This is an optimization exercise on Yosys and OpenROAD, whose aim is small area, not a production implementation. The RTL was checked by simulation tests, not by an equivalence proof against the original design. Not every run is shown, and edits may drop behaviour that the tests do not exercise. Power figures rest on the tool's default switching activity, not on a simulated workload.

**Run 1: port wiring**

The bar under the picture is 50 um long.
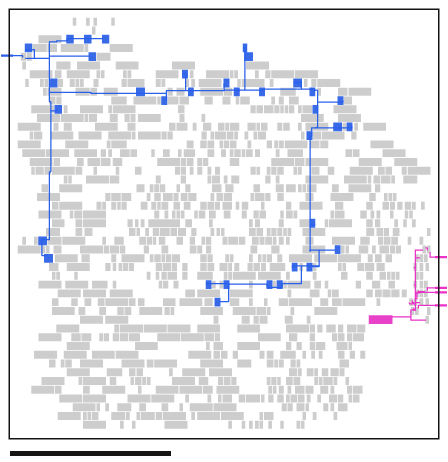
**Run 1: clock distribution**

The bar under the picture is 50 um long.
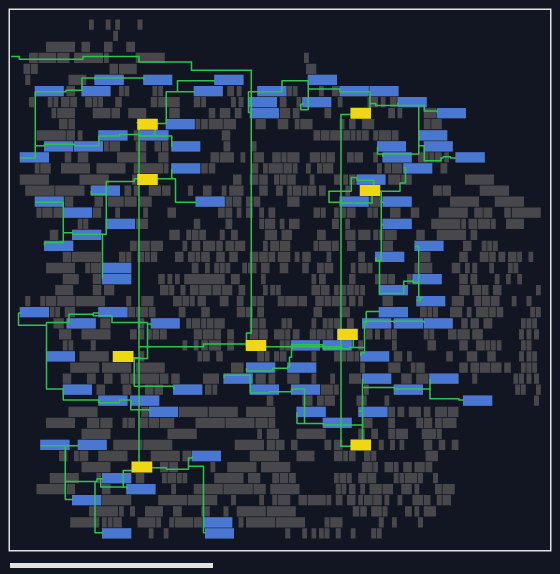
**Run 1: IR drop map**

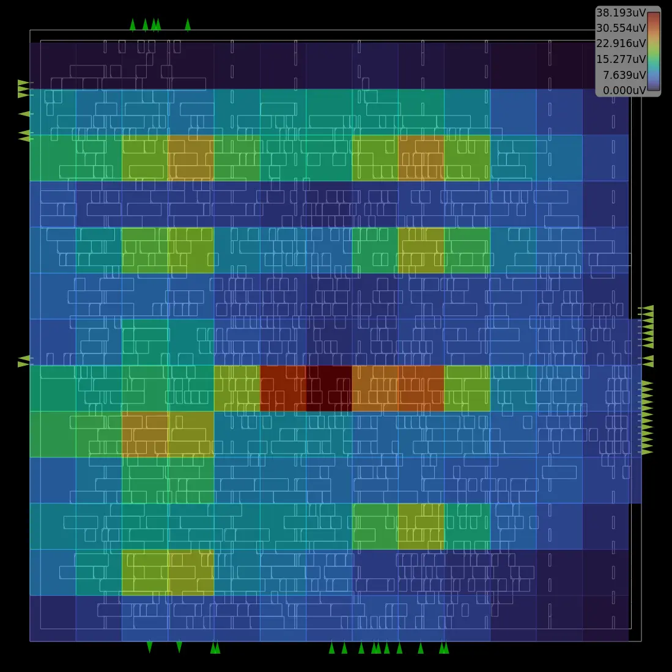
File: flow/flow/abc_area.script
&get -n
&st
&syn2
&dc2
&syn2
&dch -f
&nf -R 1000 -p
&st
&syn2
&dc2
&syn2
&dch -f
&nf -R 1000 -p
&put
topo
File: flow/config.mk
export PLATFORM = sky130hd
export DESIGN_NAME = game6
export DESIGN_NICKNAME = game6
export VERILOG_FILES = /design/flow/design.v
export SDC_FILE = /design/flow/constraint.sdc
export NUM_CORES = 4
export LEC_CHECK = 0
export CAP_MARGIN = 0
export CORE_MARGIN = 2
export CORE_UTILIZATION = 40
export CTS_BUF_LIST = sky130_fd_sc_hd__clkbuf_8
export GPL_TIMING_DRIVEN = 0
export SLEW_MARGIN = 0
export SYNTH_HIERARCHICAL = 1
File: flow/constraint.sdc
create_clock -name core_clock -period 16.0 [get_ports {CLK}]
set_input_delay 3.2000 -clock core_clock [delete_from_list [all_inputs] [get_ports {CLK}]]
set_output_delay 3.2000 -clock core_clock [all_outputs]
set_load 0.01 [all_outputs]
File: flow/flow/run.sh
#!/bin/bash
# Layout flow: the standard layout (standard.sh) with these changes:
#  - the synthesis maps the logic with an area-oriented ABC script
#    (abc_area.script here) in place of ORFS's delay-oriented abc_speed.script;
#  - the synthesis buffers pass-through outputs with buf_1 instead of buf_4;
#  - placement gives every input and output port a buf_1 buffer;
#  - clock tree synthesis adds no dummy loads to balance the tree's leaves.
# The synthesis is otherwise ORFS's with the standard flow's own script (synth_recipe.tcl),
# so the registers, their names and cells are those of the standard synthesis.
set -euo pipefail
W=$(pwd)
rm -rf "$W/scripts_area"
cp -r "$FLOW_HOME/scripts" "$W/scripts_area"
cp "$W/flow/abc_area.script" "$W/scripts_area/abc_speed.script"
bash "$W/standard.sh" SCRIPTS_DIR="$W/scripts_area" "MIN_BUF_CELL_AND_PORTS=sky130_fd_sc_hd__buf_1 A X" synth > "$W/synth.log" 2>&1
bash "$W/standard.sh" "BUFFER_PORTS_ARGS=-buffer_cell sky130_fd_sc_hd__buf_1" \
    "CTS_ARGS=-sink_clustering_enable -repair_clock_nets -buf_list sky130_fd_sc_hd__clkbuf_8 -dont_use_dummy_load" \
    > "$W/layout.log" 2>&1
File: flow/standard.sh
#!/bin/bash
# synth_recipe.tcl (not shown) runs the flow's synth.tcl, then flattens the netlist and writes it again
# the make line also repeats each setting of config.mk as NAME=value (left out here)
make -C /OpenROAD-flow-scripts/flow DESIGN_CONFIG=/design/flow/config.mk WORK_HOME=/design/flow/orfs CLKGATE_MAP_FILE= SYNTH_SCRIPT=/design/flow/synth_recipe.tcl "${@:-finish}"
File: flow/design.v
module game6 (
    input wire mode,
    input wire CLK,
    input wire rst,
    input wire [1:0] BTN_LR,
    input wire [9:0] i_x,
    input wire [8:0] i_y,
    input wire i_animate,
    output wire [3:0] VGA_R,
    output wire [3:0] VGA_G,
    output wire [3:0] VGA_B,
    output wire endgame,
    output wire [8:0] score,
    output wire win
    );
    reg [9:0] bxn;       
    reg [8:0] byn;       
    wire [9:0] bx = ~bxn;
    wire [8:0] by = ~byn;
    reg xd, yd;          
    reg par;             
    reg eg;              
    reg [8:0] ph;        
    reg cs;              
    reg hx, hy;          
    reg [4:0] n;         
    reg lit;             
    wire run = i_animate & ~eg & mode;
    wire bottom = ((by[7] & by[6] & ~by[5] & by[3] & by[1]));
    wire restart = ~mode | bottom | eg;
    wire cx104 = ((~bx[9] & ~bx[8] & ~bx[7] & bx[6] & bx[3]) | (~bx[9] & ~bx[8] & ~bx[7] & bx[6] & bx[4]) | (~bx[8] & bx[7] & ~bx[6] & ~bx[4] & ~bx[3] & bx[1]) | (~bx[9] & ~bx[8] & ~bx[7] & bx[6] & bx[5]));
    wire sx104 = ((~bx[7] & ~bx[5] & ~bx[3] & bx[2] & bx[1] & ~bx[0]));
    wire cx140 = ((~bx[9] & ~bx[8] & bx[7] & ~bx[6] & ~bx[5]) | (~bx[9] & ~bx[8] & ~bx[7] & bx[6] & bx[5] & bx[4]) | (~bx[9] & ~bx[8] & bx[7] & ~bx[6] & ~bx[4] & ~bx[0]) | (~bx[9] & ~bx[8] & bx[7] & ~bx[6] & ~bx[4] & ~bx[3]) | (~bx[8] & bx[5] & ~bx[4] & bx[3] & bx[1] & ~bx[0]));
    wire sx140 = ((~bx[7] & bx[5] & bx[3] & ~bx[2] & ~bx[1] & bx[0]) | (bx[7] & ~bx[6] & bx[5] & bx[2] & bx[1] & bx[0]));
    wire cx176 = ((~bx[8] & bx[7] & ~bx[6] & bx[5]) | (~bx[9] & ~bx[8] & bx[7] & ~bx[6] & bx[4]) | (~bx[8] & bx[7] & bx[6] & ~bx[5] & ~bx[4]));
    wire sx176 = ((bx[7] & bx[4] & ~bx[3] & ~bx[2] & bx[1] & ~bx[0]));
    wire cx212 = ((~bx[8] & bx[7] & bx[6] & ~bx[4]) | (~bx[8] & bx[7] & bx[6] & ~bx[5]) | (~bx[8] & bx[7] & ~bx[6] & bx[5] & bx[4]) | (~bx[8] & bx[7] & bx[6] & ~bx[3] & ~bx[2]));
    wire sx212 = ((bx[7] & bx[5] & bx[4] & ~bx[3] & ~bx[1] & bx[0]));
    wire cx248 = ((~bx[8] & bx[7] & bx[6] & bx[5]) | (bx[8] & ~bx[7] & ~bx[6] & ~bx[5] & ~bx[0]) | (bx[8] & ~bx[7] & ~bx[6] & ~bx[5] & ~bx[2]) | (~bx[8] & bx[7] & bx[6] & bx[4] & ~bx[1]));
    wire sx248 = ((bx[7] & bx[4] & ~bx[3] & bx[2] & bx[1] & bx[0]));
    wire cx284 = ((bx[8] & ~bx[7] & ~bx[6]) | (~bx[9] & bx[5] & bx[4] & bx[3] & bx[1] & bx[0]));
    wire sx284 = ((bx[7] & bx[5] & bx[4] & ~bx[2] & bx[1] & ~bx[0]));
    wire cx320 = ((bx[8] & ~bx[7] & bx[6] & ~bx[5]) | (bx[8] & ~bx[7] & ~bx[6] & bx[5]));
    wire sx320 = ((bx[8] & bx[6] & ~bx[4] & ~bx[2] & bx[0]) | (bx[8] & ~bx[5] & bx[3] & bx[2] & ~bx[1] & bx[0]));
    wire cx356 = ((bx[8] & ~bx[7] & bx[6] & bx[2]) | (bx[8] & ~bx[7] & bx[6] & bx[3]) | (bx[8] & ~bx[7] & bx[6] & bx[1]) | (bx[8] & ~bx[4] & ~bx[3] & ~bx[2] & bx[0]));
    wire sx356 = ((bx[7] & ~bx[5] & ~bx[4] & bx[2] & bx[1] & ~bx[0]));
    wire cx392 = ((bx[8] & bx[7] & ~bx[6] & ~bx[5]) | (bx[8] & ~bx[7] & bx[6] & bx[5] & ~bx[0]) | (bx[8] & ~bx[7] & bx[6] & bx[5] & bx[2]) | (bx[8] & bx[7] & ~bx[6] & ~bx[3] & ~bx[1]));
    wire sx392 = ((bx[7] & bx[5] & ~bx[4] & bx[3] & ~bx[1]));
    wire cx428 = ((bx[8] & bx[7] & ~bx[6] & bx[4]) | (bx[8] & bx[7] & ~bx[6] & bx[5]) | (bx[8] & bx[7] & bx[6] & ~bx[5] & ~bx[4]));
    wire sx428 = ((bx[7] & ~bx[5] & ~bx[4] & bx[3] & ~bx[2] & bx[0]));
    wire cx464 = ((bx[8] & bx[7] & bx[6] & ~bx[4]) | (bx[8] & bx[7] & bx[6] & ~bx[5]) | (bx[8] & bx[7] & ~bx[6] & bx[5] & bx[4]));
    wire sx464 = ((bx[7] & ~bx[4] & bx[3] & bx[2] & bx[1] & ~bx[0]));
    wire cx500 = ((~bx[9] & bx[8] & bx[7] & bx[6] & bx[5]) | (bx[9] & ~bx[7] & ~bx[6] & ~bx[5] & ~bx[2]) | (~bx[9] & bx[8] & bx[7] & bx[6] & bx[4] & bx[1]) | (bx[9] & ~bx[7] & ~bx[6] & ~bx[5] & ~bx[4]));
    wire sx500 = ((bx[7] & bx[6] & ~bx[5] & ~bx[3] & ~bx[1]) | (bx[9] & ~bx[5] & ~bx[3] & bx[2] & bx[1]));
    wire cx536 = ((bx[9] & ~bx[7] & ~bx[6] & ~bx[3]) | (bx[9] & ~bx[7] & ~bx[6] & ~bx[1]) | (~bx[9] & bx[8] & bx[7] & bx[6] & bx[5] & bx[4] & bx[3]) | (bx[9] & ~bx[7] & ~bx[6] & ~bx[4]));
    wire sx536 = ((bx[9] & bx[4] & bx[3] & bx[1] & ~bx[0]));
    wire ry100 = ((~by[8] & ~by[7] & by[6] & by[4] & by[1]) | (~by[8] & ~by[7] & by[6] & by[5] & ~by[4]) | (~by[7] & by[6] & ~by[5] & by[4] & by[2] & by[0]));
    wire ey100 = ((~by[8] & ~by[7] & by[6] & by[4] & ~by[3] & by[0]));
    wire ry125 = ((~by[8] & by[7] & ~by[6] & ~by[5] & ~by[4]) | (~by[8] & ~by[7] & by[6] & by[5] & by[4]) | (~by[8] & ~by[4] & by[3] & by[2] & ~by[0]));
    wire ey125 = ((~by[8] & ~by[4] & by[3] & by[2] & ~by[0]));
    wire ry150 = ((~by[8] & by[7] & ~by[6] & ~by[3] & by[0]) | (~by[8] & by[7] & ~by[6] & ~by[4] & ~by[1]) | (~by[8] & by[7] & ~by[6] & ~by[5] & by[4]));
    wire ey150 = ((by[7] & ~by[6] & ~by[4] & ~by[3] & by[2] & by[0]));
    wire ry175 = ((~by[8] & by[7] & ~by[6] & by[5]));
    wire ey175 = ((by[5] & by[4] & by[3] & by[2] & by[1] & ~by[0]) | (by[5] & ~by[4] & ~by[3] & ~by[2] & ~by[1] & ~by[0]));
    wire ry200 = ((~by[8] & by[7] & by[6] & ~by[5] & by[0]) | (~by[8] & by[7] & by[6] & ~by[5] & ~by[2]) | (~by[8] & by[7] & ~by[6] & by[5] & by[4] & by[3]));
    wire ey200 = ((~by[8] & by[7] & by[5] & by[3] & ~by[1]) | (~by[5] & by[4] & ~by[3] & by[2] & by[1] & by[0]));
    wire ry225 = ((by[7] & by[6] & by[5] & ~by[4]) | (~by[8] & by[7] & by[6] & ~by[5] & by[4]) | (~by[8] & by[7] & by[6] & ~by[3] & ~by[0]));
    wire ey225 = ((by[7] & by[6] & by[4] & ~by[3] & ~by[2] & ~by[0]));
    wire ry250 = ((by[7] & by[6] & by[5] & by[4]) | (by[8] & ~by[7] & ~by[6] & ~by[5] & ~by[4] & ~by[1]) | (by[7] & by[6] & by[5] & by[3]));
    wire ey250 = ((~by[7] & ~by[5] & ~by[4] & by[3] & ~by[1]) | (by[7] & by[6] & ~by[4] & by[3] & by[1]));
    wire ry275 = ((by[8] & ~by[7] & ~by[6] & ~by[5]) | (by[8] & ~by[7] & ~by[6] & ~by[2] & ~by[0]));
    wire ey275 = ((by[8] & ~by[7] & ~by[6] & ~by[4] & ~by[3] & ~by[0]));
    wire ry300 = ((by[8] & ~by[7] & ~by[6] & by[5]) | (by[8] & ~by[7] & ~by[6] & by[2] & by[0]));
    wire ey300 = ((by[8] & ~by[7] & ~by[6] & by[4] & by[3] & by[0]));
    wire dx104 = ((i_x[9] | (i_x[8] | (i_x[7] | (i_x[6] & (i_x[5] | (i_x[4] | (i_x[3] & (i_x[2] | (i_x[1] & i_x[0]))))))))) & ~(i_x[9] | (i_x[8] | (i_x[7] & (i_x[6] | (i_x[5] | (i_x[4] | (i_x[3] | (i_x[2] & i_x[1])))))))));
    wire dx140 = ((i_x[9] | (i_x[8] | (i_x[7] | (i_x[6] & (i_x[5] & (i_x[4] | (i_x[3] & (i_x[2] & (i_x[1] & i_x[0]))))))))) & ~(i_x[9] | (i_x[8] | (i_x[7] & (i_x[6] | (i_x[5] & (i_x[4] | (i_x[3] & (i_x[2] | i_x[1])))))))));
    wire dx176 = ((i_x[9] | (i_x[8] | (i_x[7] & (i_x[6] | (i_x[5] | (i_x[4] & (i_x[3] | (i_x[2] | (i_x[1] & i_x[0]))))))))) & ~(i_x[9] | (i_x[8] | (i_x[7] & (i_x[6] & (i_x[5] | (i_x[4] | (i_x[3] & (i_x[2] & i_x[1])))))))));
    wire dx212 = ((i_x[9] | (i_x[8] | (i_x[7] & (i_x[6] | (i_x[5] & (i_x[4] & (i_x[3] | (i_x[2] & (i_x[1] & i_x[0]))))))))) & ~(i_x[9] | (i_x[8] | (i_x[7] & (i_x[6] & (i_x[5] & (i_x[4] & (i_x[3] | (i_x[2] | i_x[1])))))))));
    wire dx248 = ((i_x[9] | (i_x[8] | (i_x[7] & (i_x[6] & (i_x[5] | (i_x[4] & (i_x[3] & (i_x[2] | (i_x[1] & i_x[0]))))))))) & ~(i_x[9] | (i_x[8] & (i_x[7] | (i_x[6] | (i_x[5] | (i_x[4] & (i_x[3] | (i_x[2] & i_x[1])))))))));
    wire dx284 = ((i_x[9] | (i_x[8] | (i_x[7] & (i_x[6] & (i_x[5] & (i_x[4] & (i_x[3] & (i_x[2] & (i_x[1] & i_x[0]))))))))) & ~(i_x[9] | (i_x[8] & (i_x[7] | (i_x[6] | (i_x[5] & (i_x[4] & (i_x[3] & (i_x[2] | i_x[1])))))))));
    wire dx320 = ((i_x[9] | (i_x[8] & (i_x[7] | (i_x[6] | (i_x[5] & (i_x[4] | (i_x[3] | (i_x[2] | (i_x[1] & i_x[0]))))))))) & ~(i_x[9] | (i_x[8] & (i_x[7] | (i_x[6] & (i_x[5] | (i_x[4] & (i_x[3] & (i_x[2] & i_x[1])))))))));
    wire dx356 = ((i_x[9] | (i_x[8] & (i_x[7] | (i_x[6] & (i_x[5] | (i_x[4] | (i_x[3] | (i_x[2] & (i_x[1] & i_x[0]))))))))) & ~(i_x[9] | (i_x[8] & (i_x[7] & (i_x[6] | (i_x[5] | (i_x[4] | (i_x[3] | (i_x[2] | i_x[1])))))))));
    wire dx392 = ((i_x[9] | (i_x[8] & (i_x[7] | (i_x[6] & (i_x[5] & (i_x[4] | (i_x[3] & (i_x[2] | (i_x[1] & i_x[0]))))))))) & ~(i_x[9] | (i_x[8] & (i_x[7] & (i_x[6] | (i_x[5] & (i_x[4] | (i_x[3] | (i_x[2] & i_x[1])))))))));
    wire dx428 = ((i_x[9] | (i_x[8] & (i_x[7] & (i_x[6] | (i_x[5] | (i_x[4] | (i_x[3] & (i_x[2] & (i_x[1] & i_x[0]))))))))) & ~(i_x[9] | (i_x[8] & (i_x[7] & (i_x[6] & (i_x[5] | (i_x[4] | (i_x[3] & (i_x[2] | i_x[1])))))))));
    wire dx464 = ((i_x[9] | (i_x[8] & (i_x[7] & (i_x[6] | (i_x[5] & (i_x[4] & (i_x[3] | (i_x[2] | (i_x[1] & i_x[0]))))))))) & ~(i_x[9] | (i_x[8] & (i_x[7] & (i_x[6] & (i_x[5] & (i_x[4] | (i_x[3] & (i_x[2] & i_x[1])))))))));
    wire dx500 = ((i_x[9] | (i_x[8] & (i_x[7] & (i_x[6] & (i_x[5] | (i_x[4] & (i_x[3] | (i_x[2] & (i_x[1] & i_x[0]))))))))) & ~(i_x[9] & (i_x[8] | (i_x[7] | (i_x[6] | (i_x[5] | (i_x[4] & (i_x[3] | (i_x[2] | i_x[1])))))))));
    wire dx536 = ((i_x[9] | (i_x[8] & (i_x[7] & (i_x[6] & (i_x[5] & (i_x[4] & (i_x[3] & (i_x[2] | (i_x[1] & i_x[0]))))))))) & ~(i_x[9] & (i_x[8] | (i_x[7] | (i_x[6] | (i_x[5] & (i_x[4] & (i_x[3] | (i_x[2] & i_x[1])))))))));
    wire dy100 = ((i_y[8] | (i_y[7] | (i_y[6] & (i_y[5] | (i_y[4] & (i_y[3] & (i_y[2] | (i_y[1] & i_y[0])))))))) & ~(i_y[8] | (i_y[7] | (i_y[6] & (i_y[5] & (i_y[4] | (i_y[3] & (i_y[2] & i_y[1]))))))));
    wire dy125 = ((i_y[8] | (i_y[7] | (i_y[6] & (i_y[5] & (i_y[4] & (i_y[3] | i_y[2])))))) & ~(i_y[8] | (i_y[7] & (i_y[6] | (i_y[5] | (i_y[4] | (i_y[3] | (i_y[2] & (i_y[1] & i_y[0])))))))));
    wire dy150 = ((i_y[8] | (i_y[7] & (i_y[6] | (i_y[5] | (i_y[4] | (i_y[3] & (i_y[2] & (i_y[1] | i_y[0])))))))) & ~(i_y[8] | (i_y[7] & (i_y[6] | i_y[5]))));
    wire dy175 = ((i_y[8] | (i_y[7] & (i_y[6] | (i_y[5] & (i_y[4] | (i_y[3] | (i_y[2] & i_y[1]))))))) & ~(i_y[8] | (i_y[7] & (i_y[6] | (i_y[5] & (i_y[4] & (i_y[3] & (i_y[2] | (i_y[1] | i_y[0])))))))));
    wire dy200 = ((i_y[8] | (i_y[7] & (i_y[6] | (i_y[5] & (i_y[4] & (i_y[3] & (i_y[2] & (i_y[1] & i_y[0])))))))) & ~(i_y[8] | (i_y[7] & (i_y[6] & (i_y[5] | (i_y[4] & (i_y[3] | (i_y[2] | i_y[1]))))))));
    wire dy225 = ((i_y[8] | (i_y[7] & (i_y[6] & (i_y[5] | (i_y[4] & i_y[3]))))) & ~(i_y[8] | (i_y[7] & (i_y[6] & (i_y[5] & (i_y[4] | (i_y[3] & (i_y[2] | (i_y[1] & i_y[0])))))))));
    wire dy250 = ((i_y[8] | (i_y[7] & (i_y[6] & (i_y[5] & (i_y[4] & (i_y[3] | (i_y[2] | (i_y[1] | i_y[0])))))))) & ~(i_y[8] & (i_y[7] | (i_y[6] | (i_y[5] | (i_y[4] | (i_y[3] | i_y[2])))))));
    wire dy275 = ((i_y[8] & (i_y[7] | (i_y[6] | (i_y[5] | (i_y[4] | (i_y[3] & (i_y[2] | i_y[1]))))))) & ~(i_y[8] & (i_y[7] | (i_y[6] | (i_y[5] | (i_y[4] & (i_y[3] & (i_y[2] & (i_y[1] | i_y[0])))))))));
    wire dy300 = ((i_y[8] & (i_y[7] | (i_y[6] | (i_y[5] & (i_y[4] | (i_y[3] | (i_y[2] | (i_y[1] & i_y[0])))))))) & ~(i_y[8] & (i_y[7] | (i_y[6] | (i_y[5] & (i_y[4] & (i_y[3] | (i_y[2] & i_y[1]))))))));
    wire [21:0] hxs, hys, bpix;
    reg [21:0] an;
    wire [21:0] a = ~an;
    reg [21:0] h;
    wire [21:0] zs, ze;
    assign zs[0] = sx104 & ry150;
    assign ze[0] = cx104 & ey150;
    assign bpix[0] = a[0] & dx104 & dy150;
    assign zs[1] = sx320 & ry150;
    assign ze[1] = cx320 & ey150;
    assign bpix[1] = a[1] & dx320 & dy150;
    assign zs[2] = sx536 & ry150;
    assign ze[2] = cx536 & ey150;
    assign bpix[2] = a[2] & dx536 & dy150;
    assign zs[3] = sx320 & ry300;
    assign ze[3] = cx320 & ey300;
    assign bpix[3] = a[3] & dx320 & dy300;
    assign zs[4] = sx140 & ry125;
    assign ze[4] = cx140 & ey125;
    assign bpix[4] = a[4] & dx140 & dy125;
    assign zs[5] = sx140 & ry175;
    assign ze[5] = cx140 & ey175;
    assign bpix[5] = a[5] & dx140 & dy175;
    assign zs[6] = sx176 & ry100;
    assign ze[6] = cx176 & ey100;
    assign bpix[6] = a[6] & dx176 & dy100;
    assign zs[7] = sx176 & ry200;
    assign ze[7] = cx176 & ey200;
    assign bpix[7] = a[7] & dx176 & dy200;
    assign zs[8] = sx248 & ry100;
    assign ze[8] = cx248 & ey100;
    assign bpix[8] = a[8] & dx248 & dy100;
    assign zs[9] = sx248 & ry250;
    assign ze[9] = cx248 & ey250;
    assign bpix[9] = a[9] & dx248 & dy250;
    assign zs[10] = sx284 & ry125;
    assign ze[10] = cx284 & ey125;
    assign bpix[10] = a[10] & dx284 & dy125;
    assign zs[11] = sx284 & ry275;
    assign ze[11] = cx284 & ey275;
    assign bpix[11] = a[11] & dx284 & dy275;
    assign zs[12] = sx356 & ry125;
    assign ze[12] = cx356 & ey125;
    assign bpix[12] = a[12] & dx356 & dy125;
    assign zs[13] = sx356 & ry275;
    assign ze[13] = cx356 & ey275;
    assign bpix[13] = a[13] & dx356 & dy275;
    assign zs[14] = sx392 & ry100;
    assign ze[14] = cx392 & ey100;
    assign bpix[14] = a[14] & dx392 & dy100;
    assign zs[15] = sx392 & ry250;
    assign ze[15] = cx392 & ey250;
    assign bpix[15] = a[15] & dx392 & dy250;
    assign zs[16] = sx464 & ry100;
    assign ze[16] = cx464 & ey100;
    assign bpix[16] = a[16] & dx464 & dy100;
    assign zs[17] = sx464 & ry200;
    assign ze[17] = cx464 & ey200;
    assign bpix[17] = a[17] & dx464 & dy200;
    assign zs[18] = sx500 & ry125;
    assign ze[18] = cx500 & ey125;
    assign bpix[18] = a[18] & dx500 & dy125;
    assign zs[19] = sx500 & ry175;
    assign ze[19] = cx500 & ey175;
    assign bpix[19] = a[19] & dx500 & dy175;
    assign zs[20] = sx212 & ry225;
    assign ze[20] = cx212 & ey225;
    assign bpix[20] = a[20] & dx212 & dy225;
    assign zs[21] = sx428 & ry225;
    assign ze[21] = cx428 & ey225;
    assign bpix[21] = a[21] & dx428 & dy225;
    wire hxn = |hxs, hyn = |hys;
    wire [21:0] z = zs | ze;
    wire [21:0] g = {22{~mode}} | (a & ~h);
    assign hxs = zs & g;
    assign hys = ze & g;
    wire [21:0] a_n = rst ? {22{1'b1}} : (a | {22{~mode}}) & ~z;
    wire [21:0] h_n = rst ? {22{1'b0}} : mode ? h : (z | (h & {22{~cs}}));
    always @(posedge CLK) begin
        an <= ~a_n;
        h <= h_n;
    end
    always @(posedge CLK)
    if (rst) begin
        cs <= 1'b0;
        hx <= 1'b0;
        hy <= 1'b0;
    end else begin
        cs <= mode & (cs | run);
        hx <= ~run & (hx | hxn);
        hy <= ~run & (hy | hyn);
    end
    wire btn_l = BTN_LR[1] & ~BTN_LR[0];
    wire btn_r = BTN_LR[0] & ~BTN_LR[1];
    wire [8:0] dbp_s;
    wire [9:0] dbp_c;
    assign dbp_c[0] = bxn[0];
    fa dbp_0 (.a(ph[0]), .b(bxn[1]), .ci(dbp_c[0]), .s(dbp_s[0]), .co(dbp_c[1]));
    fa dbp_1 (.a(ph[1]), .b(bxn[2]), .ci(dbp_c[1]), .s(dbp_s[1]), .co(dbp_c[2]));
    fa dbp_2 (.a(ph[2]), .b(bxn[3]), .ci(dbp_c[2]), .s(dbp_s[2]), .co(dbp_c[3]));
    fa dbp_3 (.a(ph[3]), .b(bxn[4]), .ci(dbp_c[3]), .s(dbp_s[3]), .co(dbp_c[4]));
    fa dbp_4 (.a(ph[4]), .b(bxn[5]), .ci(dbp_c[4]), .s(dbp_s[4]), .co(dbp_c[5]));
    fa dbp_5 (.a(ph[5]), .b(bxn[6]), .ci(dbp_c[5]), .s(dbp_s[5]), .co(dbp_c[6]));
    fa dbp_6 (.a(ph[6]), .b(bxn[7]), .ci(dbp_c[6]), .s(dbp_s[6]), .co(dbp_c[7]));
    fa dbp_7 (.a(ph[7]), .b(bxn[8]), .ci(dbp_c[7]), .s(dbp_s[7]), .co(dbp_c[8]));
    fa dbp_8 (.a(ph[8]), .b(bxn[9]), .ci(dbp_c[8]), .s(dbp_s[8]), .co(dbp_c[9]));
    wire [9:0] dbp = {dbp_s, ~bxn[0]};
    wire pad_x = ((bx[2]) | (~bx[9] & bx[3]) | (~bx[3] & bx[0]) | (bx[9] & ~bx[8]) | (~bx[9] & bx[6]) | (~bx[9] & bx[7]) | (~bx[9] & bx[1])) & ((dbp_c[9] & ~(dbp[9] | (dbp[8] | (dbp[7] | (dbp[6] & (dbp[5] | (dbp[4] | (dbp[3] | (dbp[2] | dbp[1]))))))))) | (~dbp_c[9] & (dbp[9] & (dbp[8] & (dbp[7] & (dbp[6] | (dbp[5] & (dbp[4] & (dbp[3] & (dbp[2] & (dbp[1] & dbp[0])))))))))));
    wire pad_hit = bottom | (((by[8] & by[7] & by[6] & by[4]) | (by[8] & by[7] & by[6] & ~by[1])) & pad_x);
    wire lwall = ((~bx[8] & ~bx[7] & ~bx[6] & ~bx[5] & ~bx[4] & ~bx[3] & ~bx[1]));
    wire rwall = ((bx[9] & bx[7]) | (bx[9] & bx[4] & bx[3] & ~bx[2] & bx[0]));
    wire top = ((~by[8] & ~by[6] & ~by[5] & ~by[4] & ~by[3] & ~by[1]));
    wire [8:0] mx_s;
    wire [9:0] mx_c;
    assign mx_c[0] = bxn[0];
    fa mx_0 (.a(bxn[1]), .b(xd), .ci(mx_c[0]), .s(mx_s[0]), .co(mx_c[1]));
    fa mx_1 (.a(bxn[2]), .b(~xd), .ci(mx_c[1]), .s(mx_s[1]), .co(mx_c[2]));
    fa mx_2 (.a(bxn[3]), .b(xd), .ci(mx_c[2]), .s(mx_s[2]), .co(mx_c[3]));
    fa mx_3 (.a(bxn[4]), .b(xd), .ci(mx_c[3]), .s(mx_s[3]), .co(mx_c[4]));
    fa mx_4 (.a(bxn[5]), .b(xd), .ci(mx_c[4]), .s(mx_s[4]), .co(mx_c[5]));
    fa mx_5 (.a(bxn[6]), .b(xd), .ci(mx_c[5]), .s(mx_s[5]), .co(mx_c[6]));
    fa mx_6 (.a(bxn[7]), .b(xd), .ci(mx_c[6]), .s(mx_s[6]), .co(mx_c[7]));
    fa mx_7 (.a(bxn[8]), .b(xd), .ci(mx_c[7]), .s(mx_s[7]), .co(mx_c[8]));
    fa mx_8 (.a(bxn[9]), .b(xd), .ci(mx_c[8]), .s(mx_s[8]), .co(mx_c[9]));
    wire [7:0] my_s;
    wire [8:0] my_c;
    assign my_c[0] = byn[0];
    fa my_0 (.a(byn[1]), .b(yd), .ci(my_c[0]), .s(my_s[0]), .co(my_c[1]));
    fa my_1 (.a(byn[2]), .b(~yd), .ci(my_c[1]), .s(my_s[1]), .co(my_c[2]));
    fa my_2 (.a(byn[3]), .b(yd), .ci(my_c[2]), .s(my_s[2]), .co(my_c[3]));
    fa my_3 (.a(byn[4]), .b(yd), .ci(my_c[3]), .s(my_s[3]), .co(my_c[4]));
    fa my_4 (.a(byn[5]), .b(yd), .ci(my_c[4]), .s(my_s[4]), .co(my_c[5]));
    fa my_5 (.a(byn[6]), .b(yd), .ci(my_c[5]), .s(my_s[5]), .co(my_c[6]));
    fa my_6 (.a(byn[7]), .b(yd), .ci(my_c[6]), .s(my_s[6]), .co(my_c[7]));
    fa my_7 (.a(byn[8]), .b(yd), .ci(my_c[7]), .s(my_s[7]), .co(my_c[8]));
    wire inc1 = hx ^ hy, inc2 = hx & hy;
    wire [4:0] na_s;
    wire [5:0] na_c;
    assign na_c[0] = 1'b0;
    assign na_s[0] = n[0] ^ inc1 ^ na_c[0];
    assign na_c[1] = (n[0] & inc1) | (na_c[0] & (n[0] ^ inc1));
    fa na_1 (.a(n[1]), .b(inc2), .ci(na_c[1]), .s(na_s[1]), .co(na_c[2]));
    assign na_s[2] = n[2] ^ 1'b0 ^ na_c[2];
    assign na_c[3] = (n[2] & 1'b0) | (na_c[2] & (n[2] ^ 1'b0));
    assign na_s[3] = n[3] ^ 1'b0 ^ na_c[3];
    assign na_c[4] = (n[3] & 1'b0) | (na_c[3] & (n[3] ^ 1'b0));
    assign na_s[4] = n[4] ^ 1'b0 ^ na_c[4];
    assign na_c[5] = (n[4] & 1'b0) | (na_c[4] & (n[4] ^ 1'b0));
    always @(posedge CLK)
    if (rst | ~mode) n <= 5'd0;
    else if (run) n <= na_s;
    always @(posedge CLK)
    if (rst) begin
        par <= 1'b0;
        bxn <= ~10'd320;
        byn <= ~9'd430;
        xd <= 1'b0;
        yd <= 1'b0;
        eg <= 1'b0;
    end else begin
        par <= ~par;
        eg <= mode & (eg | bottom);
        if (run) begin
            bxn <= {mx_s, ~bxn[0]};
            byn <= {my_s, ~byn[0]};
            if (pad_hit & (btn_l | btn_r)) xd <= btn_r;
            else if (rwall) xd <= 1'b0;
            else if (lwall) xd <= 1'b1;
            else if (bottom) xd <= ~par;
            else xd <= xd ^ hx;
            if (pad_hit) yd <= 1'b0;
            else if (top) yd <= 1'b1;
            else if (bottom) yd <= 1'b0;
            else yd <= yd ^ hy;
        end else if (restart) begin
            bxn <= ~10'd320;
            byn <= ~9'd430;
            xd <= ~par;
            yd <= 1'b0;
        end
    end
    wire pm_l = run & btn_l & ((ph[5]) | (ph[0]) | (~ph[2]) | (~ph[4]) | (ph[7]));
    wire pm_r = run & btn_r & ((~ph[8]) | (~ph[5]) | (~ph[0]));
    wire pm = pm_l | pm_r;
    wire [8:0] pa_s;
    wire [9:0] pa_c;
    assign pa_c[0] = 1'b0;
    assign pa_s[0] = ph[0] ^ pm ^ pa_c[0];
    assign pa_c[1] = (ph[0] & pm) | (pa_c[0] & (ph[0] ^ pm));
    fa pa_1 (.a(ph[1]), .b(pm_l), .ci(pa_c[1]), .s(pa_s[1]), .co(pa_c[2]));
    fa pa_2 (.a(ph[2]), .b(pm_r), .ci(pa_c[2]), .s(pa_s[2]), .co(pa_c[3]));
    fa pa_3 (.a(ph[3]), .b(pm_l), .ci(pa_c[3]), .s(pa_s[3]), .co(pa_c[4]));
    fa pa_4 (.a(ph[4]), .b(pm_l), .ci(pa_c[4]), .s(pa_s[4]), .co(pa_c[5]));
    fa pa_5 (.a(ph[5]), .b(pm_l), .ci(pa_c[5]), .s(pa_s[5]), .co(pa_c[6]));
    fa pa_6 (.a(ph[6]), .b(pm_l), .ci(pa_c[6]), .s(pa_s[6]), .co(pa_c[7]));
    fa pa_7 (.a(ph[7]), .b(pm_l), .ci(pa_c[7]), .s(pa_s[7]), .co(pa_c[8]));
    fa pa_8 (.a(ph[8]), .b(pm_l), .ci(pa_c[8]), .s(pa_s[8]), .co(pa_c[9]));
    always @(posedge CLK)
    if (rst | eg | ~mode) ph <= 9'd160;
    else ph <= pa_s;
    wire [9:0] bpx_s;
    wire [10:0] bpx_c;
    assign bpx_c[0] = 1'b0;
    assign bpx_s[0] = i_x[0] ^ bxn[0] ^ bpx_c[0];
    assign bpx_c[1] = (i_x[0] & bxn[0]) | (bpx_c[0] & (i_x[0] ^ bxn[0]));
    fa bpx_1 (.a(i_x[1]), .b(bxn[1]), .ci(bpx_c[1]), .s(bpx_s[1]), .co(bpx_c[2]));
    fa bpx_2 (.a(i_x[2]), .b(bxn[2]), .ci(bpx_c[2]), .s(bpx_s[2]), .co(bpx_c[3]));
    fa bpx_3 (.a(i_x[3]), .b(bxn[3]), .ci(bpx_c[3]), .s(bpx_s[3]), .co(bpx_c[4]));
    fa bpx_4 (.a(i_x[4]), .b(bxn[4]), .ci(bpx_c[4]), .s(bpx_s[4]), .co(bpx_c[5]));
    fa bpx_5 (.a(i_x[5]), .b(bxn[5]), .ci(bpx_c[5]), .s(bpx_s[5]), .co(bpx_c[6]));
    fa bpx_6 (.a(i_x[6]), .b(bxn[6]), .ci(bpx_c[6]), .s(bpx_s[6]), .co(bpx_c[7]));
    fa bpx_7 (.a(i_x[7]), .b(bxn[7]), .ci(bpx_c[7]), .s(bpx_s[7]), .co(bpx_c[8]));
    fa bpx_8 (.a(i_x[8]), .b(bxn[8]), .ci(bpx_c[8]), .s(bpx_s[8]), .co(bpx_c[9]));
    fa bpx_9 (.a(i_x[9]), .b(bxn[9]), .ci(bpx_c[9]), .s(bpx_s[9]), .co(bpx_c[10]));
    wire [8:0] bpy_s;
    wire [9:0] bpy_c;
    assign bpy_c[0] = 1'b0;
    assign bpy_s[0] = i_y[0] ^ byn[0] ^ bpy_c[0];
    assign bpy_c[1] = (i_y[0] & byn[0]) | (bpy_c[0] & (i_y[0] ^ byn[0]));
    fa bpy_1 (.a(i_y[1]), .b(byn[1]), .ci(bpy_c[1]), .s(bpy_s[1]), .co(bpy_c[2]));
    fa bpy_2 (.a(i_y[2]), .b(byn[2]), .ci(bpy_c[2]), .s(bpy_s[2]), .co(bpy_c[3]));
    fa bpy_3 (.a(i_y[3]), .b(byn[3]), .ci(bpy_c[3]), .s(bpy_s[3]), .co(bpy_c[4]));
    fa bpy_4 (.a(i_y[4]), .b(byn[4]), .ci(bpy_c[4]), .s(bpy_s[4]), .co(bpy_c[5]));
    fa bpy_5 (.a(i_y[5]), .b(byn[5]), .ci(bpy_c[5]), .s(bpy_s[5]), .co(bpy_c[6]));
    fa bpy_6 (.a(i_y[6]), .b(byn[6]), .ci(bpy_c[6]), .s(bpy_s[6]), .co(bpy_c[7]));
    fa bpy_7 (.a(i_y[7]), .b(byn[7]), .ci(bpy_c[7]), .s(bpy_s[7]), .co(bpy_c[8]));
    fa bpy_8 (.a(i_y[8]), .b(byn[8]), .ci(bpy_c[8]), .s(bpy_s[8]), .co(bpy_c[9]));
    wire [8:0] ppx_s;
    wire [9:0] ppx_c;
    assign ppx_c[0] = 1'b1;
    assign ppx_s[0] = i_x[1] ^ ~ph[0] ^ ppx_c[0];
    assign ppx_c[1] = (i_x[1] & ~ph[0]) | (ppx_c[0] & (i_x[1] ^ ~ph[0]));
    fa ppx_1 (.a(i_x[2]), .b(~ph[1]), .ci(ppx_c[1]), .s(ppx_s[1]), .co(ppx_c[2]));
    fa ppx_2 (.a(i_x[3]), .b(~ph[2]), .ci(ppx_c[2]), .s(ppx_s[2]), .co(ppx_c[3]));
    fa ppx_3 (.a(i_x[4]), .b(~ph[3]), .ci(ppx_c[3]), .s(ppx_s[3]), .co(ppx_c[4]));
    fa ppx_4 (.a(i_x[5]), .b(~ph[4]), .ci(ppx_c[4]), .s(ppx_s[4]), .co(ppx_c[5]));
    fa ppx_5 (.a(i_x[6]), .b(~ph[5]), .ci(ppx_c[5]), .s(ppx_s[5]), .co(ppx_c[6]));
    fa ppx_6 (.a(i_x[7]), .b(~ph[6]), .ci(ppx_c[6]), .s(ppx_s[6]), .co(ppx_c[7]));
    fa ppx_7 (.a(i_x[8]), .b(~ph[7]), .ci(ppx_c[7]), .s(ppx_s[7]), .co(ppx_c[8]));
    fa ppx_8 (.a(i_x[9]), .b(~ph[8]), .ci(ppx_c[8]), .s(ppx_s[8]), .co(ppx_c[9]));
    wire [9:0] dpx = {ppx_s, i_x[0]};
    wire ball_x = (bpx_c[10] & ~(bpx_s[9] | (bpx_s[8] | (bpx_s[7] | (bpx_s[6] | (bpx_s[5] | (bpx_s[4] | (bpx_s[3] | bpx_s[2])))))))) | (~bpx_c[10] & (bpx_s[9] & (bpx_s[8] & (bpx_s[7] & (bpx_s[6] & (bpx_s[5] & (bpx_s[4] & (bpx_s[3] & (bpx_s[2] | (bpx_s[1] & bpx_s[0]))))))))));
    wire ball_y = (bpy_c[9] & ~(bpy_s[8] | (bpy_s[7] | (bpy_s[6] | (bpy_s[5] | (bpy_s[4] | (bpy_s[3] | bpy_s[2]))))))) | (~bpy_c[9] & (bpy_s[8] & (bpy_s[7] & (bpy_s[6] & (bpy_s[5] & (bpy_s[4] & (bpy_s[3] & (bpy_s[2] | (bpy_s[1] & bpy_s[0])))))))));
    wire ball_pix = ((bx[0]) | (bx[3]) | (bx[2]) | (bx[1]) | (bx[7]) | (bx[4]) | (bx[6])) & ((by[0]) | (by[1]) | (by[2]) | (by[3]) | (by[4]) | (by[6]) | (by[7])) & ball_x & ball_y;
    wire pad_pix = ((ppx_c[9] & ~(dpx[9] | (dpx[8] | (dpx[7] | (dpx[6] | (dpx[5] & (dpx[4] & (dpx[3] & dpx[2])))))))) | (~ppx_c[9] & (dpx[9] & (dpx[8] & (dpx[7] & (dpx[6] & (dpx[5] | (dpx[4] | (dpx[3] | (dpx[2] & (dpx[1] | dpx[0]))))))))))) & ((i_y[8] & (i_y[7] & (i_y[6] & (i_y[5] | (i_y[4] & (i_y[3] | (i_y[2] | i_y[1]))))))) & ~(i_y[8] & (i_y[7] & (i_y[6] & (i_y[5] | (i_y[4] & (i_y[3] & (i_y[2] | (i_y[1] & i_y[0])))))))));
    always @(posedge CLK)
    if (rst) lit <= 1'b0;
    else lit <= ball_pix | pad_pix | (|bpix);
    assign VGA_R = {4{lit}};
    assign VGA_G = {4{lit}};
    assign VGA_B = {4{lit}};
    assign endgame = eg;
    wire [4:0] s5_s;
    wire [5:0] s5_c;
    assign s5_c[0] = 1'b0;
    assign s5_s[0] = n[2] ^ n[0] ^ s5_c[0];
    assign s5_c[1] = (n[2] & n[0]) | (s5_c[0] & (n[2] ^ n[0]));
    fa s5_1 (.a(n[3]), .b(n[1]), .ci(s5_c[1]), .s(s5_s[1]), .co(s5_c[2]));
    fa s5_2 (.a(n[4]), .b(n[2]), .ci(s5_c[2]), .s(s5_s[2]), .co(s5_c[3]));
    assign s5_s[3] = 1'b0 ^ n[3] ^ s5_c[3];
    assign s5_c[4] = (1'b0 & n[3]) | (s5_c[3] & (1'b0 ^ n[3]));
    assign s5_s[4] = 1'b0 ^ n[4] ^ s5_c[4];
    assign s5_c[5] = (1'b0 & n[4]) | (s5_c[4] & (1'b0 ^ n[4]));
    wire [6:0] s = {s5_s, n[1:0]};
    assign score = {2'b00, s & {7{mode}}};
    assign win = ((n[4] & n[2] & n[1]));
endmodule
module fa (
    input wire a,
    input wire b,
    input wire ci,
    output wire s,
    output wire co
    );
    assign s = a ^ b ^ ci;
    assign co = (a & b) | (ci & (a ^ b));
endmodule
==> metrics.cfg, run 1 <==
[final_layout]
n_all_inverters = 29
nets = 968
nNonClkBuffers = 65
biggestCellCategory = multi-input combinational cells
comb.multi_input.count = 679
seq-cell-share_pct = 23.2
seqCellArea_mm2 = 0.00170
clock_area_share_pct = 1.69
fin_util_pct = 44.6
seq_cells = 85
nonClkBufAreaFrac_pct = 4.32
drive_gt1_share_pct = 2.42
areaGrowthSynthToFinish_pct = 10.3
fill_cells = 1671
multi_input_area_share_pct = 65.5
final_cell_mix = nor2_1 (97), dfxtp_1 (85), nand2_1 (82), o21ai_0 (64), fa_1 (62)
final_common_cell = nor2_1
nClkBuffers = 9

[worst_setup_path]
path_buf_inv = 2
r2r.worst_path.cells = 18
cpMaxStageDelayCell = clkinv_1
r2r_end = lit
cpPeakStageDelay_ps = 680
endpoint = ph[8]
cp.required_ps = 16270
critPathMostFrequentCell = fa_1
cp_top_family = adder cells
arrival_ps = 8720
rrSetupSlack_ps = 10250
worst_setup_path_end_kind = flop
r2r_start = bxn[0]
crit_chain = clkbuf_2 -> clkinv_1 -> nor3b_2 -> and3_1 -> or2_0 -> ha_1 -> fa_1 -> fa_1 -> fa_1 -> fa_1 -> fa_1 -> fa_1 -> fa_1 -> fa_1 -> and2_0
startpoint = mode
worstSetupPathType = in2reg

[die]
tap_cells = 220
rows = 47
die_w_um = 133
dieArea_mm2 = 0.0176
core_mm2 = 0.0164
start_util_pct = 40.5
fp.dieH_um = 133

[synth]
syn_area_per_cell_um2 = 8.24
syn_inst = 806
synthAdderAreaFrac_pct = 21.0
async_flop_share_pct = 0
synth_area_mm2 = 0.00664
ys_ff_latch = 85
synth-edff-count = 0
synth_xor_area_share_pct = 0.396
yosysWarnings = 7
synth_compound_area_share_pct = 24.2
synthFlopType = dfxtp_1
ys_types = 58
yosysSeqAreaShare_pct = 25.6
synth_top_family_by_area = simple AND/OR/NAND/NOR gates
synthSimpleGateAreaFrac_pct = 26.3

[clocking]
cts_max_level = 3
clkTransAtPathRegs_ps = 70
cts_buffers = 9
cts_tree = yes
clockBufferDepth = 2
cts-hold-fix-buffers = 0
cts_sinks = 85
cts.repair.resized = 0
cts-root-buf = clkbuf_8

[sta]
rsz0062_at_grt = no
slew_violations = 0
fin_crit_ps = 8460
setup-tns-final_ps = 0
fin_ws_ps = 7540
hold_viol = 0
fmax_mhz = 118
period_share_pct = 52.8
slew_headroom_pct = 21.8

[run_status]
status = no timing/DRC/antenna violations

[grt]
grt_pass1_wl_mm = 32.7
use_met3_pct = 2.41
grt_max_degree = 49
track_usage_pct = 23.6
overflow = 0
top_usage_layer = met2
use_met1_pct = 33.9
antenna_found_initial = 0
grtUsageMet2_pct = 37.1
grt_pass1_vias = 5938

[power]
pwr-share-seq_pct = 50.4
powerComb_uw = 103
max-vdd-ir-drop_mv = 0.0345
clockPowerShare_pct = 27.0
power_leader = sequential cells
combPwrFrac_pct = 22.6
p_leak_uw = 0.00261
switching_share_pct = 32.8
seq-power_uw = 230

[drt]
first_pass_iters = 8
wl_mm = 20.4
drt_iter0_drc = 795
routed_via_density = 5.96
ant_nets = 0
post-route-drc-count = 0
routedWlPerCell_um = 18.8
top_layer_used = met4
wl_met2_mm = 9.37
vias = 6478
wl_met1_mm = 9.47

[placement]
dp_hpwl_mm = 15.5
gp_congestion = 0.973
post-place-ws_ps = 6730

[hold_path]
min-delay-path-class = reg2reg

About 'port wiring':
| color | port | direction | end cells | buffers | wire |
|---|---|---|---|---|---|
| blue | mode | input | 34 | 1 | 380 um |
| magenta | VGA_B | output | 1 | 8 | 70.2 um |
port buffer count: 45
I/O pin count: 48

About 'clock distribution':
[yellow] clock drivers | count: 9
[blue] flip-flops | count: 85
[green] clock wires | length: 1,200 um
flops lie: all over the die
Clk Latency, worst-skew pair: 380 ps
Final Skew: 21.2 ps

About 'IR drop map':
Internal Power: 307 uW
total power: 457 uW
Sw Pwr: 150 uW
power per cell area: 62.4 mW/mm2

==> run 1: Yosys cell counts (all sizes together), types with 3 or more instances <==
library cell | number | share of area, %
nor2 | 98 | 5.5
dfxtp | 85 | 26
nand2 | 82 | 4.6
o21ai | 64 | 4.8
fa | 62 | 19
a21oi | 50 | 3.8
clkinv | 29 | 1.6
nand3 | 26 | 2.0
o22ai | 22 | 2.1
nand2b | 21 | 2.0
and2 | 19 | 1.8
a31oi | 16 | 1.5
nor2b | 16 | 1.5
a21o | 14 | 1.6
buf | 14 | 0.79
nor3 | 14 | 1.1
nand4 | 13 | 1.2
a22o | 12 | 1.6
ha | 12 | 2.3
nor4 | 12 | 1.1
a22oi | 11 | 1.2
a211oi | 9 | 1.0
and3 | 9 | 0.85
o31ai | 8 | 0.90
or3 | 8 | 0.75
nor4b | 7 | 0.92
or2 | 7 | 0.66
nor3b | 6 | 0.68
a221oi | 4 | 0.53
a41oi | 4 | 0.53
nand4b | 4 | 0.53
o21bai | 4 | 0.45
o221ai | 4 | 0.53
nand3b | 3 | 0.34
o32ai | 3 | 0.40
or4 | 3 | 0.34
==> run 1: through the flow <==
| stage | hold WS [ps] | cells | power, uW |
|---|---|---|---|
| global placement | 420 | 1072 | 334 |
| global route | 481 | 1087 | 482 |
| detailed placement | 436 | 1078 | 338 |
| CTS | 454 | 1087 | 459 |
| floorplan | 398 | 807 | 296 |
| finish | 450 | 1087 | 457 |
==> run 1: worst register-to-register path: cells and delay by family (launching register included) <==
kind                     cells  cell delay, ps
flip-flops                   1             520
AND/OR/NAND/NOR              4             760
adder cells (fa/ha/maj)     10            3910
AO/OA/AOI/OAI                4             490
==> run 1: sequential cells by signal, summed over array words and instances, names as in the netlist <==
signal / cells
an: 22
h: 22
bxn: 10
byn: 9
ph: 9
n: 5
cs: 1
eg: 1
hx: 1
hy: 1
lit: 1
par: 1
xd: 1
yd: 1
==> run 1: modules after synthesis (local to each module, per instance) <==
module	cells inside	flops+latches	cell area (um2)
game6	744	85	5400
fa	1	0	20.0
==> run 1: how the worst min path moves through the flow <==
stage | start | endpoint | slack (ps) | cells past startpoint
6_report | h[10] | h[10] | 450 | 2
5_1_grt | h[4] | h[4] | 480 | 2
4_1_cts | h[18] | h[18] | 450 | 2
3_5_place_dp | par | par | 440 | 1
3_3_place_gp | par | par | 420 | 1
2_1_floorplan | par | par | 400 | 1
**Run 1: layout detail**

Region (75, 8) to (125, 58) um. Cells in gray, sequential cells in the stronger gray; small squares are vias.
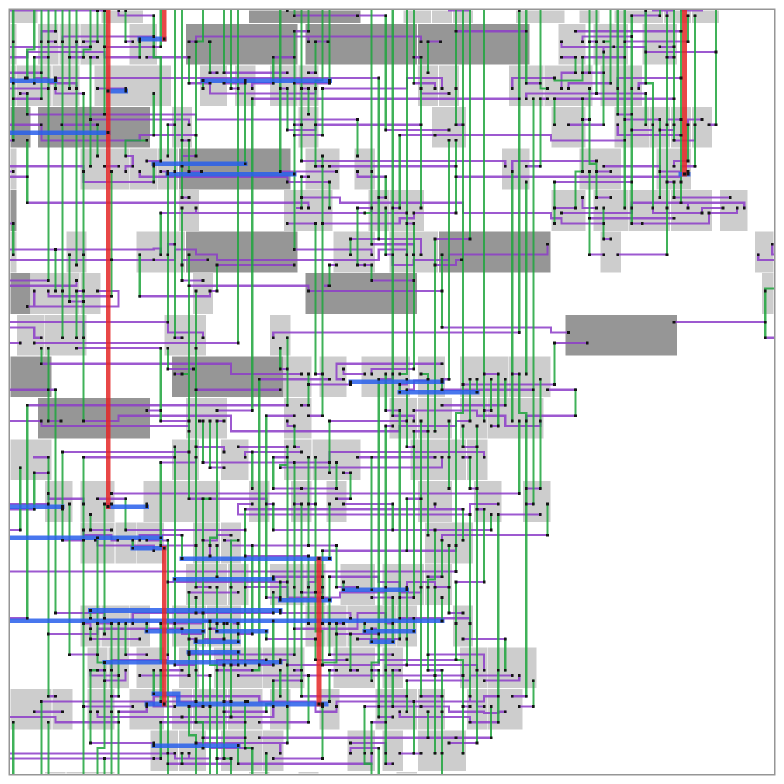

==> run 2, diff against run 1 <==
==> flow/flow/run.sh (replaced) <==
#!/bin/bash
# Layout flow: the standard layout (standard.sh) with these changes:
#  - the synthesis maps the logic with an area-oriented ABC script
#    (abc_area.script here) in place of ORFS's delay-oriented abc_speed.script;
#  - the synthesis adds no buffers between outputs that carry the same signal
#    (placement still gives every output port a buffer of its own);
#  - placement gives every input and output port a buf_1 buffer;
#  - clock tree synthesis adds no dummy loads to balance the tree's leaves.
# The synthesis is otherwise ORFS's with the standard flow's own script (synth_recipe.tcl),
# so the registers, their names and cells are those of the standard synthesis.
set -euo pipefail
W=$(pwd)
rm -rf "$W/scripts_area"
cp -r "$FLOW_HOME/scripts" "$W/scripts_area"
cp "$W/flow/abc_area.script" "$W/scripts_area/abc_speed.script"
bash "$W/standard.sh" SCRIPTS_DIR="$W/scripts_area" SYNTH_INSBUF=0 synth > "$W/synth.log" 2>&1
bash "$W/standard.sh" "BUFFER_PORTS_ARGS=-buffer_cell sky130_fd_sc_hd__buf_1" \
    "CTS_ARGS=-sink_clustering_enable -repair_clock_nets -buf_list sky130_fd_sc_hd__clkbuf_8 -dont_use_dummy_load" \
    > "$W/layout.log" 2>&1
==> flow/flow/abc_area.script (replaced) <==
&get -n
&st
&syn2
&dc2
&syn2
&dch -f
&nf -R 1000 -p
&st
&syn2
&dc2
&syn2
&dch -f
&nf -R 1000 -p
&put
buffer -c
topo
stime -c
upsize -c
dnsize -c
**Run 2: layout detail**

Region (76, 9) to (126, 59) um. Cells in gray, sequential cells in the stronger gray; small squares are vias.
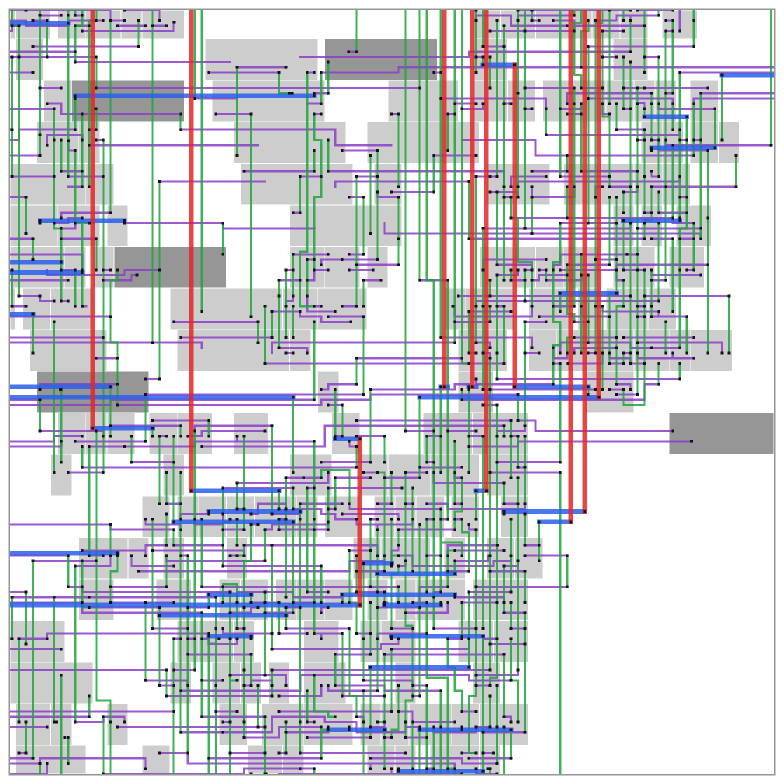
| color | layer |
|---|---|
| green | metal 2 |
| blue | metal 3 |
| red | metal 4 |
| purple | metal 1 |
cells with their middle in the window: 175
most frequent: nor2_1 (19), nand2_1 (19), a21oi_1 (13)
sequential cells in the window: 5
netlist names of flops here include: byn (3)

==> run 2 against run 1 <==
Against the previous run: synthesized cell count increased by 4.5%; sequential share of layout area down 0.32 points; register-to-register slack improved by 140 ps; critical path depth fell by 9; cell area increased by 1.4%; wire length increased by 13%; die area grew 3.2%; global-route usage rose by 2.4 points; synthesized area rose by 3.3%.
==> metrics.cfg, run 2 <==
[drt]
routedWlPerCell_um = 20.7  ; was 18.8 um
vias = 6794  ; was 6,478
post-route-drc-count = 0  ; unchanged
first_pass_iters = 5  ; was 8
wl_met2_mm = 9.79  ; was 9.37 mm
wl_mm = 23.0  ; was 20.4 mm
wl_met1_mm = 10.2  ; was 9.47 mm
top_layer_used = met4  ; unchanged

[clocking]
clkTransAtPathRegs_ps = 70  ; about the same
clockBufferDepth = 2  ; unchanged
cts_tree = yes  ; unchanged
cts.repair.resized = 0  ; unchanged
cts_max_level = 3  ; unchanged
cts_sinks = 85  ; unchanged
cts-hold-fix-buffers = 0  ; unchanged

[synth]
ys_ff_latch = 85  ; unchanged
syn_inst = 842  ; was 806
syn_area_per_cell_um2 = 8.14  ; was 8.24 um2
synthFlopType = dfxtp_1  ; unchanged
yosysMostFrequentCell = nor2_1  ; unchanged
ys_types = 71  ; was 58
synth_largest_area_cell = dfxtp_1  ; unchanged
synth_top_cell_area_share_pct = 24.8  ; was 25.6%
async_flop_share_pct = 0  ; unchanged
synth-edff-count = 0  ; unchanged
synth_area_mm2 = 0.00686  ; was 0.00664 mm2

[grt]
grt_pass1_wl_mm = 36.0  ; was 32.7 mm
antenna_found_initial = 1  ; was 0
overflow = 0  ; unchanged

[placement]
gp_congestion = 0.999  ; was 0.973
dp_hpwl_mm = 18.1  ; was 15.5 mm

[sta]
finClkSkew_ps = 31.3  ; was 21.2 ps
setup-tns-final_ps = 0  ; unchanged
rsz0062_at_grt = no  ; unchanged
fin_crit_ps = 8480  ; was 8460 ps
hold_viol = 0  ; unchanged
slew_headroom_pct = 39.0  ; was 21.8%
period_share_pct = 53.0  ; was 52.8%

[worst_setup_path]
cp.required_ps = 12800  ; was 16,270 ps
worst_setup_path_end_kind = output port  ; was flop
worstSetupPathType = in2out  ; was in2reg
arrival_ps = 5280  ; was 8720 ps

[die]
rows = 47  ; unchanged
fp.dieH_um = 135  ; was 133 um
die_w_um = 135  ; was 133 um
dieArea_mm2 = 0.0182  ; was 0.0176 mm2
core_mm2 = 0.0166  ; was 0.0164 mm2
start_util_pct = 41.2  ; was 40.5%
num_io_pins = 48  ; unchanged

[final_layout]
nets = 997  ; was 968
reg_top3 = an: 22 flops, h: 22 flops, bxn: 10 flops  ; unchanged
areaGrowthSynthToFinish_pct = 8.28  ; was 10.3%
drive_gt1_share_pct = 5.36  ; was 2.42%
fill_cells = 1697  ; was 1,671
final_cell_mix = nor2_1 (98), dfxtp_1 (85), nand2_1 (81), fa_1 (62), o21ai_0 (61)  ; was nor2_1 (97), dfxtp_1 (85), nand2_1 (82), o21ai_0 (64), fa_1 (62)

[run_status]
status = no timing/DRC/antenna violations  ; unchanged

[power]
max-vdd-ir-drop_mv = 0.0330  ; was 0.0345 mV
p_per_area_mw_per_mm2 = 62.5  ; was 62.4 mW/mm2
p_leak_uw = 0.00281  ; was 0.00261 uW

**Run 2: port wiring**

The bar under the picture is 50 um long.
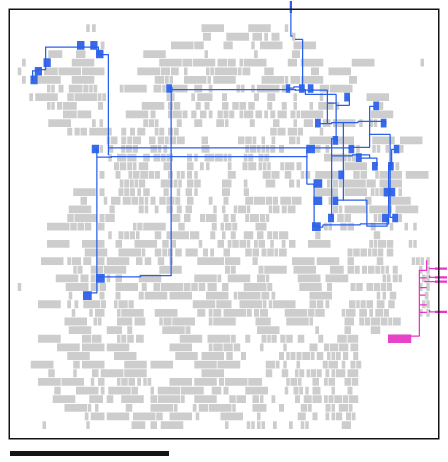
| color | port | direction | end cells | buffers | wire |
|---|---|---|---|---|---|
| magenta | VGA_B | output | 1 | 4 | 51.7 um |
| blue | mode | input | 34 | 4 | 726 um |
port buffer count: 44

[run 2: cell count changes in the layout (fill, tap and decap cells not counted), moves of 12 or more]
| cell | change |
|---|---|
| inv_1 | +28 |
| buf_2 | +26 |
| clkinv_1 | -28 |
| buf_1 | -12 |
| and2_1 | +19 |
| clkbuf_1 | +20 |
| and2_0 | -19 |
[run 2: layout make-up]
type	count	area, um2	area share, %
multi-input cells	679	4810	64.8
flip-flops and latches	85	1700	22.9
inverters	29	109	1.47
plain buffers	50	236	3.19
repair buffers	44	165	2.22
well taps	220	275	3.71
clock buffers	9	124	1.67
[run 2: final timing paths]
path               to   start  slack, ps  cells after the start
max          score[5]    mode       7520                      6
min reg2reg       par     par        430                      1
max reg2reg       lit  bxn[0]      10390                     18
min               par     par        430                      1
[run 2: cells by family (layout without fill, tap and decap cells)]
kind of cell             after synthesis  count (layout)  share of synthesized area, %
AO/OA/AOI/OAI                        249             249                          23.6
buffers and inverters                 79             132                          5.04
XOR/XNOR                               3               3                         0.383
AND/OR/NAND/NOR                      351             351                          25.9
flip-flops                            85              85                          24.8
adder cells (fa/ha/maj)               74              74                          20.3
other                                  1               2                        0.0547
[run 2: critical path, cell delays in order]
cell	delay, ps
buf_1	280
clkbuf_1	530
buf_2	390
clkbuf_1	500
and2_1	210
buf_1	150
[run 2: metal layers]
layer,track usage (%),vias up
li1,-,3153
met1,35.6,3269
met2,37.9,318
met3,6.98,54
met4,12.5,0
met5,0,-
[run 2: modules after synthesis, one instance, submodules excluded]
module,cell area (um2),times used,flops+latches,cells inside
game6,5620,1,85,780
fa,20.0,62,0,1
[run 2: power by group]
group          switching, uW  total (uW)  internal, uW
Clock                   75.1         126          50.5
Sequential              9.02         224           215
Combinational           72.1         115          42.5
[run 2: per-stage QoR]
step | hold WS, ps | setup WS (ps) | util (%) | power [uW] | cells
global placement | 418 | 7470 | 43.9 | 340 | 1107
detailed placement | 418 | 7500 | 43.9 | 341 | 1107
finish | 434 | 7520 | 44.6 | 464 | 1116
global route | 449 | 7350 | 44.6 | 490 | 1116
floorplan | 398 | 8060 | - | 303 | 843
CTS | 437 | 7520 | 44.6 | 465 | 1116
**Run 2: IR drop map**

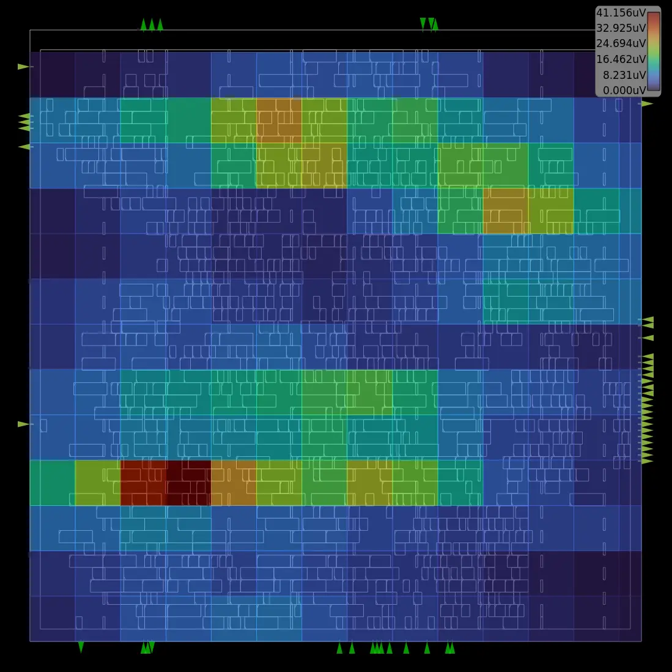

==> run 3, diff against run 2 <==
==> flow/flow/abc_area.script (replaced) <==
&get -n
&st
&syn2
&dc2
&syn2
&dch -f
&nf -R 1000 -p
&st
&syn2
&dc2
&syn2
&dch -f
&nf -R 1000 -p
&put
topo
**Run 3: IR drop map**

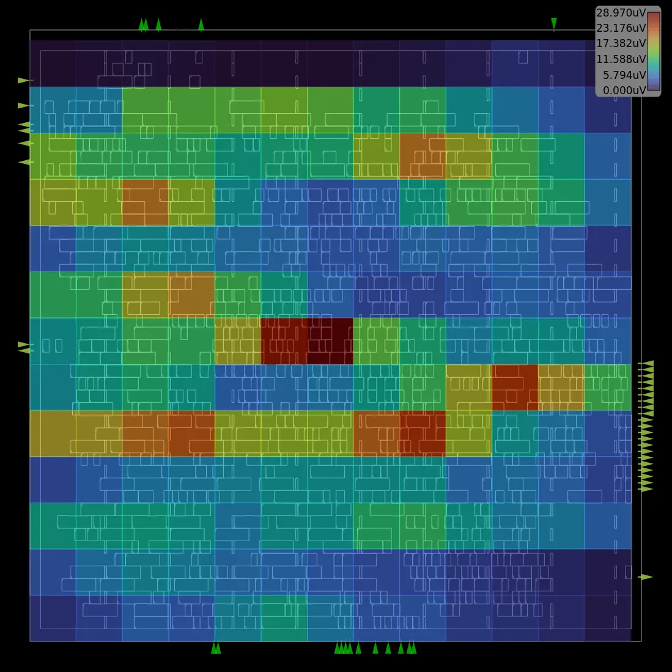
Internal Power: 305 uW
total power: 453 uW

**Run 3: port wiring**

The bar under the picture is 50 um long.
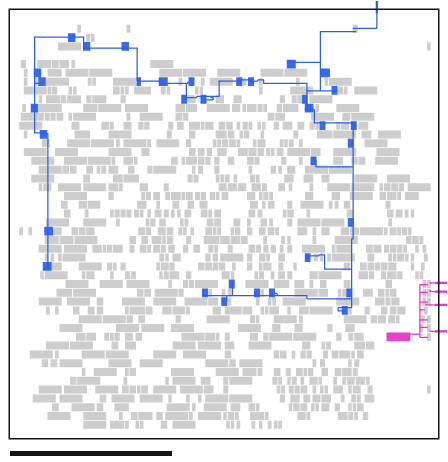
| color | port | direction | end cells | buffers | wire |
|---|---|---|---|---|---|
| magenta | VGA_B | output | 1 | 4 | 45.4 um |
| blue | mode | input | 34 | 1 | 440 um |
port buffer count: 45

==> run 3 against run 2 <==
Against the previous run: final cell count is 4.3% lower; synthesized area is 4.0% lower; sequential power is 3% higher; wire length is 11% lower; power is 2.4% lower; core utilization is 0.64 points higher; hold slack better by 14 ps.
==> metrics.cfg, run 3 <==
[run_status]
status = no timing/DRC/antenna violations  ; unchanged

[synth]
synthTopCellsByArea = dfxtp_1 (26%), fa_1 (19%), nor2_1 (5.6%)  ; was dfxtp_1 (25%), fa_1 (18%), nor2_1 (5.4%)
synth_mux_area_share_pct = 0  ; unchanged
synth_top_cell_area_share_pct = 25.8  ; was 24.8%
async_flop_share_pct = 0  ; unchanged
synth_compound_area_share_pct = 24.4  ; was 23.6%
syn_area_per_cell_um2 = 8.31  ; was 8.14 um2
synth_largest_area_cell = dfxtp_1  ; unchanged
synth_area_mm2 = 0.00659  ; was 0.00686 mm2
synth_top_family_by_area = simple AND/OR/NAND/NOR gates  ; unchanged
yosysMostFrequentCell = nor2_1  ; unchanged
synthFlopType = dfxtp_1  ; unchanged
synthSimpleGateAreaFrac_pct = 26.5  ; was 25.9%
yosys-top-cells-count = nor2_1 (98), dfxtp_1 (85), nand2_1 (82), o21ai_0 (64), fa_1 (62)  ; was nor2_1 (98), dfxtp_1 (85), nand2_1 (81), fa_1 (62), o21ai_0 (61)
synth_xor_area_share_pct = 0.399  ; was 0.383%

[final_layout]
final_cell_mix = nor2_1 (97), dfxtp_1 (85), nand2_1 (82), o21ai_0 (64), fa_1 (62)  ; was nor2_1 (98), dfxtp_1 (85), nand2_1 (81), fa_1 (62), o21ai_0 (61)
areaGrowthSynthToFinish_pct = 9.96  ; was 8.28%
nets = 953  ; was 997
final_common_cell = nor2_1  ; unchanged
reg_top3 = an: 22 flops, h: 22 flops, bxn: 10 flops  ; unchanged

[worst_setup_path]
worst-path-stages = 15  ; was 6
worstSetupPathType = in2reg  ; was in2out
critPathMostFrequentCell = fa_1
cp_top_family = adder cells  ; was buffers and inverters
rrSetupSlack_ps = 10290  ; was 10,390 ps
cp.required_ps = 16270  ; was 12,800 ps
path_buf_inv = 2  ; was 5
r2r.worst_path.cells = 18  ; unchanged
cpPeakStageDelay_ps = 600  ; was 530 ps

[sta]
fmax_mhz = 120  ; was 118 MHz
rsz0062_at_grt = no  ; unchanged
period_share_pct = 52.2  ; was 53.0%
setup-tns-final_ps = 0  ; unchanged
slew_headroom_pct = 29.5  ; was 39.0%
slew_violations = 0  ; unchanged

[hold_path]
min-delay-path-class = reg2reg  ; unchanged
hold_depth = 1  ; unchanged

[power]
switching_power_uw = 148  ; was 156 uW
max-vdd-ir-drop_mv = 0.0624  ; was 0.0330 mV
pwr-share-seq_pct = 50.9  ; was 48.3%
p_leak_uw = 0.00258  ; was 0.00281 uW

[clocking]
clk_latency_ps = 370  ; was 380 ps
clockBufferDepth = 2  ; unchanged
cts_tree = yes  ; unchanged
cts_sinks = 85  ; unchanged
clkTransAtPathRegs_ps = 80  ; was 70 ps
cts_buffers = 9  ; unchanged
cts.repair.resized = 0  ; unchanged

[placement]
dp_hpwl_mm = 15.4  ; was 18.1 mm
gp_congestion = 0.982  ; was 0.999

[drt]
ant_nets = 0  ; unchanged
first_pass_iters = 7  ; was 5
drt_iter0_drc = 674  ; was 716

[grt]
overflow = 0  ; unchanged
grt_pass1_vias = 6073  ; was 6,331
track_usage_pct = 24.1  ; was 26.0%
grt_pass1_wl_mm = 33.5  ; was 36.0 mm

[die]
fp.dieH_um = 132  ; was 135 um
num_io_pins = 48  ; unchanged

## run 3: cell types whose count changed in the layout (fill, tap and decap cells not counted), sizes merged
cell	change
buf	-24
clkbuf	-20
nor2b	+3
clkinv	+28
and2b	-3
inv	-28
## run 3: through the flow
step | setup WS [ps] | util (%) | std cells | hold slack, ps | area, um2
2_1_floorplan | 8050 | - | 793 | 398 | 6590
4_1_cts | 7580 | 45.3 | 1068 | 446 | 7240
5_1_grt | 7260 | 45.3 | 1068 | 478 | 7240
3_5_place_dp | 7190 | 44.5 | 1059 | 425 | 7120
3_3_place_gp | 4820 | 43.9 | 1054 | 417 | 7030
6_report | 7640 | 45.3 | 1068 | 448 | 7240
## run 3: power by group through the flow
stage	clock, uW	sequential [uW]	combinational (uW)
after floorplan	0	231	62.9
after global placement	0	235	96.6
after detailed placement	0	235	100
after CTS	126	230	100
after global routing	132	232	115
final	122	231	101
## run 3: Yosys stat by module, one instance, submodules excluded
module / cell area [um2] / cells inside
fa: 20.0 / 1
game6: 5340 / 730
## run 3: final cells by class
cell class	instances	area (um2)
inverter	29	109
fill	1694	8760
timing repair buffer	50	240
tap	216	270
multi-input combinational	679	4800
clock buffer	9	124
sequential	85	1700
## run 3: cell families (layout without fill, tap and decap cells)
group | after synthesis | count (layout)
simple gates | 351 | 351
compound gates | 249 | 249
flops | 85 | 85
fa+ha+maj | 74 | 74
buf+inv | 29 | 88
xor+xnor | 3 | 3
other cells | 1 | 2
## run 3: worst register-to-register path, delay by kind of cell (launching register included)
| family | cells | cell delay, ps |
|---|---|---|
| adder cells (fa/ha/maj) | 10 | 3860 |
| AND/OR/NAND/NOR | 4 | 750 |
| flip-flops | 1 | 520 |
| AO/OA/AOI/OAI | 4 | 500 |
## run 3: routing by layer
metal,part of all wire (%),track usage [%],up-vias
li1,-,-,3064
met1,46,34.3,3049
met2,44,37.1,248
met3,6.7,4.38,44
met4,2.6,8.06,0
met5,0,0,-
## run 3: final timing paths
kind,start,end
max,mode,ph[8]
max reg2reg,bxn[0],lit
min reg2reg,par,par
min,par,par
**Run 3: layout detail**

Region (74, 8) to (124, 58) um. Cells in gray, sequential cells in the stronger gray; small squares are vias.
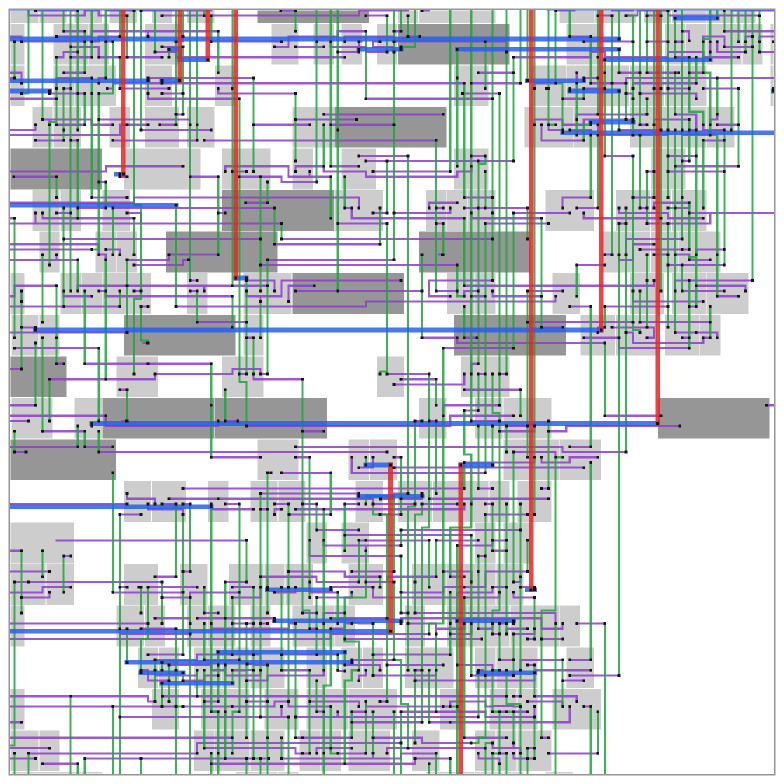

==> run 4, diff against run 3 <==
--- a/flow/config.mk
+++ b/flow/config.mk
@@ -7,8 +7,9 @@
 export LEC_CHECK = 0
 export CAP_MARGIN = 0
 export CORE_MARGIN = 2
-export CORE_UTILIZATION = 40
+export CORE_UTILIZATION = 60
 export CTS_BUF_LIST = sky130_fd_sc_hd__clkbuf_8
 export GPL_TIMING_DRIVEN = 0
+export PLACE_DENSITY = 0.8
 export SLEW_MARGIN = 0
 export SYNTH_HIERARCHICAL = 1
**Run 4: layout detail**

Region (57, 2) to (107, 52) um. Cells in gray, sequential cells in the stronger gray; small squares are vias.
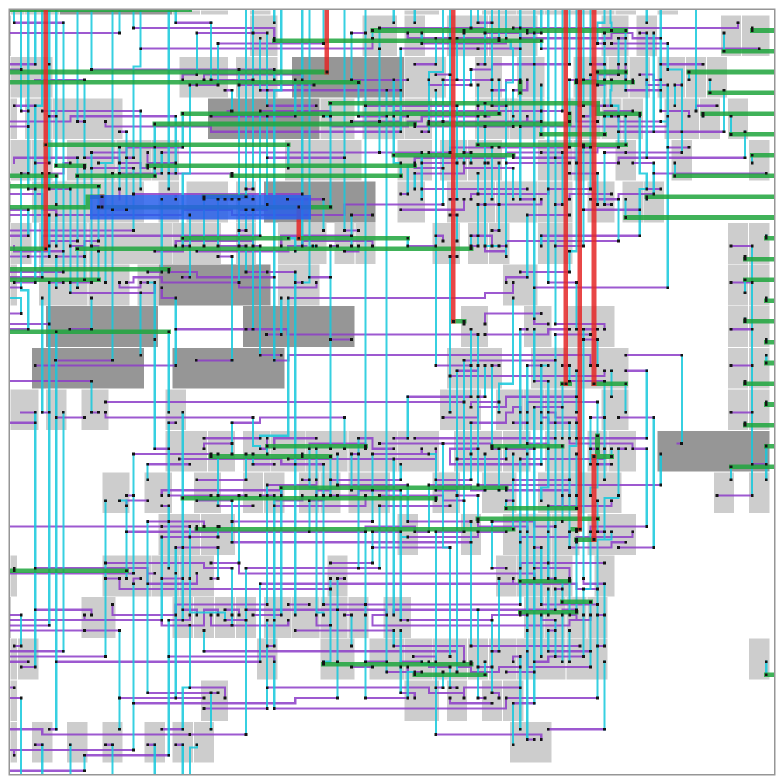
| color | layer |
|---|---|
| green | metal 3 |
| blue | metal 5 |
| purple | metal 1 |
| red | metal 4 |
| cyan | metal 2 |
cells with their middle in the window: 184
sequential cells in the window: 9
netlist names of flops here include: an (4), h (4)
most frequent: buf_1 (27), nor2_1 (22), nand2_1 (19)

**Run 4: clock distribution**

The bar under the picture is 20 um long.
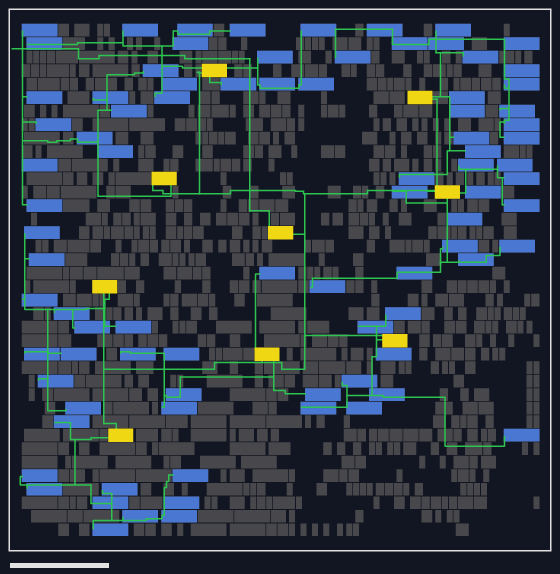
[blue] flip-flops | count: 85
[green] clock wires | length: 1,140 um
[yellow] clock drivers | count: 9
routed clock nets: 10
Clock Power: 125 uW
Clk Latency, worst-skew pair: 400 ps

==> run 4 against run 3 <==
Against the previous run: still clean; combinational power is 7% higher; cell area down 1.5%; die area decreased by 32%; critical path depth is the same; final cell count down 7.2%; fmax is 2.0% lower; critical path type unchanged; largest cell class unchanged; largest power group unchanged; highest routed layer is now met5.
==> metrics.cfg, run 4 <==
[synth]
ys_types = 57  ; unchanged
syn_area_per_cell_um2 = 8.31  ; unchanged
ys_ff_latch = 85  ; unchanged
synth_top_cell_area_share_pct = 25.8  ; unchanged
synthFlopType = dfxtp_1  ; unchanged
synth_area_mm2 = 0.00659  ; unchanged
yosysMostFrequentCell = nor2_1  ; unchanged
yosys-top-cells-count = nor2_1 (98), dfxtp_1 (85), nand2_1 (82), o21ai_0 (64), fa_1 (62)  ; unchanged
async_flop_share_pct = 0  ; unchanged

[die]
num_io_pins = 48  ; unchanged
rows = 38  ; was 46
core_mm2 = 0.0108  ; was 0.0160 mm2
dieArea_mm2 = 0.0118  ; was 0.0175 mm2
die_w_um = 109  ; was 132 um

[drt]
wl_mm = 21.7  ; was 20.6 mm
vias = 6911  ; was 6,405
ant_nets = 0  ; unchanged
post-route-drc-count = 0  ; unchanged

[power]
pwr-share-seq_pct = 49.7  ; was 50.9%
combPwrFrac_pct = 23.3  ; was 22.3%
clockPowerShare_pct = 27.0  ; was 26.8%
internal-power_uw = 307  ; was 305 uW
max-vdd-ir-drop_mv = 0.0572  ; was 0.0624 mV
p_leak_uw = 0.00258  ; about the same
p_per_area_mw_per_mm2 = 65.0  ; was 62.6 mW/mm2

[placement]
port_buffers = 45  ; unchanged
dp.cells = 982  ; was 1,059
dp_hpwl_mm = 16.2  ; was 15.4 mm
gp_congestion = 1.02  ; was 0.982

[clocking]
cts_max_level = 3  ; unchanged
cts-hold-fix-buffers = 0  ; unchanged
cts_sinks = 85  ; unchanged
clockBufferDepth = 2  ; unchanged
cts_tree = yes  ; unchanged
cts.repair.resized = 0  ; unchanged
cts_buffers = 9  ; unchanged

[final_layout]
seqCellArea_mm2 = 0.00170  ; unchanged
areaGrowthSynthToFinish_pct = 8.27  ; was 9.96%
fill_cells = 908  ; was 1,694
multi_input_area_mm2 = 0.00480  ; unchanged

[worst_setup_path]
crit_chain = clkbuf_2 -> clkinv_1 -> nor3b_2 -> and3_1 -> or2_0 -> ha_1 -> fa_1 -> fa_1 -> fa_1 -> fa_1 -> fa_1 -> fa_1 -> fa_1 -> fa_1 -> and2_0  ; was buf_2 -> clkinv_1 -> nor3b_2 -> and3_1 -> or2_0 -> ha_1 -> fa_1 -> fa_1 -> fa_1 -> fa_1 -> fa_1 -> fa_1 -> fa_1 -> fa_1 -> and2_0
cpMaxStageDelayCell = clkinv_1  ; unchanged
worstSetupPathType = in2reg  ; unchanged
critPathMostFrequentCell = fa_1  ; unchanged
cp.required_ps = 16270  ; about the same
arrival_ps = 8800  ; was 8630 ps

[sta]
fmax_mhz = 117  ; was 120 MHz
slew_violations = 0  ; unchanged
hold_viol = 0  ; unchanged
setup-tns-final_ps = 0  ; unchanged
finClkSkew_ps = 33.5  ; was 17.0 ps
hold_ws_ps = 453  ; was 448 ps

[grt]
antenna_found_initial = 1  ; was 0
overflow = 0  ; unchanged
grt_pass1_vias = 6365  ; was 6,073

[run_status]
status = no timing/DRC/antenna violations  ; unchanged

[hold_path]
min-delay-path-class = reg2reg  ; unchanged

run 4: cell counts after synthesis:
No cell type changed its count.
run 4: critical path: cells and delay by family:
family                   cells  cell delay (ps)
adder cells (fa/ha/maj)      9             3350
AND/OR/NAND/NOR              4             1130
buffers and inverters        2             1090
run 4: final cells by class:
cell class	count	area share (%)
multi-input combinational	679	67.3
sequential	85	23.9
tap	140	2.46
timing repair buffer	49	3.14
inverter	29	1.53
clock buffer	9	1.74
run 4: cells by family (layout without fill, tap and decap cells):
group,count (synthesis),count (layout),share of synthesized area [%]
AOI/OAI and AO/OA,249,249,24.4
xor gates and xnor gates,3,3,0.399
adders and majority gates,74,74,21.1
buffers and inverters,29,87,1.65
DFF,85,85,25.8
other,1,2,0.0569
and+or+nand+nor,351,351,26.5
run 4: metal layers:
layer / wire length (um) / global-route usage, % / part of all wire (%)
met1: 8740 / 52.3 / 40
met3: 2120 / 7.71 / 9.7
met2: 9960 / 59.5 / 46
met5: 12 / 0 / 0.055
met4: 910 / 16.4 / 4.2
run 4: power groups by stage:
stage               registers [uW]  clock network [uW]  logic (uW)
floorplan                      231                   0        62.9
global placement               235                   0        93.1
detailed placement             235                   0         104
CTS                            230                 125         105
global route                   232                 130         118
finish                         230                 125         108
run 4: metrics by stage:
stage | total power (uW) | util, % | area, um2 | worst slack, ps
global placement | 328 | 64.2 | 6930 | 5470
detailed placement | 338 | 64.9 | 7000 | 6750
CTS | 460 | 66.0 | 7130 | 6840
global route | 480 | 66.1 | 7130 | 7260
floorplan | 294 | - | 6590 | 8050
finish | 463 | 66.1 | 7130 | 7470
run 4: modules after synthesis (local to each module, per instance):
module / cells / times used
fa: 1 / 62
game6: 730 / 1
run 4: worst paths after layout:
kind,from,depth (start not counted),slack [ps],endpoint
max,mode,15,7470,ph[8]
min,h[1],2,450,h[1]
max reg2reg,bxn[1],17,10180,xd
min reg2reg,h[1],2,450,h[1]
**Run 4: pin map**

Pins as bars across the die edge, other pins in gray.
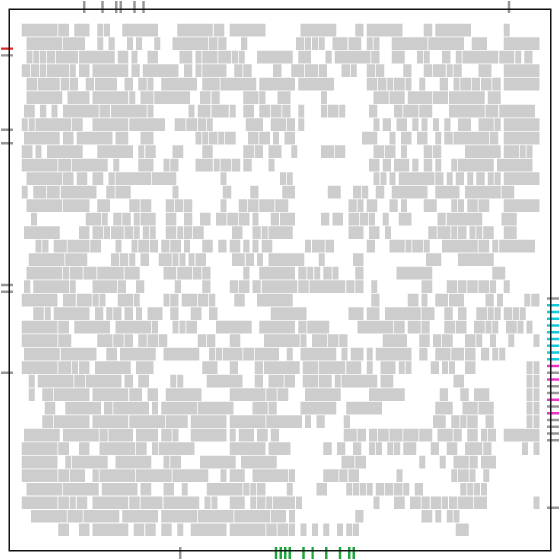

==> run 5, diff against run 4 <==
--- a/flow/design.v
+++ b/flow/design.v
@@ -97,7 +97,6 @@
     wire [21:0] hxs, hys, bpix;
     reg [21:0] an;
     wire [21:0] a = ~an;
-    reg [21:0] h;
     wire [21:0] zs, ze;
     assign zs[0] = sx104 & ry150;
     assign ze[0] = cx104 & ey150;
@@ -165,16 +164,23 @@
     assign zs[21] = sx428 & ry225;
     assign ze[21] = cx428 & ey225;
     assign bpix[21] = a[21] & dx428 & dy225;
-    wire hxn = |hxs, hyn = |hys;
-    wire [21:0] z = zs | ze;
-    wire [21:0] g = {22{~mode}} | (a & ~h);
-    assign hxs = zs & g;
-    assign hys = ze & g;
-    wire [21:0] a_n = rst ? {22{1'b1}} : (a | {22{~mode}}) & ~z;
-    wire [21:0] h_n = rst ? {22{1'b0}} : mode ? h : (z | (h & {22{~cs}}));
+    wire [4:0] es = {|{zs[15], zs[16], zs[17], zs[18], zs[19], zs[20], zs[21]}, |{zs[7], zs[8], zs[9], zs[10], zs[11], zs[12], zs[13], zs[14]}, |{zs[3], zs[4], zs[5], zs[6], zs[11], zs[12], zs[13], zs[14], zs[19], zs[20], zs[21]}, |{zs[1], zs[2], zs[5], zs[6], zs[9], zs[10], zs[13], zs[14], zs[17], zs[18], zs[21]}, |{zs[0], zs[2], zs[4], zs[6], zs[8], zs[10], zs[12], zs[14], zs[16], zs[18], zs[20]}};
+    wire [4:0] ee = {|{ze[15], ze[16], ze[17], ze[18], ze[19], ze[20], ze[21]}, |{ze[7], ze[8], ze[9], ze[10], ze[11], ze[12], ze[13], ze[14]}, |{ze[3], ze[4], ze[5], ze[6], ze[11], ze[12], ze[13], ze[14], ze[19], ze[20], ze[21]}, |{ze[1], ze[2], ze[5], ze[6], ze[9], ze[10], ze[13], ze[14], ze[17], ze[18], ze[21]}, |{ze[0], ze[2], ze[4], ze[6], ze[8], ze[10], ze[12], ze[14], ze[16], ze[18], ze[20]}};
+    wire [21:0] a_n = rst ? {22{1'b1}} : (a | {22{~mode}}) & ~(zs | ze);
+    reg [4:0] ks, ke;    
+    wire in_s = (es == ks) | (es == ke);     
+    wire in_e = (ee == ks) | (ee == ke);
+    wire hxn = (|zs) & (~mode | ((|(zs & a)) & ~in_s));
+    wire hyn = (|ze) & (~mode | ((|(ze & a)) & ~in_e));
     always @(posedge CLK) begin
         an <= ~a_n;
-        h <= h_n;
+        if (rst) begin
+            ks <= 5'd0;
+            ke <= 5'd0;
+        end else if (~mode & cs) begin
+            ks <= es;
+            ke <= ee;
+        end
     end
     always @(posedge CLK)
     if (rst) begin
==> flow/flow/abc_area.script (replaced) <==
&get -n
&st
&syn2
&dc2
&syn2
&dch -f
&nf -R 1000 -p
&st
&syn2
&dc2
&syn2
&dch -f
&nf -R 1000 -p
&st
&syn2
&dc2
&syn2
&dch -f
&nf -R 1000 -p
&put
topo
--- a/flow/config.mk
+++ b/flow/config.mk
@@ -7,9 +7,8 @@
 export LEC_CHECK = 0
 export CAP_MARGIN = 0
 export CORE_MARGIN = 2
-export CORE_UTILIZATION = 60
+export CORE_UTILIZATION = 40
 export CTS_BUF_LIST = sky130_fd_sc_hd__clkbuf_8
 export GPL_TIMING_DRIVEN = 0
-export PLACE_DENSITY = 0.8
 export SLEW_MARGIN = 0
 export SYNTH_HIERARCHICAL = 1
**Run 5: pin map**

Pins as bars across the die edge, other pins in gray.
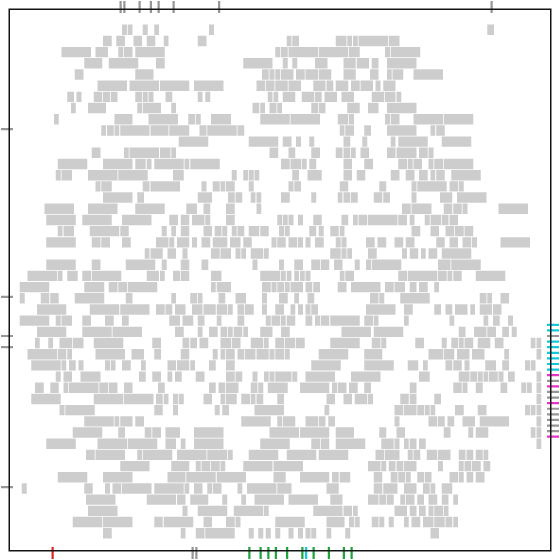
| color | port | pins | direction | edge |
|---|---|---|---|---|
| cyan | i_y | 9 | input | 8 east, 1 south |
| red | CLK | 1 | input | south |
| green | i_x | 10 | input | south |
| magenta | VGA_B | 4 | output | east |
all pins by edge: 21 east, 14 south, 8 north, 5 west
die height: 131 um
Die X: 131 um

**Run 5: clock distribution**

The bar under the picture is 50 um long.
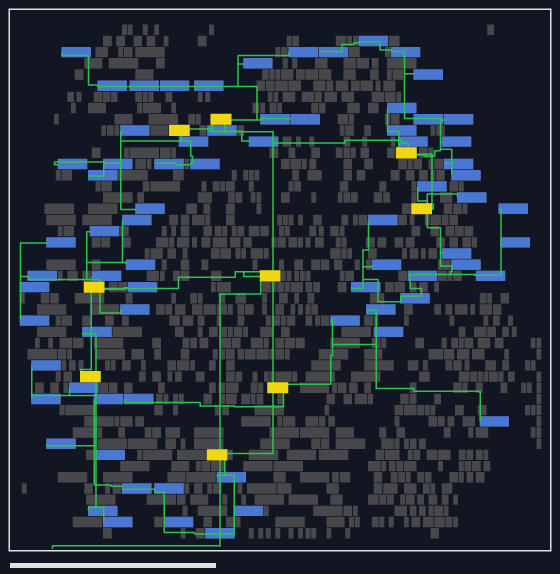
[green] clock wires | length: 1,240 um
[blue] flip-flops | count: 73
[yellow] clock drivers | count: 9
routed clock nets: 10
flops lie: all over the die
Clock Power: 121 uW
Final Skew: 26.2 ps
Clock Power Share: 28.9%
Clk Latency, worst-skew pair: 390 ps

==> run 5 against run 4 <==
Against the previous run: final cell count grew 8.3%; wire length is 2.6% lower; synthesized area shrank 1.6%; core utilization shrank 22 points; worst setup slack gained 320 ps; non-clock buffer count decreased by 3; cell area shrank 0.84%; critical path type unchanged; largest power group unchanged.
==> metrics.cfg, run 5 <==
[run_status]
status = no timing/DRC/antenna violations  ; unchanged

[placement]
port_buffers = 45  ; unchanged
dp_hpwl_mm = 15.8  ; was 16.2 mm
place_area_mm2 = 0.00695  ; was 0.00700 mm2
dp.cells = 1064  ; was 982
post-place-ws_ps = 7350  ; was 6750 ps

[drt]
vias = 6616  ; was 6,911
first_pass_iters = 7  ; was 5
post-route-drc-count = 0  ; unchanged
wl_mm = 21.2  ; was 21.7 mm

[synth]
synth-edff-count = 0  ; unchanged
ys_types = 55  ; was 57
yosysSeqAreaShare_pct = 22.6  ; was 25.8%
synth_area_mm2 = 0.00648  ; was 0.00659 mm2
synthTopCellsByArea = dfxtp_1 (23%), fa_1 (19%), nand2_1 (6.3%)  ; was dfxtp_1 (26%), fa_1 (19%), nor2_1 (5.6%)
syn_inst = 801  ; was 792

[grt]
grt_pass1_vias = 6232  ; was 6,365
grt_max_degree = 38  ; was 53
grtUsageMet2_pct = 39.0  ; was 59.5%
antenna_found_initial = 0  ; was 1
overflow = 0  ; unchanged
track_usage_pct = 24.9  ; was 38.3%
top_usage_layer = met2  ; unchanged

[final_layout]
reg_top3 = an: 22 flops, bxn: 10 flops  ; was an: 22 flops, h: 22 flops, bxn: 10 flops
fin_cells = 1073  ; was 991
final_cell_mix = nand2_1 (109), nor2_1 (92), dfxtp_1 (73), fa_1 (62), buf_1 (43)  ; was nor2_1 (97), dfxtp_1 (85), nand2_1 (82), o21ai_0 (64), fa_1 (62)
areaGrowthSynthToFinish_pct = 9.09  ; was 8.27%
drive_gt1_share_pct = 1.40  ; was 2.23%

[worst_setup_path]
rrSetupSlack_ps = 10240  ; was 10,180 ps
startpoint = mode  ; unchanged
cpPeakStageDelay_ps = 580  ; was 700 ps
r2r_end = xd  ; unchanged
worst_setup_path_end_kind = flop  ; unchanged

[clocking]
cts_tree = yes  ; unchanged
cts.repair.resized = 0  ; unchanged
clockBufferDepth = 2  ; unchanged
cts_max_level = 3  ; unchanged
cts_buffers = 9  ; unchanged
cts-hold-fix-buffers = 0  ; unchanged

[power]
max-vdd-ir-drop_mv = 0.0749  ; was 0.0572 mV

[die]
dieArea_mm2 = 0.0172  ; was 0.0118 mm2
num_io_pins = 48  ; unchanged

[sta]
slew_violations = 0  ; unchanged
fin_crit_ps = 8210  ; was 8530 ps
slew_headroom_pct = 35.5  ; was 32.3%
rsz0062_at_grt = no  ; unchanged
fmax_mhz = 122  ; was 117 MHz

[hold_path]
hp-start = par  ; was h[1]
min-delay-path-class = reg2reg  ; unchanged
hold_depth = 1  ; was 2

run 5: worst max-delay path by stage:
stage | end | cells after the start | slack (ps)
floorplan | lit | 18 | 7990
global placement | ph[8] | 14 | 6950
detailed placement | ph[8] | 14 | 7350
CTS | ph[8] | 14 | 7750
global route | ph[8] | 14 | 7540
finish | ph[8] | 14 | 7790
run 5: logic make-up (layout without fill, tap and decap cells):
logic type,count (synthesis),after routing,synth area share (%)
adders and majority gates,74,74,21.5
AOI/OAI and AO/OA,204,204,20.3
other,1,2,0.0579
DFF,73,73,22.6
buffers and inverters,18,73,1.04
and+or+nand+nor,409,409,31.6
xor gates and xnor gates,22,22,2.97
run 5: area by class of cell:
class	instances	area, um2
well taps	216	270
repair buffers	46	191
clock buffers	9	124
inverters	18	67.6
multi-input cells	711	4950
fillers	1675	8820
flip-flops and latches	73	1460
run 5: per-layer routing:
metal | up-vias | part of all wire [%] | wire length [um]
met1 | 3136 | 45 | 9570
met3 | 64 | 6.6 | 1400
met5 | - | 0 | 0
met4 | 0 | 3.3 | 701
met2 | 323 | 45 | 9520
li1 | 3093 | - | -
run 5: report_power, final:
group	internal, uW	switching, uW
clock network	50.3	70.4
logic	39.2	56.3
registers	185	16.4
total	275	143
run 5: stage by stage:
stage          hold slack (ps)  utilization (%)
2_1_floorplan              398                -
5_1_grt                    497             44.5
4_1_cts                    477             44.5
6_report                   470             44.5
3_5_place_dp               461             43.7
3_3_place_gp               432             43.6
run 5: critical path, delay by kind of cell:
family / cells / cell delay [ps]
fa+ha+maj: 9 / 3360
simple gates: 4 / 1530
buf+inv: 1 / 320
run 5: per-module statistics from Yosys (local to each module, per instance):
module / cell area [um2] / cells inside
fa: 20.0 / 1
game6: 5240 / 739
**Run 5: layout detail**

Region (73, 8) to (123, 58) um. Cells in gray, sequential cells in the stronger gray; small squares are vias.
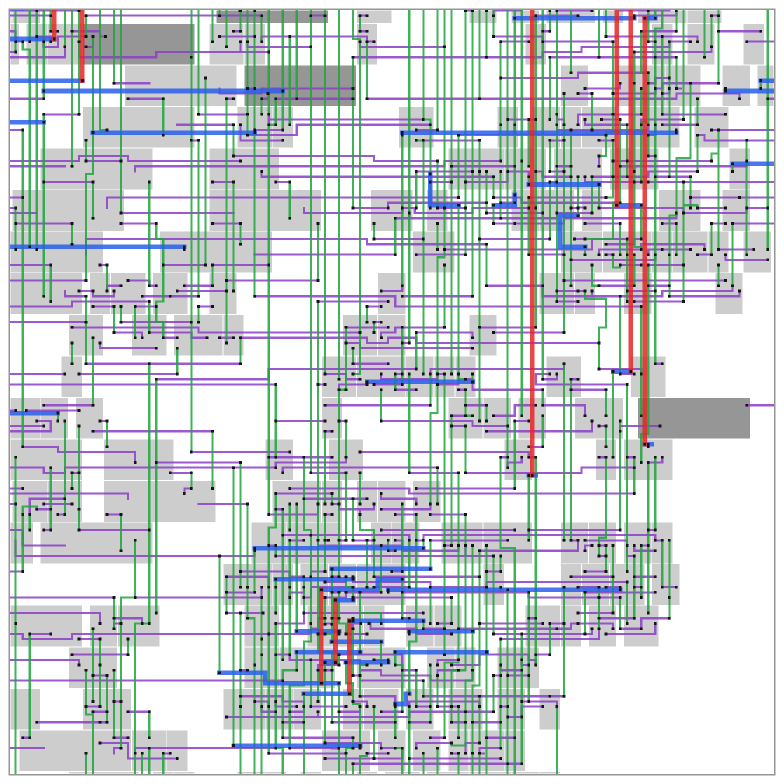

==> run 6, diff against run 5 <==
==> flow/flow/abc_area.script (replaced) <==
&get -n
&st
&syn2
&dc2
&syn2
&dch -f
&nf -R 1000 -p
&st
&syn2
&dc2
&syn2
&dch -f
&nf -R 1000 -p
&put
topo
**Run 6: layout detail**

Region (74, 8) to (124, 58) um. Cells in gray, sequential cells in the stronger gray; small squares are vias.
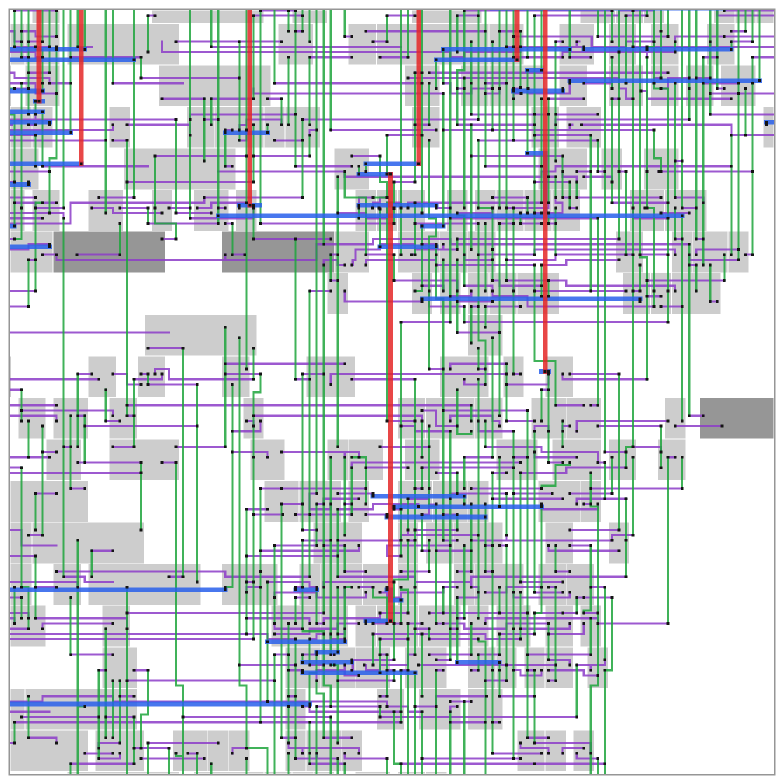
| color | layer |
|---|---|
| green | metal 2 |
| blue | metal 3 |
| red | metal 4 |
| purple | metal 1 |
sequential cells in the window: 3
netlist names of flops here include: an (2), lit (1)
cells with their middle in the window: 168
most frequent: nor2_1 (22), nand2_1 (20), a21oi_1 (15)

==> run 6 against run 5 <==
Against the previous run: power down 1.4%; combinational power decreased by 2.7%; fmax shrank 2.1%; clock power about the same; critical path type unchanged; hold slack worse by 27 ps; clock skew fell by 4.4 ps.
==> metrics.cfg, run 6 <==
[grt]
track_usage_pct = 24.8  ; was 24.9%
antenna_found_initial = 0  ; unchanged
grt_max_degree = 47  ; was 38
grt_pass1_vias = 6317  ; was 6,232
grt_pass1_wl_mm = 34.3  ; about the same
overflow = 0  ; unchanged

[sta]
finClkSkew_ps = 21.8  ; was 26.2 ps
slew_headroom_pct = 36.2  ; was 35.5%
slew_violations = 0  ; unchanged
hold_ws_ps = 442  ; was 470 ps
hold_viol = 0  ; unchanged
setup-tns-final_ps = 0  ; unchanged
fin_crit_ps = 8380  ; was 8210 ps
fmax_mhz = 119  ; was 122 MHz
period_share_pct = 52.4  ; was 51.3%
rsz0062_at_grt = no  ; unchanged
tightest_slew_ps = 947  ; was 966 ps

[worst_setup_path]
r2r.worst_path.cells = 19  ; unchanged
path_buf_inv = 1  ; unchanged
worstSetupPathType = in2reg  ; unchanged
cpPeakStageDelay_ps = 520  ; was 580 ps
worstSetupStartpointType = input pin  ; unchanged
worst-path-stages = 20  ; was 14
worst_setup_path_end_kind = flop  ; unchanged
cpMaxStageDelayCell = fa_1  ; was and3b_1
critPathMostFrequentCell = fa_1  ; unchanged
crit_chain = buf_1 -> ha_1 -> fa_1 -> fa_1 -> fa_1 -> fa_1 -> fa_1 -> fa_1 -> fa_1 -> fa_1 -> fa_1 -> nor2_1 -> nand3_1 -> nor3_1 -> o21ai_0 -> o311ai_0 -> a2111oi_0 -> nand4_1 -> nor4_1 -> nor2_1  ; was buf_2 -> and3b_1 -> and3_1 -> or2_0 -> ha_1 -> fa_1 -> fa_1 -> fa_1 -> fa_1 -> fa_1 -> fa_1 -> fa_1 -> fa_1 -> and2_0
cp_top_family = adder cells  ; unchanged
arrival_ps = 8630  ; was 8470 ps
cp.required_ps = 16250  ; was 16,260 ps

[drt]
drt_iter0_drc = 690  ; was 928
routedWlPerCell_um = 19.4  ; was 19.7 um
ant_nets = 0  ; unchanged
wl_mm = 21.1  ; was 21.2 mm
routed_via_density = 6.10  ; was 6.17
first_pass_iters = 7  ; unchanged
post-route-drc-count = 0  ; unchanged
vias = 6636  ; was 6,616

[power]
p_leak_uw = 0.00256  ; was 0.00251 uW
max-vdd-ir-drop_mv = 0.0403  ; was 0.0749 mV
p_per_area_mw_per_mm2 = 58.3  ; was 59.2 mW/mm2

[clocking]
clkTransAtPathRegs_ps = 70  ; about the same
cts.repair.resized = 0  ; unchanged
cts-hold-fix-buffers = 0  ; unchanged
cts_tree = yes  ; unchanged
clockBufferDepth = 2  ; unchanged
clk_latency_ps = 390  ; about the same
cts_buffers = 9  ; unchanged
cts_max_level = 3  ; unchanged
post_cts_buffers = 0  ; unchanged
cts_sinks = 73  ; unchanged
cts-root-buf = clkbuf_8  ; unchanged

[hold_path]
hold_depth = 1  ; unchanged
min-delay-path-class = reg2reg  ; unchanged

[synth]
synthFlopType = dfxtp_1  ; unchanged
yosysMostFrequentCell = nor2_1  ; was nand2_1
yosysSeqAreaShare_pct = 22.5  ; was 22.6%
synth_top_cell_area_share_pct = 22.5  ; was 22.6%
ys_ff_latch = 73  ; unchanged
synthTopCellsByArea = dfxtp_1 (23%), fa_1 (19%), nor2_1 (6.4%)  ; was dfxtp_1 (23%), fa_1 (19%), nand2_1 (6.3%)
yosys-top-cells-count = nor2_1 (110), nand2_1 (107), dfxtp_1 (73), fa_1 (62)  ; was nand2_1 (109), nor2_1 (92), dfxtp_1 (73), fa_1 (62), o22ai_1 (41)
async_flop_share_pct = 0  ; unchanged
yosysWarnings = 7  ; unchanged
syn_inst = 816  ; was 801
synth_largest_area_cell = dfxtp_1  ; unchanged
syn_area_per_cell_um2 = 7.95  ; was 8.09 um2
synth_area_mm2 = 0.00649  ; was 0.00648 mm2
ys_types = 54  ; was 55
synth-edff-count = 0  ; unchanged

[placement]
gp_congestion = 0.989  ; was 1.01
place_area_mm2 = 0.00696  ; was 0.00695 mm2
dp_hpwl_mm = 15.7  ; was 15.8 mm
dp.cells = 1079  ; was 1,064
port_buffers = 45  ; unchanged

[final_layout]
final_common_cell = nor2_1  ; was nand2_1
regMostFlops = an  ; unchanged
finish.instance_area_mm2 = 0.00708  ; was 0.00707 mm2
largest_reg_flops = 22  ; unchanged
fin_cells = 1088  ; was 1,073
areaGrowthSynthToFinish_pct = 9.08  ; was 9.09%
fin_util_pct = 44.6  ; was 44.5%
drive_gt1_share_pct = 1.38  ; was 1.40%
final_cell_mix = nor2_1 (110), nand2_1 (107), dfxtp_1 (73), fa_1 (62), buf_1 (43)  ; was nand2_1 (109), nor2_1 (92), dfxtp_1 (73), fa_1 (62), buf_1 (43)
antennaDiodeCount = 0  ; unchanged
fill_cells = 1691  ; was 1,675
nets = 973  ; was 958
reg_top3 = an: 22 flops, bxn: 10 flops  ; unchanged

[run]
drv_cap = 0  ; unchanged

[die]
start_util_pct = 40.9  ; was 40.8%
fp.dieH_um = 131  ; about the same
core_mm2 = 0.0159  ; unchanged
dieArea_mm2 = 0.0173  ; was 0.0172 mm2
rows = 46  ; unchanged
die_w_um = 131  ; about the same
num_io_pins = 48  ; unchanged

[run_status]
status = no timing/DRC/antenna violations  ; unchanged

**Run 6: port wiring**

The bar under the picture is 50 um long.
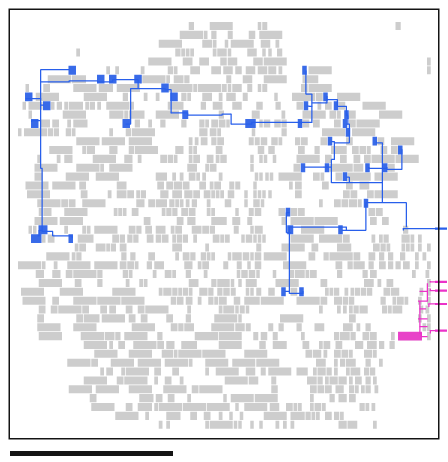
| color | port | direction | end cells | buffers | wire |
|---|---|---|---|---|---|
| magenta | VGA_B | output | 1 | 4 | 41.7 um |
| blue | mode | input | 37 | 1 | 427 um |

[run 6: worst paths after layout]
| path | from | end | slack [ps] |
|---|---|---|---|
| setup / recovery | i_x[0] | lit | 7620 |
| hold / removal | par | par | 440 |
| setup reg to reg | bxn[0] | lit | 10100 |
| hold reg to reg | par | par | 440 |
[run 6: per-module statistics from Yosys (local to each module, per instance)]
module | flip-flops and latches | area (um2) | copies in the design
game6 | 73 | 5250 | 1
fa | 0 | 20.0 | 62
[run 6: per-layer routing]
metal | global-route usage (%) | wire, um | up-vias
met4 | 8.45 | 540 | 0
met1 | 34.9 | 9440 | 3171
li1 | - | - | 3134
met5 | 0 | 0 | -
met2 | 38.7 | 9610 | 291
met3 | 4.09 | 1500 | 40
[run 6: cell families (layout without fill, tap and decap cells)]
group           count (synthesis)  in the layout  share of synthesized area [%]
compound gates                192            192                           18.7
xor+xnor                       23             23                           3.10
fa+ha+maj                      74             74                           21.4
buf+inv                        19             74                           1.10
flops                          73             73                           22.5
other cells                     1              2                         0.0578
simple gates                  434            434                           33.1
[run 6: through the flow]
step                      total power, uW  setup WS [ps]
after floorplan                       261           7910
after global placement                296           6970
after detailed placement              297           7300
after CTS                             415           7680
after global routing                  435           7280
final                                 412           7620
[run 6: final cells by class]
cell class	instances	area, um2	area share [%]
Clock buffer	9	124	1.75
Inverter	19	71.3	1.01
Multi-Input combinational cell	725	4960	70.1
Sequential cell	73	1460	20.6
Tap cell	216	270	3.82
Timing Repair Buffer	46	191	2.70
[run 6: worst register-to-register path, stage by stage (launching register included)]
cell and delay [ps]:
dfxtp_1 490, ha_1 300, fa_1 390, fa_1 390, fa_1 380, fa_1 390, fa_1 390, fa_1 390
fa_1 390, fa_1 390, fa_1 520, nor2_1 50, nand3_1 70, nor3_1 40, o21ai_0 220, o311ai_0 160
a2111oi_0 410, nand4_1 140, nor4_1 190, nor2_1 60
[run 6: report_power, final]
group	leakage, uW	internal (uW)	switching (uW)
Clock	0.0000647	50.3	68.2
Sequential	0.000591	185	15.6
Combinational	0.00191	37.3	55.7
**Run 6: IR drop map**

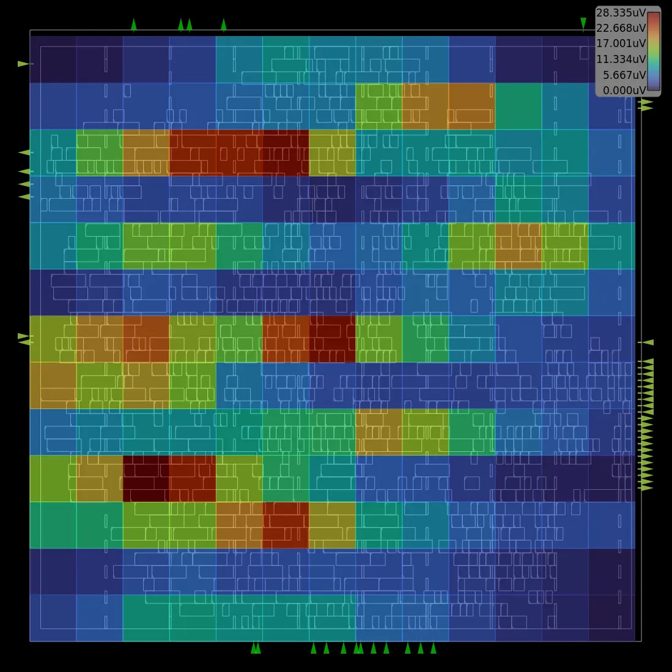

==> run 7, diff against run 6 <==
--- a/flow/design.v
+++ b/flow/design.v
@@ -28,46 +28,46 @@
     wire run = i_animate & ~eg & mode;
     wire bottom = ((by[7] & by[6] & ~by[5] & by[3] & by[1]));
     wire restart = ~mode | bottom | eg;
-    wire cx104 = ((~bx[9] & ~bx[8] & ~bx[7] & bx[6] & bx[3]) | (~bx[9] & ~bx[8] & ~bx[7] & bx[6] & bx[4]) | (~bx[8] & bx[7] & ~bx[6] & ~bx[4] & ~bx[3] & bx[1]) | (~bx[9] & ~bx[8] & ~bx[7] & bx[6] & bx[5]));
+    wire cx104 = ~((bx[9]) | (bx[8]) | (~bx[7] & ~bx[6]) | (bx[7] & bx[4]) | (bx[7] & bx[5]) | (bx[6] & ~bx[5] & ~bx[4] & ~bx[3]) | (bx[7] & ~bx[1]));
     wire sx104 = ((~bx[7] & ~bx[5] & ~bx[3] & bx[2] & bx[1] & ~bx[0]));
-    wire cx140 = ((~bx[9] & ~bx[8] & bx[7] & ~bx[6] & ~bx[5]) | (~bx[9] & ~bx[8] & ~bx[7] & bx[6] & bx[5] & bx[4]) | (~bx[9] & ~bx[8] & bx[7] & ~bx[6] & ~bx[4] & ~bx[0]) | (~bx[9] & ~bx[8] & bx[7] & ~bx[6] & ~bx[4] & ~bx[3]) | (~bx[8] & bx[5] & ~bx[4] & bx[3] & bx[1] & ~bx[0]));
-    wire sx140 = ((~bx[7] & bx[5] & bx[3] & ~bx[2] & ~bx[1] & bx[0]) | (bx[7] & ~bx[6] & bx[5] & bx[2] & bx[1] & bx[0]));
-    wire cx176 = ((~bx[8] & bx[7] & ~bx[6] & bx[5]) | (~bx[9] & ~bx[8] & bx[7] & ~bx[6] & bx[4]) | (~bx[8] & bx[7] & bx[6] & ~bx[5] & ~bx[4]));
+    wire cx140 = ~((bx[9]) | (bx[8]) | (~bx[7] & ~bx[6]) | (bx[6] & ~bx[5]) | (bx[6] & ~bx[4] & ~bx[3]) | (bx[7] & bx[5] & bx[4]) | (~bx[4] & bx[3] & bx[0]));
+    wire sx140 = ((bx[7] & ~bx[6] & bx[5] & bx[2] & bx[1] & bx[0]) | (~bx[7] & bx[5] & bx[3] & ~bx[2] & ~bx[1] & bx[0]));
+    wire cx176 = ((~bx[8] & bx[7] & ~bx[6] & bx[5]) | (~bx[8] & bx[7] & bx[6] & ~bx[5] & ~bx[4]) | (~bx[9] & ~bx[8] & bx[7] & ~bx[6] & bx[4]));
     wire sx176 = ((bx[7] & bx[4] & ~bx[3] & ~bx[2] & bx[1] & ~bx[0]));
-    wire cx212 = ((~bx[8] & bx[7] & bx[6] & ~bx[4]) | (~bx[8] & bx[7] & bx[6] & ~bx[5]) | (~bx[8] & bx[7] & ~bx[6] & bx[5] & bx[4]) | (~bx[8] & bx[7] & bx[6] & ~bx[3] & ~bx[2]));
+    wire cx212 = ~((~bx[7]) | (~bx[6] & ~bx[5]) | (bx[8]) | (~bx[6] & ~bx[4]) | (bx[5] & bx[2] & bx[0]) | (bx[3] & ~bx[2] & bx[1] & ~bx[0]));
     wire sx212 = ((bx[7] & bx[5] & bx[4] & ~bx[3] & ~bx[1] & bx[0]));
-    wire cx248 = ((~bx[8] & bx[7] & bx[6] & bx[5]) | (bx[8] & ~bx[7] & ~bx[6] & ~bx[5] & ~bx[0]) | (bx[8] & ~bx[7] & ~bx[6] & ~bx[5] & ~bx[2]) | (~bx[8] & bx[7] & bx[6] & bx[4] & ~bx[1]));
+    wire cx248 = ~((~bx[8] & ~bx[7]) | (bx[7] & ~bx[6]) | (bx[8] & bx[6]) | (~bx[7] & bx[5]) | (~bx[8] & ~bx[5] & ~bx[2]) | (~bx[5] & bx[2] & bx[0]));
     wire sx248 = ((bx[7] & bx[4] & ~bx[3] & bx[2] & bx[1] & bx[0]));
     wire cx284 = ((bx[8] & ~bx[7] & ~bx[6]) | (~bx[9] & bx[5] & bx[4] & bx[3] & bx[1] & bx[0]));
     wire sx284 = ((bx[7] & bx[5] & bx[4] & ~bx[2] & bx[1] & ~bx[0]));
-    wire cx320 = ((bx[8] & ~bx[7] & bx[6] & ~bx[5]) | (bx[8] & ~bx[7] & ~bx[6] & bx[5]));
-    wire sx320 = ((bx[8] & bx[6] & ~bx[4] & ~bx[2] & bx[0]) | (bx[8] & ~bx[5] & bx[3] & bx[2] & ~bx[1] & bx[0]));
-    wire cx356 = ((bx[8] & ~bx[7] & bx[6] & bx[2]) | (bx[8] & ~bx[7] & bx[6] & bx[3]) | (bx[8] & ~bx[7] & bx[6] & bx[1]) | (bx[8] & ~bx[4] & ~bx[3] & ~bx[2] & bx[0]));
+    wire cx320 = ((bx[8] & ~bx[7] & ~bx[6] & bx[5]) | (bx[8] & ~bx[7] & bx[6] & ~bx[5]));
+    wire sx320 = ((bx[8] & ~bx[5] & bx[3] & bx[2] & ~bx[1] & bx[0]) | (bx[8] & bx[6] & ~bx[4] & ~bx[2] & bx[0]));
+    wire cx356 = ~((~bx[8]) | (bx[7] & bx[6]) | (~bx[7] & ~bx[6]) | (~bx[6] & bx[3]) | (~bx[6] & bx[4]) | (~bx[4] & ~bx[3] & ~bx[0]));
     wire sx356 = ((bx[7] & ~bx[5] & ~bx[4] & bx[2] & bx[1] & ~bx[0]));
-    wire cx392 = ((bx[8] & bx[7] & ~bx[6] & ~bx[5]) | (bx[8] & ~bx[7] & bx[6] & bx[5] & ~bx[0]) | (bx[8] & ~bx[7] & bx[6] & bx[5] & bx[2]) | (bx[8] & bx[7] & ~bx[6] & ~bx[3] & ~bx[1]));
+    wire cx392 = ~((~bx[8]) | (~bx[7] & ~bx[5]) | (bx[7] & bx[6]) | (~bx[7] & ~bx[6]) | (~bx[6] & bx[5] & bx[3]) | (bx[5] & ~bx[2] & bx[0]));
     wire sx392 = ((bx[7] & bx[5] & ~bx[4] & bx[3] & ~bx[1]));
-    wire cx428 = ((bx[8] & bx[7] & ~bx[6] & bx[4]) | (bx[8] & bx[7] & ~bx[6] & bx[5]) | (bx[8] & bx[7] & bx[6] & ~bx[5] & ~bx[4]));
+    wire cx428 = ~((~bx[8]) | (~bx[7]) | (bx[6] & bx[4]) | (bx[6] & bx[5]) | (~bx[6] & ~bx[5] & ~bx[4]));
     wire sx428 = ((bx[7] & ~bx[5] & ~bx[4] & bx[3] & ~bx[2] & bx[0]));
-    wire cx464 = ((bx[8] & bx[7] & bx[6] & ~bx[4]) | (bx[8] & bx[7] & bx[6] & ~bx[5]) | (bx[8] & bx[7] & ~bx[6] & bx[5] & bx[4]));
+    wire cx464 = ~((~bx[8]) | (~bx[7]) | (bx[6] & bx[5] & bx[4]) | (~bx[6] & ~bx[5]) | (~bx[6] & ~bx[4]));
     wire sx464 = ((bx[7] & ~bx[4] & bx[3] & bx[2] & bx[1] & ~bx[0]));
-    wire cx500 = ((~bx[9] & bx[8] & bx[7] & bx[6] & bx[5]) | (bx[9] & ~bx[7] & ~bx[6] & ~bx[5] & ~bx[2]) | (~bx[9] & bx[8] & bx[7] & bx[6] & bx[4] & bx[1]) | (bx[9] & ~bx[7] & ~bx[6] & ~bx[5] & ~bx[4]));
+    wire cx500 = ((bx[9] & ~bx[7] & ~bx[6] & ~bx[5] & ~bx[2]) | (bx[9] & ~bx[7] & ~bx[6] & ~bx[5] & ~bx[4]) | (~bx[9] & bx[8] & bx[7] & bx[6] & bx[4] & bx[1]) | (~bx[9] & bx[8] & bx[7] & bx[6] & bx[5]));
     wire sx500 = ((bx[7] & bx[6] & ~bx[5] & ~bx[3] & ~bx[1]) | (bx[9] & ~bx[5] & ~bx[3] & bx[2] & bx[1]));
-    wire cx536 = ((bx[9] & ~bx[7] & ~bx[6] & ~bx[3]) | (bx[9] & ~bx[7] & ~bx[6] & ~bx[1]) | (~bx[9] & bx[8] & bx[7] & bx[6] & bx[5] & bx[4] & bx[3]) | (bx[9] & ~bx[7] & ~bx[6] & ~bx[4]));
+    wire cx536 = ((bx[9] & ~bx[7] & ~bx[6] & ~bx[1]) | (~bx[9] & bx[8] & bx[7] & bx[6] & bx[5] & bx[4] & bx[3]) | (bx[9] & ~bx[7] & ~bx[6] & ~bx[4]) | (bx[9] & ~bx[7] & ~bx[6] & ~bx[3]));
     wire sx536 = ((bx[9] & bx[4] & bx[3] & bx[1] & ~bx[0]));
-    wire ry100 = ((~by[8] & ~by[7] & by[6] & by[4] & by[1]) | (~by[8] & ~by[7] & by[6] & by[5] & ~by[4]) | (~by[7] & by[6] & ~by[5] & by[4] & by[2] & by[0]));
+    wire ry100 = ~((~by[6]) | (by[7]) | (by[8]) | (~by[5] & ~by[4]) | (by[4] & by[3] & ~by[1]) | (~by[5] & ~by[3] & ~by[0]));
     wire ey100 = ((~by[8] & ~by[7] & by[6] & by[4] & ~by[3] & by[0]));
     wire ry125 = ((~by[8] & by[7] & ~by[6] & ~by[5] & ~by[4]) | (~by[8] & ~by[7] & by[6] & by[5] & by[4]) | (~by[8] & ~by[4] & by[3] & by[2] & ~by[0]));
     wire ey125 = ((~by[8] & ~by[4] & by[3] & by[2] & ~by[0]));
-    wire ry150 = ((~by[8] & by[7] & ~by[6] & ~by[3] & by[0]) | (~by[8] & by[7] & ~by[6] & ~by[4] & ~by[1]) | (~by[8] & by[7] & ~by[6] & ~by[5] & by[4]));
+    wire ry150 = ~((by[6]) | (~by[7]) | (by[8]) | (by[5] & by[4]) | (by[5] & by[3]) | (~by[5] & ~by[2] & ~by[0]));
     wire ey150 = ((by[7] & ~by[6] & ~by[4] & ~by[3] & by[2] & by[0]));
     wire ry175 = ((~by[8] & by[7] & ~by[6] & by[5]));
-    wire ey175 = ((by[5] & by[4] & by[3] & by[2] & by[1] & ~by[0]) | (by[5] & ~by[4] & ~by[3] & ~by[2] & ~by[1] & ~by[0]));
-    wire ry200 = ((~by[8] & by[7] & by[6] & ~by[5] & by[0]) | (~by[8] & by[7] & by[6] & ~by[5] & ~by[2]) | (~by[8] & by[7] & ~by[6] & by[5] & by[4] & by[3]));
-    wire ey200 = ((~by[8] & by[7] & by[5] & by[3] & ~by[1]) | (~by[5] & by[4] & ~by[3] & by[2] & by[1] & by[0]));
-    wire ry225 = ((by[7] & by[6] & by[5] & ~by[4]) | (~by[8] & by[7] & by[6] & ~by[5] & by[4]) | (~by[8] & by[7] & by[6] & ~by[3] & ~by[0]));
+    wire ey175 = ((by[5] & ~by[4] & ~by[3] & ~by[2] & ~by[1] & ~by[0]) | (by[5] & by[4] & by[3] & by[2] & by[1] & ~by[0]));
+    wire ry200 = ~((by[8]) | (~by[6] & ~by[5]) | (~by[7]) | (by[5] & ~by[4]) | (by[6] & by[5]) | (by[2] & ~by[1] & ~by[0]));
+    wire ey200 = ((~by[5] & by[4] & ~by[3] & by[2] & by[1] & by[0]) | (~by[8] & by[7] & by[5] & by[3] & ~by[1]));
+    wire ry225 = ((~by[8] & by[7] & by[6] & ~by[5] & by[4]) | (by[7] & by[6] & by[5] & ~by[4]) | (~by[8] & by[7] & by[6] & ~by[3] & ~by[0]));
     wire ey225 = ((by[7] & by[6] & by[4] & ~by[3] & ~by[2] & ~by[0]));
-    wire ry250 = ((by[7] & by[6] & by[5] & by[4]) | (by[8] & ~by[7] & ~by[6] & ~by[5] & ~by[4] & ~by[1]) | (by[7] & by[6] & by[5] & by[3]));
-    wire ey250 = ((~by[7] & ~by[5] & ~by[4] & by[3] & ~by[1]) | (by[7] & by[6] & ~by[4] & by[3] & by[1]));
+    wire ry250 = ((by[8] & ~by[7] & ~by[6] & ~by[5] & ~by[4] & ~by[1]) | (by[7] & by[6] & by[5] & by[3]) | (by[7] & by[6] & by[5] & by[4]));
+    wire ey250 = ((by[7] & by[6] & ~by[4] & by[3] & by[1]) | (~by[7] & ~by[5] & ~by[4] & by[3] & ~by[1]));
     wire ry275 = ((by[8] & ~by[7] & ~by[6] & ~by[5]) | (by[8] & ~by[7] & ~by[6] & ~by[2] & ~by[0]));
     wire ey275 = ((by[8] & ~by[7] & ~by[6] & ~by[4] & ~by[3] & ~by[0]));
     wire ry300 = ((by[8] & ~by[7] & ~by[6] & by[5]) | (by[8] & ~by[7] & ~by[6] & by[2] & by[0]));
@@ -207,7 +207,7 @@
     fa dbp_7 (.a(ph[7]), .b(bxn[8]), .ci(dbp_c[7]), .s(dbp_s[7]), .co(dbp_c[8]));
     fa dbp_8 (.a(ph[8]), .b(bxn[9]), .ci(dbp_c[8]), .s(dbp_s[8]), .co(dbp_c[9]));
     wire [9:0] dbp = {dbp_s, ~bxn[0]};
-    wire pad_x = ((bx[2]) | (~bx[9] & bx[3]) | (~bx[3] & bx[0]) | (bx[9] & ~bx[8]) | (~bx[9] & bx[6]) | (~bx[9] & bx[7]) | (~bx[9] & bx[1])) & ((dbp_c[9] & ~(dbp[9] | (dbp[8] | (dbp[7] | (dbp[6] & (dbp[5] | (dbp[4] | (dbp[3] | (dbp[2] | dbp[1]))))))))) | (~dbp_c[9] & (dbp[9] & (dbp[8] & (dbp[7] & (dbp[6] | (dbp[5] & (dbp[4] & (dbp[3] & (dbp[2] & (dbp[1] & dbp[0])))))))))));
+    wire pad_x = ~((bx[9] & bx[8]) | (~bx[7] & ~bx[6] & ~bx[5] & ~bx[3] & ~bx[2] & ~bx[1])) & ((dbp_c[9] & ~(dbp[9] | (dbp[8] | (dbp[7] | (dbp[6] & (dbp[5] | (dbp[4] | (dbp[3] | (dbp[2] | dbp[1]))))))))) | (~dbp_c[9] & (dbp[9] & (dbp[8] & (dbp[7] & (dbp[6] | (dbp[5] & (dbp[4] & (dbp[3] & (dbp[2] & (dbp[1] & dbp[0])))))))))));
     wire pad_hit = bottom | (((by[8] & by[7] & by[6] & by[4]) | (by[8] & by[7] & by[6] & ~by[1])) & pad_x);
     wire lwall = ((~bx[8] & ~bx[7] & ~bx[6] & ~bx[5] & ~bx[4] & ~bx[3] & ~bx[1]));
     wire rwall = ((bx[9] & bx[7]) | (bx[9] & bx[4] & bx[3] & ~bx[2] & bx[0]));
@@ -281,8 +281,8 @@
             yd <= 1'b0;
         end
     end
-    wire pm_l = run & btn_l & ((ph[5]) | (ph[0]) | (~ph[2]) | (~ph[4]) | (ph[7]));
-    wire pm_r = run & btn_r & ((~ph[8]) | (~ph[5]) | (~ph[0]));
+    wire pm_l = run & btn_l & ~((~ph[8] & ~ph[7] & ~ph[6] & ~ph[5]));
+    wire pm_r = run & btn_r & ~((ph[8] & ph[5] & ph[0]));
     wire pm = pm_l | pm_r;
     wire [8:0] pa_s;
     wire [9:0] pa_c;
@@ -343,7 +343,7 @@
     wire [9:0] dpx = {ppx_s, i_x[0]};
     wire ball_x = (bpx_c[10] & ~(bpx_s[9] | (bpx_s[8] | (bpx_s[7] | (bpx_s[6] | (bpx_s[5] | (bpx_s[4] | (bpx_s[3] | bpx_s[2])))))))) | (~bpx_c[10] & (bpx_s[9] & (bpx_s[8] & (bpx_s[7] & (bpx_s[6] & (bpx_s[5] & (bpx_s[4] & (bpx_s[3] & (bpx_s[2] | (bpx_s[1] & bpx_s[0]))))))))));
     wire ball_y = (bpy_c[9] & ~(bpy_s[8] | (bpy_s[7] | (bpy_s[6] | (bpy_s[5] | (bpy_s[4] | (bpy_s[3] | bpy_s[2]))))))) | (~bpy_c[9] & (bpy_s[8] & (bpy_s[7] & (bpy_s[6] & (bpy_s[5] & (bpy_s[4] & (bpy_s[3] & (bpy_s[2] | (bpy_s[1] & bpy_s[0])))))))));
-    wire ball_pix = ((bx[0]) | (bx[3]) | (bx[2]) | (bx[1]) | (bx[7]) | (bx[4]) | (bx[6])) & ((by[0]) | (by[1]) | (by[2]) | (by[3]) | (by[4]) | (by[6]) | (by[7])) & ball_x & ball_y;
+    wire ball_pix = ~((~bx[7] & ~bx[6] & ~bx[5] & ~bx[3] & ~bx[2] & ~bx[1])) & ~((~by[6] & ~by[5] & ~by[4] & ~by[2] & ~by[1] & ~by[0])) & ball_x & ball_y;
     wire pad_pix = ((ppx_c[9] & ~(dpx[9] | (dpx[8] | (dpx[7] | (dpx[6] | (dpx[5] & (dpx[4] & (dpx[3] & dpx[2])))))))) | (~ppx_c[9] & (dpx[9] & (dpx[8] & (dpx[7] & (dpx[6] & (dpx[5] | (dpx[4] | (dpx[3] | (dpx[2] & (dpx[1] | dpx[0]))))))))))) & ((i_y[8] & (i_y[7] & (i_y[6] & (i_y[5] | (i_y[4] & (i_y[3] | (i_y[2] | i_y[1]))))))) & ~(i_y[8] & (i_y[7] & (i_y[6] & (i_y[5] | (i_y[4] & (i_y[3] & (i_y[2] | (i_y[1] & i_y[0])))))))));
     always @(posedge CLK)
     if (rst) lit <= 1'b0;
==> flow/flow/abc_area.script (replaced) <==
&get -n
&st
&syn2
&dc2
&syn2
&dch -f
&nf -R 1000 -p
&put
topo
**Run 7: IR drop map**

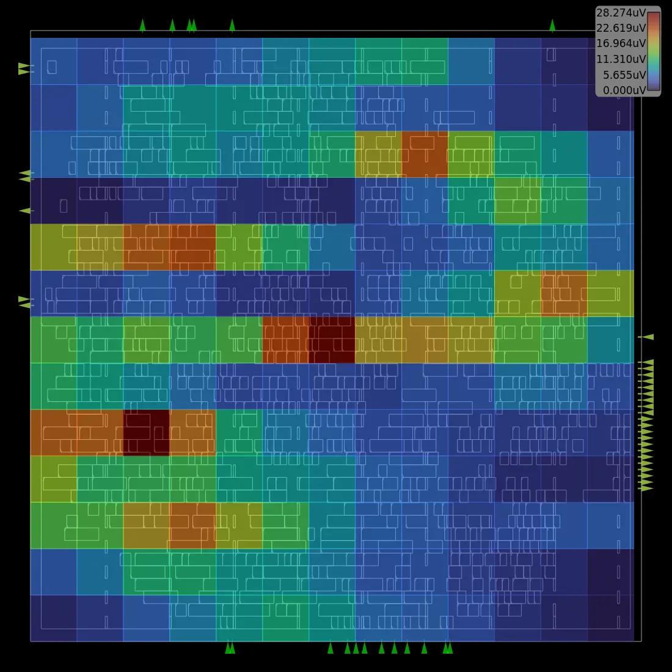
power per cell area: 58.8 mW/mm2
Internal Power: 276 uW
total power: 418 uW

==> run 7 against run 6 <==
Against the previous run: still clean on timing, DRC and antenna; combinational power increased by 7.4%; critical path depth decreased by 6; via count increased by 0.12%; global-route usage increased by 0.46 points.
==> metrics.cfg, run 7 <==
[run_status]
status = no timing/DRC/antenna violations  ; unchanged

[die]
num_io_pins = 48  ; unchanged
dieArea_mm2 = 0.0173  ; about the same
rows = 46  ; unchanged
die_w_um = 132  ; was 131 um
fp.dieH_um = 132  ; was 131 um
core_mm2 = 0.0159  ; unchanged
start_util_pct = 41.0  ; was 40.9%

[synth]
synth_top_cell_area_share_pct = 22.4  ; was 22.5%
async_flop_share_pct = 0  ; unchanged
synth_area_mm2 = 0.00652  ; was 0.00649 mm2
yosysWarnings = 7  ; unchanged
synthTopCellsByArea = dfxtp_1 (22%), fa_1 (19%), nand2_1 (5.6%)  ; was dfxtp_1 (23%), fa_1 (19%), nor2_1 (6.4%)
synth-edff-count = 0  ; unchanged
ys_types = 53  ; was 54
syn_area_per_cell_um2 = 8.03  ; was 7.95 um2
syn_inst = 812  ; was 816
synthFlopType = dfxtp_1  ; unchanged
ys_ff_latch = 73  ; unchanged
yosysMostFrequentCell = nand2_1  ; was nor2_1
yosys-top-cells-count = nand2_1 (97), nor2_1 (85), dfxtp_1 (73), fa_1 (62), nor3_1 (54)  ; was nor2_1 (110), nand2_1 (107), dfxtp_1 (73), fa_1 (62)
yosysSeqAreaShare_pct = 22.4  ; was 22.5%
synth_largest_area_cell = dfxtp_1  ; unchanged

[placement]
port_buffers = 45  ; unchanged
gp_congestion = 0.970  ; was 0.989
dp_hpwl_mm = 16.0  ; was 15.7 mm
post-place-ws_ps = 7410  ; was 7300 ps
dp.cells = 1075  ; was 1,079

[clocking]
cts_buffers = 9  ; unchanged
clkTransAtPathRegs_ps = 80  ; was 70 ps
cts.repair.resized = 0  ; unchanged
clockBufferDepth = 2  ; unchanged
cts-root-buf = clkbuf_8  ; unchanged
clk_latency_ps = 380  ; was 390 ps
cts_tree = yes  ; unchanged
cts_sinks = 73  ; unchanged
cts_max_level = 3  ; unchanged
cts-hold-fix-buffers = 0  ; unchanged
post_cts_buffers = 0  ; unchanged

[final_layout]
seqCellArea_mm2 = 0.00146  ; unchanged
drive_gt1_share_pct = 1.38  ; about the same
multi_input_area_mm2 = 0.00497  ; was 0.00496 mm2
areaGrowthSynthToFinish_pct = 9.04  ; was 9.08%
final_cell_mix = nand2_1 (97), nor2_1 (85), dfxtp_1 (73), fa_1 (62), nor3_1 (54)  ; was nor2_1 (110), nand2_1 (107), dfxtp_1 (73), fa_1 (62), buf_1 (43)
fin_cells = 1084  ; was 1,088
regMostFlops = an  ; unchanged
reg_top3 = an: 22 flops, bxn: 10 flops  ; unchanged
fill_cells = 1722  ; was 1,691
nets = 969  ; was 973
antennaDiodeCount = 0  ; unchanged
largest_reg_flops = 22  ; unchanged
final_common_cell = nand2_1  ; was nor2_1

[worst_setup_path]
cpMaxStageDelayCell = nand3b_1  ; was fa_1
rrSetupSlack_ps = 10210  ; was 10,100 ps
cp_top_family = adder cells  ; unchanged
worstSetupStartpointType = input pin  ; unchanged
r2r.worst_path.cells = 17  ; was 19
worst_setup_path_end_kind = flop  ; unchanged
path_buf_inv = 1  ; unchanged
r2r_start = bxn[1]  ; was bxn[0]
path_max_fanout = 37  ; was 7
cp.required_ps = 16270  ; was 16,250 ps
worstSetupPathType = in2reg  ; unchanged
cpPeakStageDelay_ps = 680  ; was 520 ps
crit_chain = buf_2 -> nand3b_1 -> nor2_1 -> or2_0 -> ha_1 -> fa_1 -> fa_1 -> fa_1 -> fa_1 -> fa_1 -> fa_1 -> fa_1 -> fa_1 -> and2_0  ; was buf_1 -> ha_1 -> fa_1 -> fa_1 -> fa_1 -> fa_1 -> fa_1 -> fa_1 -> fa_1 -> fa_1 -> fa_1 -> nor2_1 -> nand3_1 -> nor3_1 -> o21ai_0 -> o311ai_0 -> a2111oi_0 -> nand4_1 -> nor4_1 -> nor2_1
arrival_ps = 8420  ; was 8630 ps
r2r_end = xd  ; was lit
critPathMostFrequentCell = fa_1  ; unchanged

[drt]
routedWlPerCell_um = 19.7  ; was 19.4 um
routed_via_density = 6.13  ; was 6.10
ant_nets = 0  ; unchanged
first_pass_iters = 5  ; was 7
drt_iter0_drc = 762  ; was 690
post-route-drc-count = 0  ; unchanged
wl_mm = 21.4  ; was 21.1 mm
vias = 6644  ; was 6,636

[sta]
hold_viol = 0  ; unchanged
fin_ws_ps = 7840  ; was 7620 ps
finClkSkew_ps = 30.2  ; was 21.8 ps
slew_headroom_pct = 20.8  ; was 36.2%
period_share_pct = 51.0  ; was 52.4%
hold_ws_ps = 441  ; was 442 ps
tightest_slew_ps = 1170  ; was 947 ps
setup_viol_count_final = 0  ; unchanged
slew_violations = 0  ; unchanged
setup-tns-final_ps = 0  ; unchanged
fin_crit_ps = 8160  ; was 8380 ps
rsz0062_at_grt = no  ; unchanged
fmax_mhz = 123  ; was 119 MHz

[grt]
antenna_found_initial = 0  ; unchanged
grt_pass1_vias = 6259  ; was 6,317
grt_pass1_wl_mm = 34.8  ; was 34.3 mm
grt_max_degree = 38  ; was 47
overflow = 0  ; unchanged
track_usage_pct = 25.3  ; was 24.8%

[run]
drv_cap = 0  ; unchanged

[power]
p_leak_uw = 0.00256  ; about the same
max-vdd-ir-drop_mv = 0.0360  ; was 0.0403 mV

[hold_path]
min-delay-path-class = reg2reg  ; unchanged
hold_depth = 1  ; unchanged
hp-start = par  ; unchanged
hold_end = par  ; unchanged

**Run 7: layout detail**

Region (74, 8) to (124, 58) um. Cells in gray, sequential cells in the stronger gray; small squares are vias.
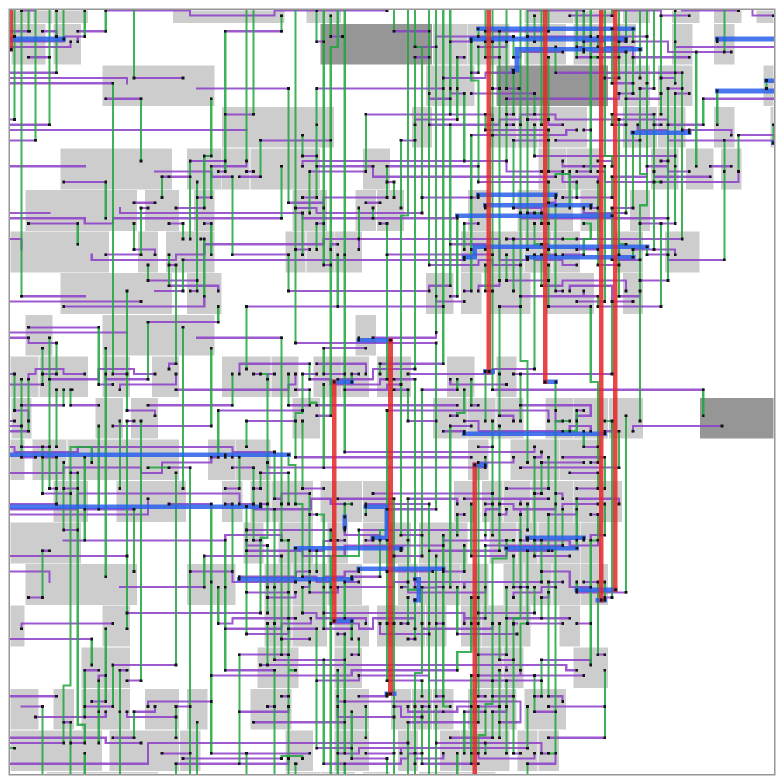
| color | layer |
|---|---|
| green | metal 2 |
| red | metal 4 |
| blue | metal 3 |
| purple | metal 1 |
most frequent: nor2_1 (19), nand2_1 (19), o21ai_0 (15)
netlist names of flops here include: an (2), lit (1)
cells with their middle in the window: 168
sequential cells in the window: 3

## run 7: changes by cell type in the layout (fill, tap and decap cells not counted), moves of 10 or more
cell | previous run | this run
nand3_1 | 26 | 36
nand4_1 | 25 | 15
nor2_1 | 110 | 85
nand2_1 | 107 | 97
nor3_1 | 38 | 54
## run 7: final cells by class
cell class,instances,share of cell area (%)
clock buffer,9,1.74
inverter,24,1.27
multi-input combinational,716,69.9
sequential,73,20.6
tap,216,3.80
timing repair buffer,46,2.69
## run 7: metrics by stage
step	util [%]	power, uW	cell area [um2]
global route	44.7	445	7110
floorplan	-	267	6520
finish	44.7	418	7110
global placement	43.8	304	6960
CTS	44.7	420	7110
detailed placement	44.0	305	6980
## run 7: cells by family after synthesis
logic type | share of synthesized area [%]
and+or+nand+nor | 32.2
AOI/OAI and AO/OA | 18.9
adders and majority gates | 21.3
DFF | 22.4
xor gates and xnor gates | 3.36
buffers and inverters | 1.38
muxes | 0.307
other | 0.0575
## run 7: Yosys stat by module (local to each module, per instance)
module | copies in the design | area, um2
game6 | 1 | 5280
fa | 62 | 20.0
## run 7: how the worst max path moves through the flow
stage / from / to / slack, ps / cells past startpoint
2_1_floorplan: i_x[0] / lit / 8250 / 17
3_3_place_gp: mode / ph[8] / 6880 / 14
3_5_place_dp: mode / ph[8] / 7410 / 14
4_1_cts: mode / ph[8] / 7800 / 14
5_1_grt: mode / ph[8] / 7590 / 14
6_report: mode / ph[8] / 7840 / 14
## run 7: report_power, final
part,leakage [uW],switching [uW],internal [uW]
registers,0.000592,16.5,186
logic,0.00191,59.8,40.1
clock network,0.0000647,65.7,50.1
## run 7: worst register-to-register path: cells and delay by family (launching register included)
kind / cells / cell delay (ps)
AND/OR/NAND/NOR: 3 / 250
flip-flops: 1 / 570
adder cells (fa/ha/maj): 9 / 3770
AO/OA/AOI/OAI: 5 / 1170
## run 7: metal layers
layer	share of wire (%)	track usage [%]
met5	0	0
met4	3.7	10.7
met3	7.6	4.78
met2	44	37.2
met1	45	36.1

separate check: timing with driven ports:
Ports are ideal in the flow. The routed layouts listed here were re-timed in OpenROAD.
Step 1: set_driving_cell puts a clkbuf_16 on CLK and a buf_2 on each other input, an assumption about the parent block.
Step 2 times the ports against the registers' clock, not the clock port: input delays grow and output delays shrink by t, the midpoint of the rising clock arrivals with the driver on.
a / b / c = no drivers / after step 1 / after step 2; a / b = the first two.
run	shift t [ns]	setup WS [ns]
run 1	0.413	7.544 / 7.565 / 7.152
run 2	0.405	7.524 / 7.500 / 7.392
run 3	0.401	7.644 / 7.637 / 7.259
run 4	0.413	7.470 / 7.485 / 7.072
run 5	0.414	7.793 / 7.804 / 7.390
run 6	0.413	7.620 / 7.638 / 7.225
run 7	0.405	7.844 / 7.858 / 7.453
After both steps setup and hold are still met in every run listed.
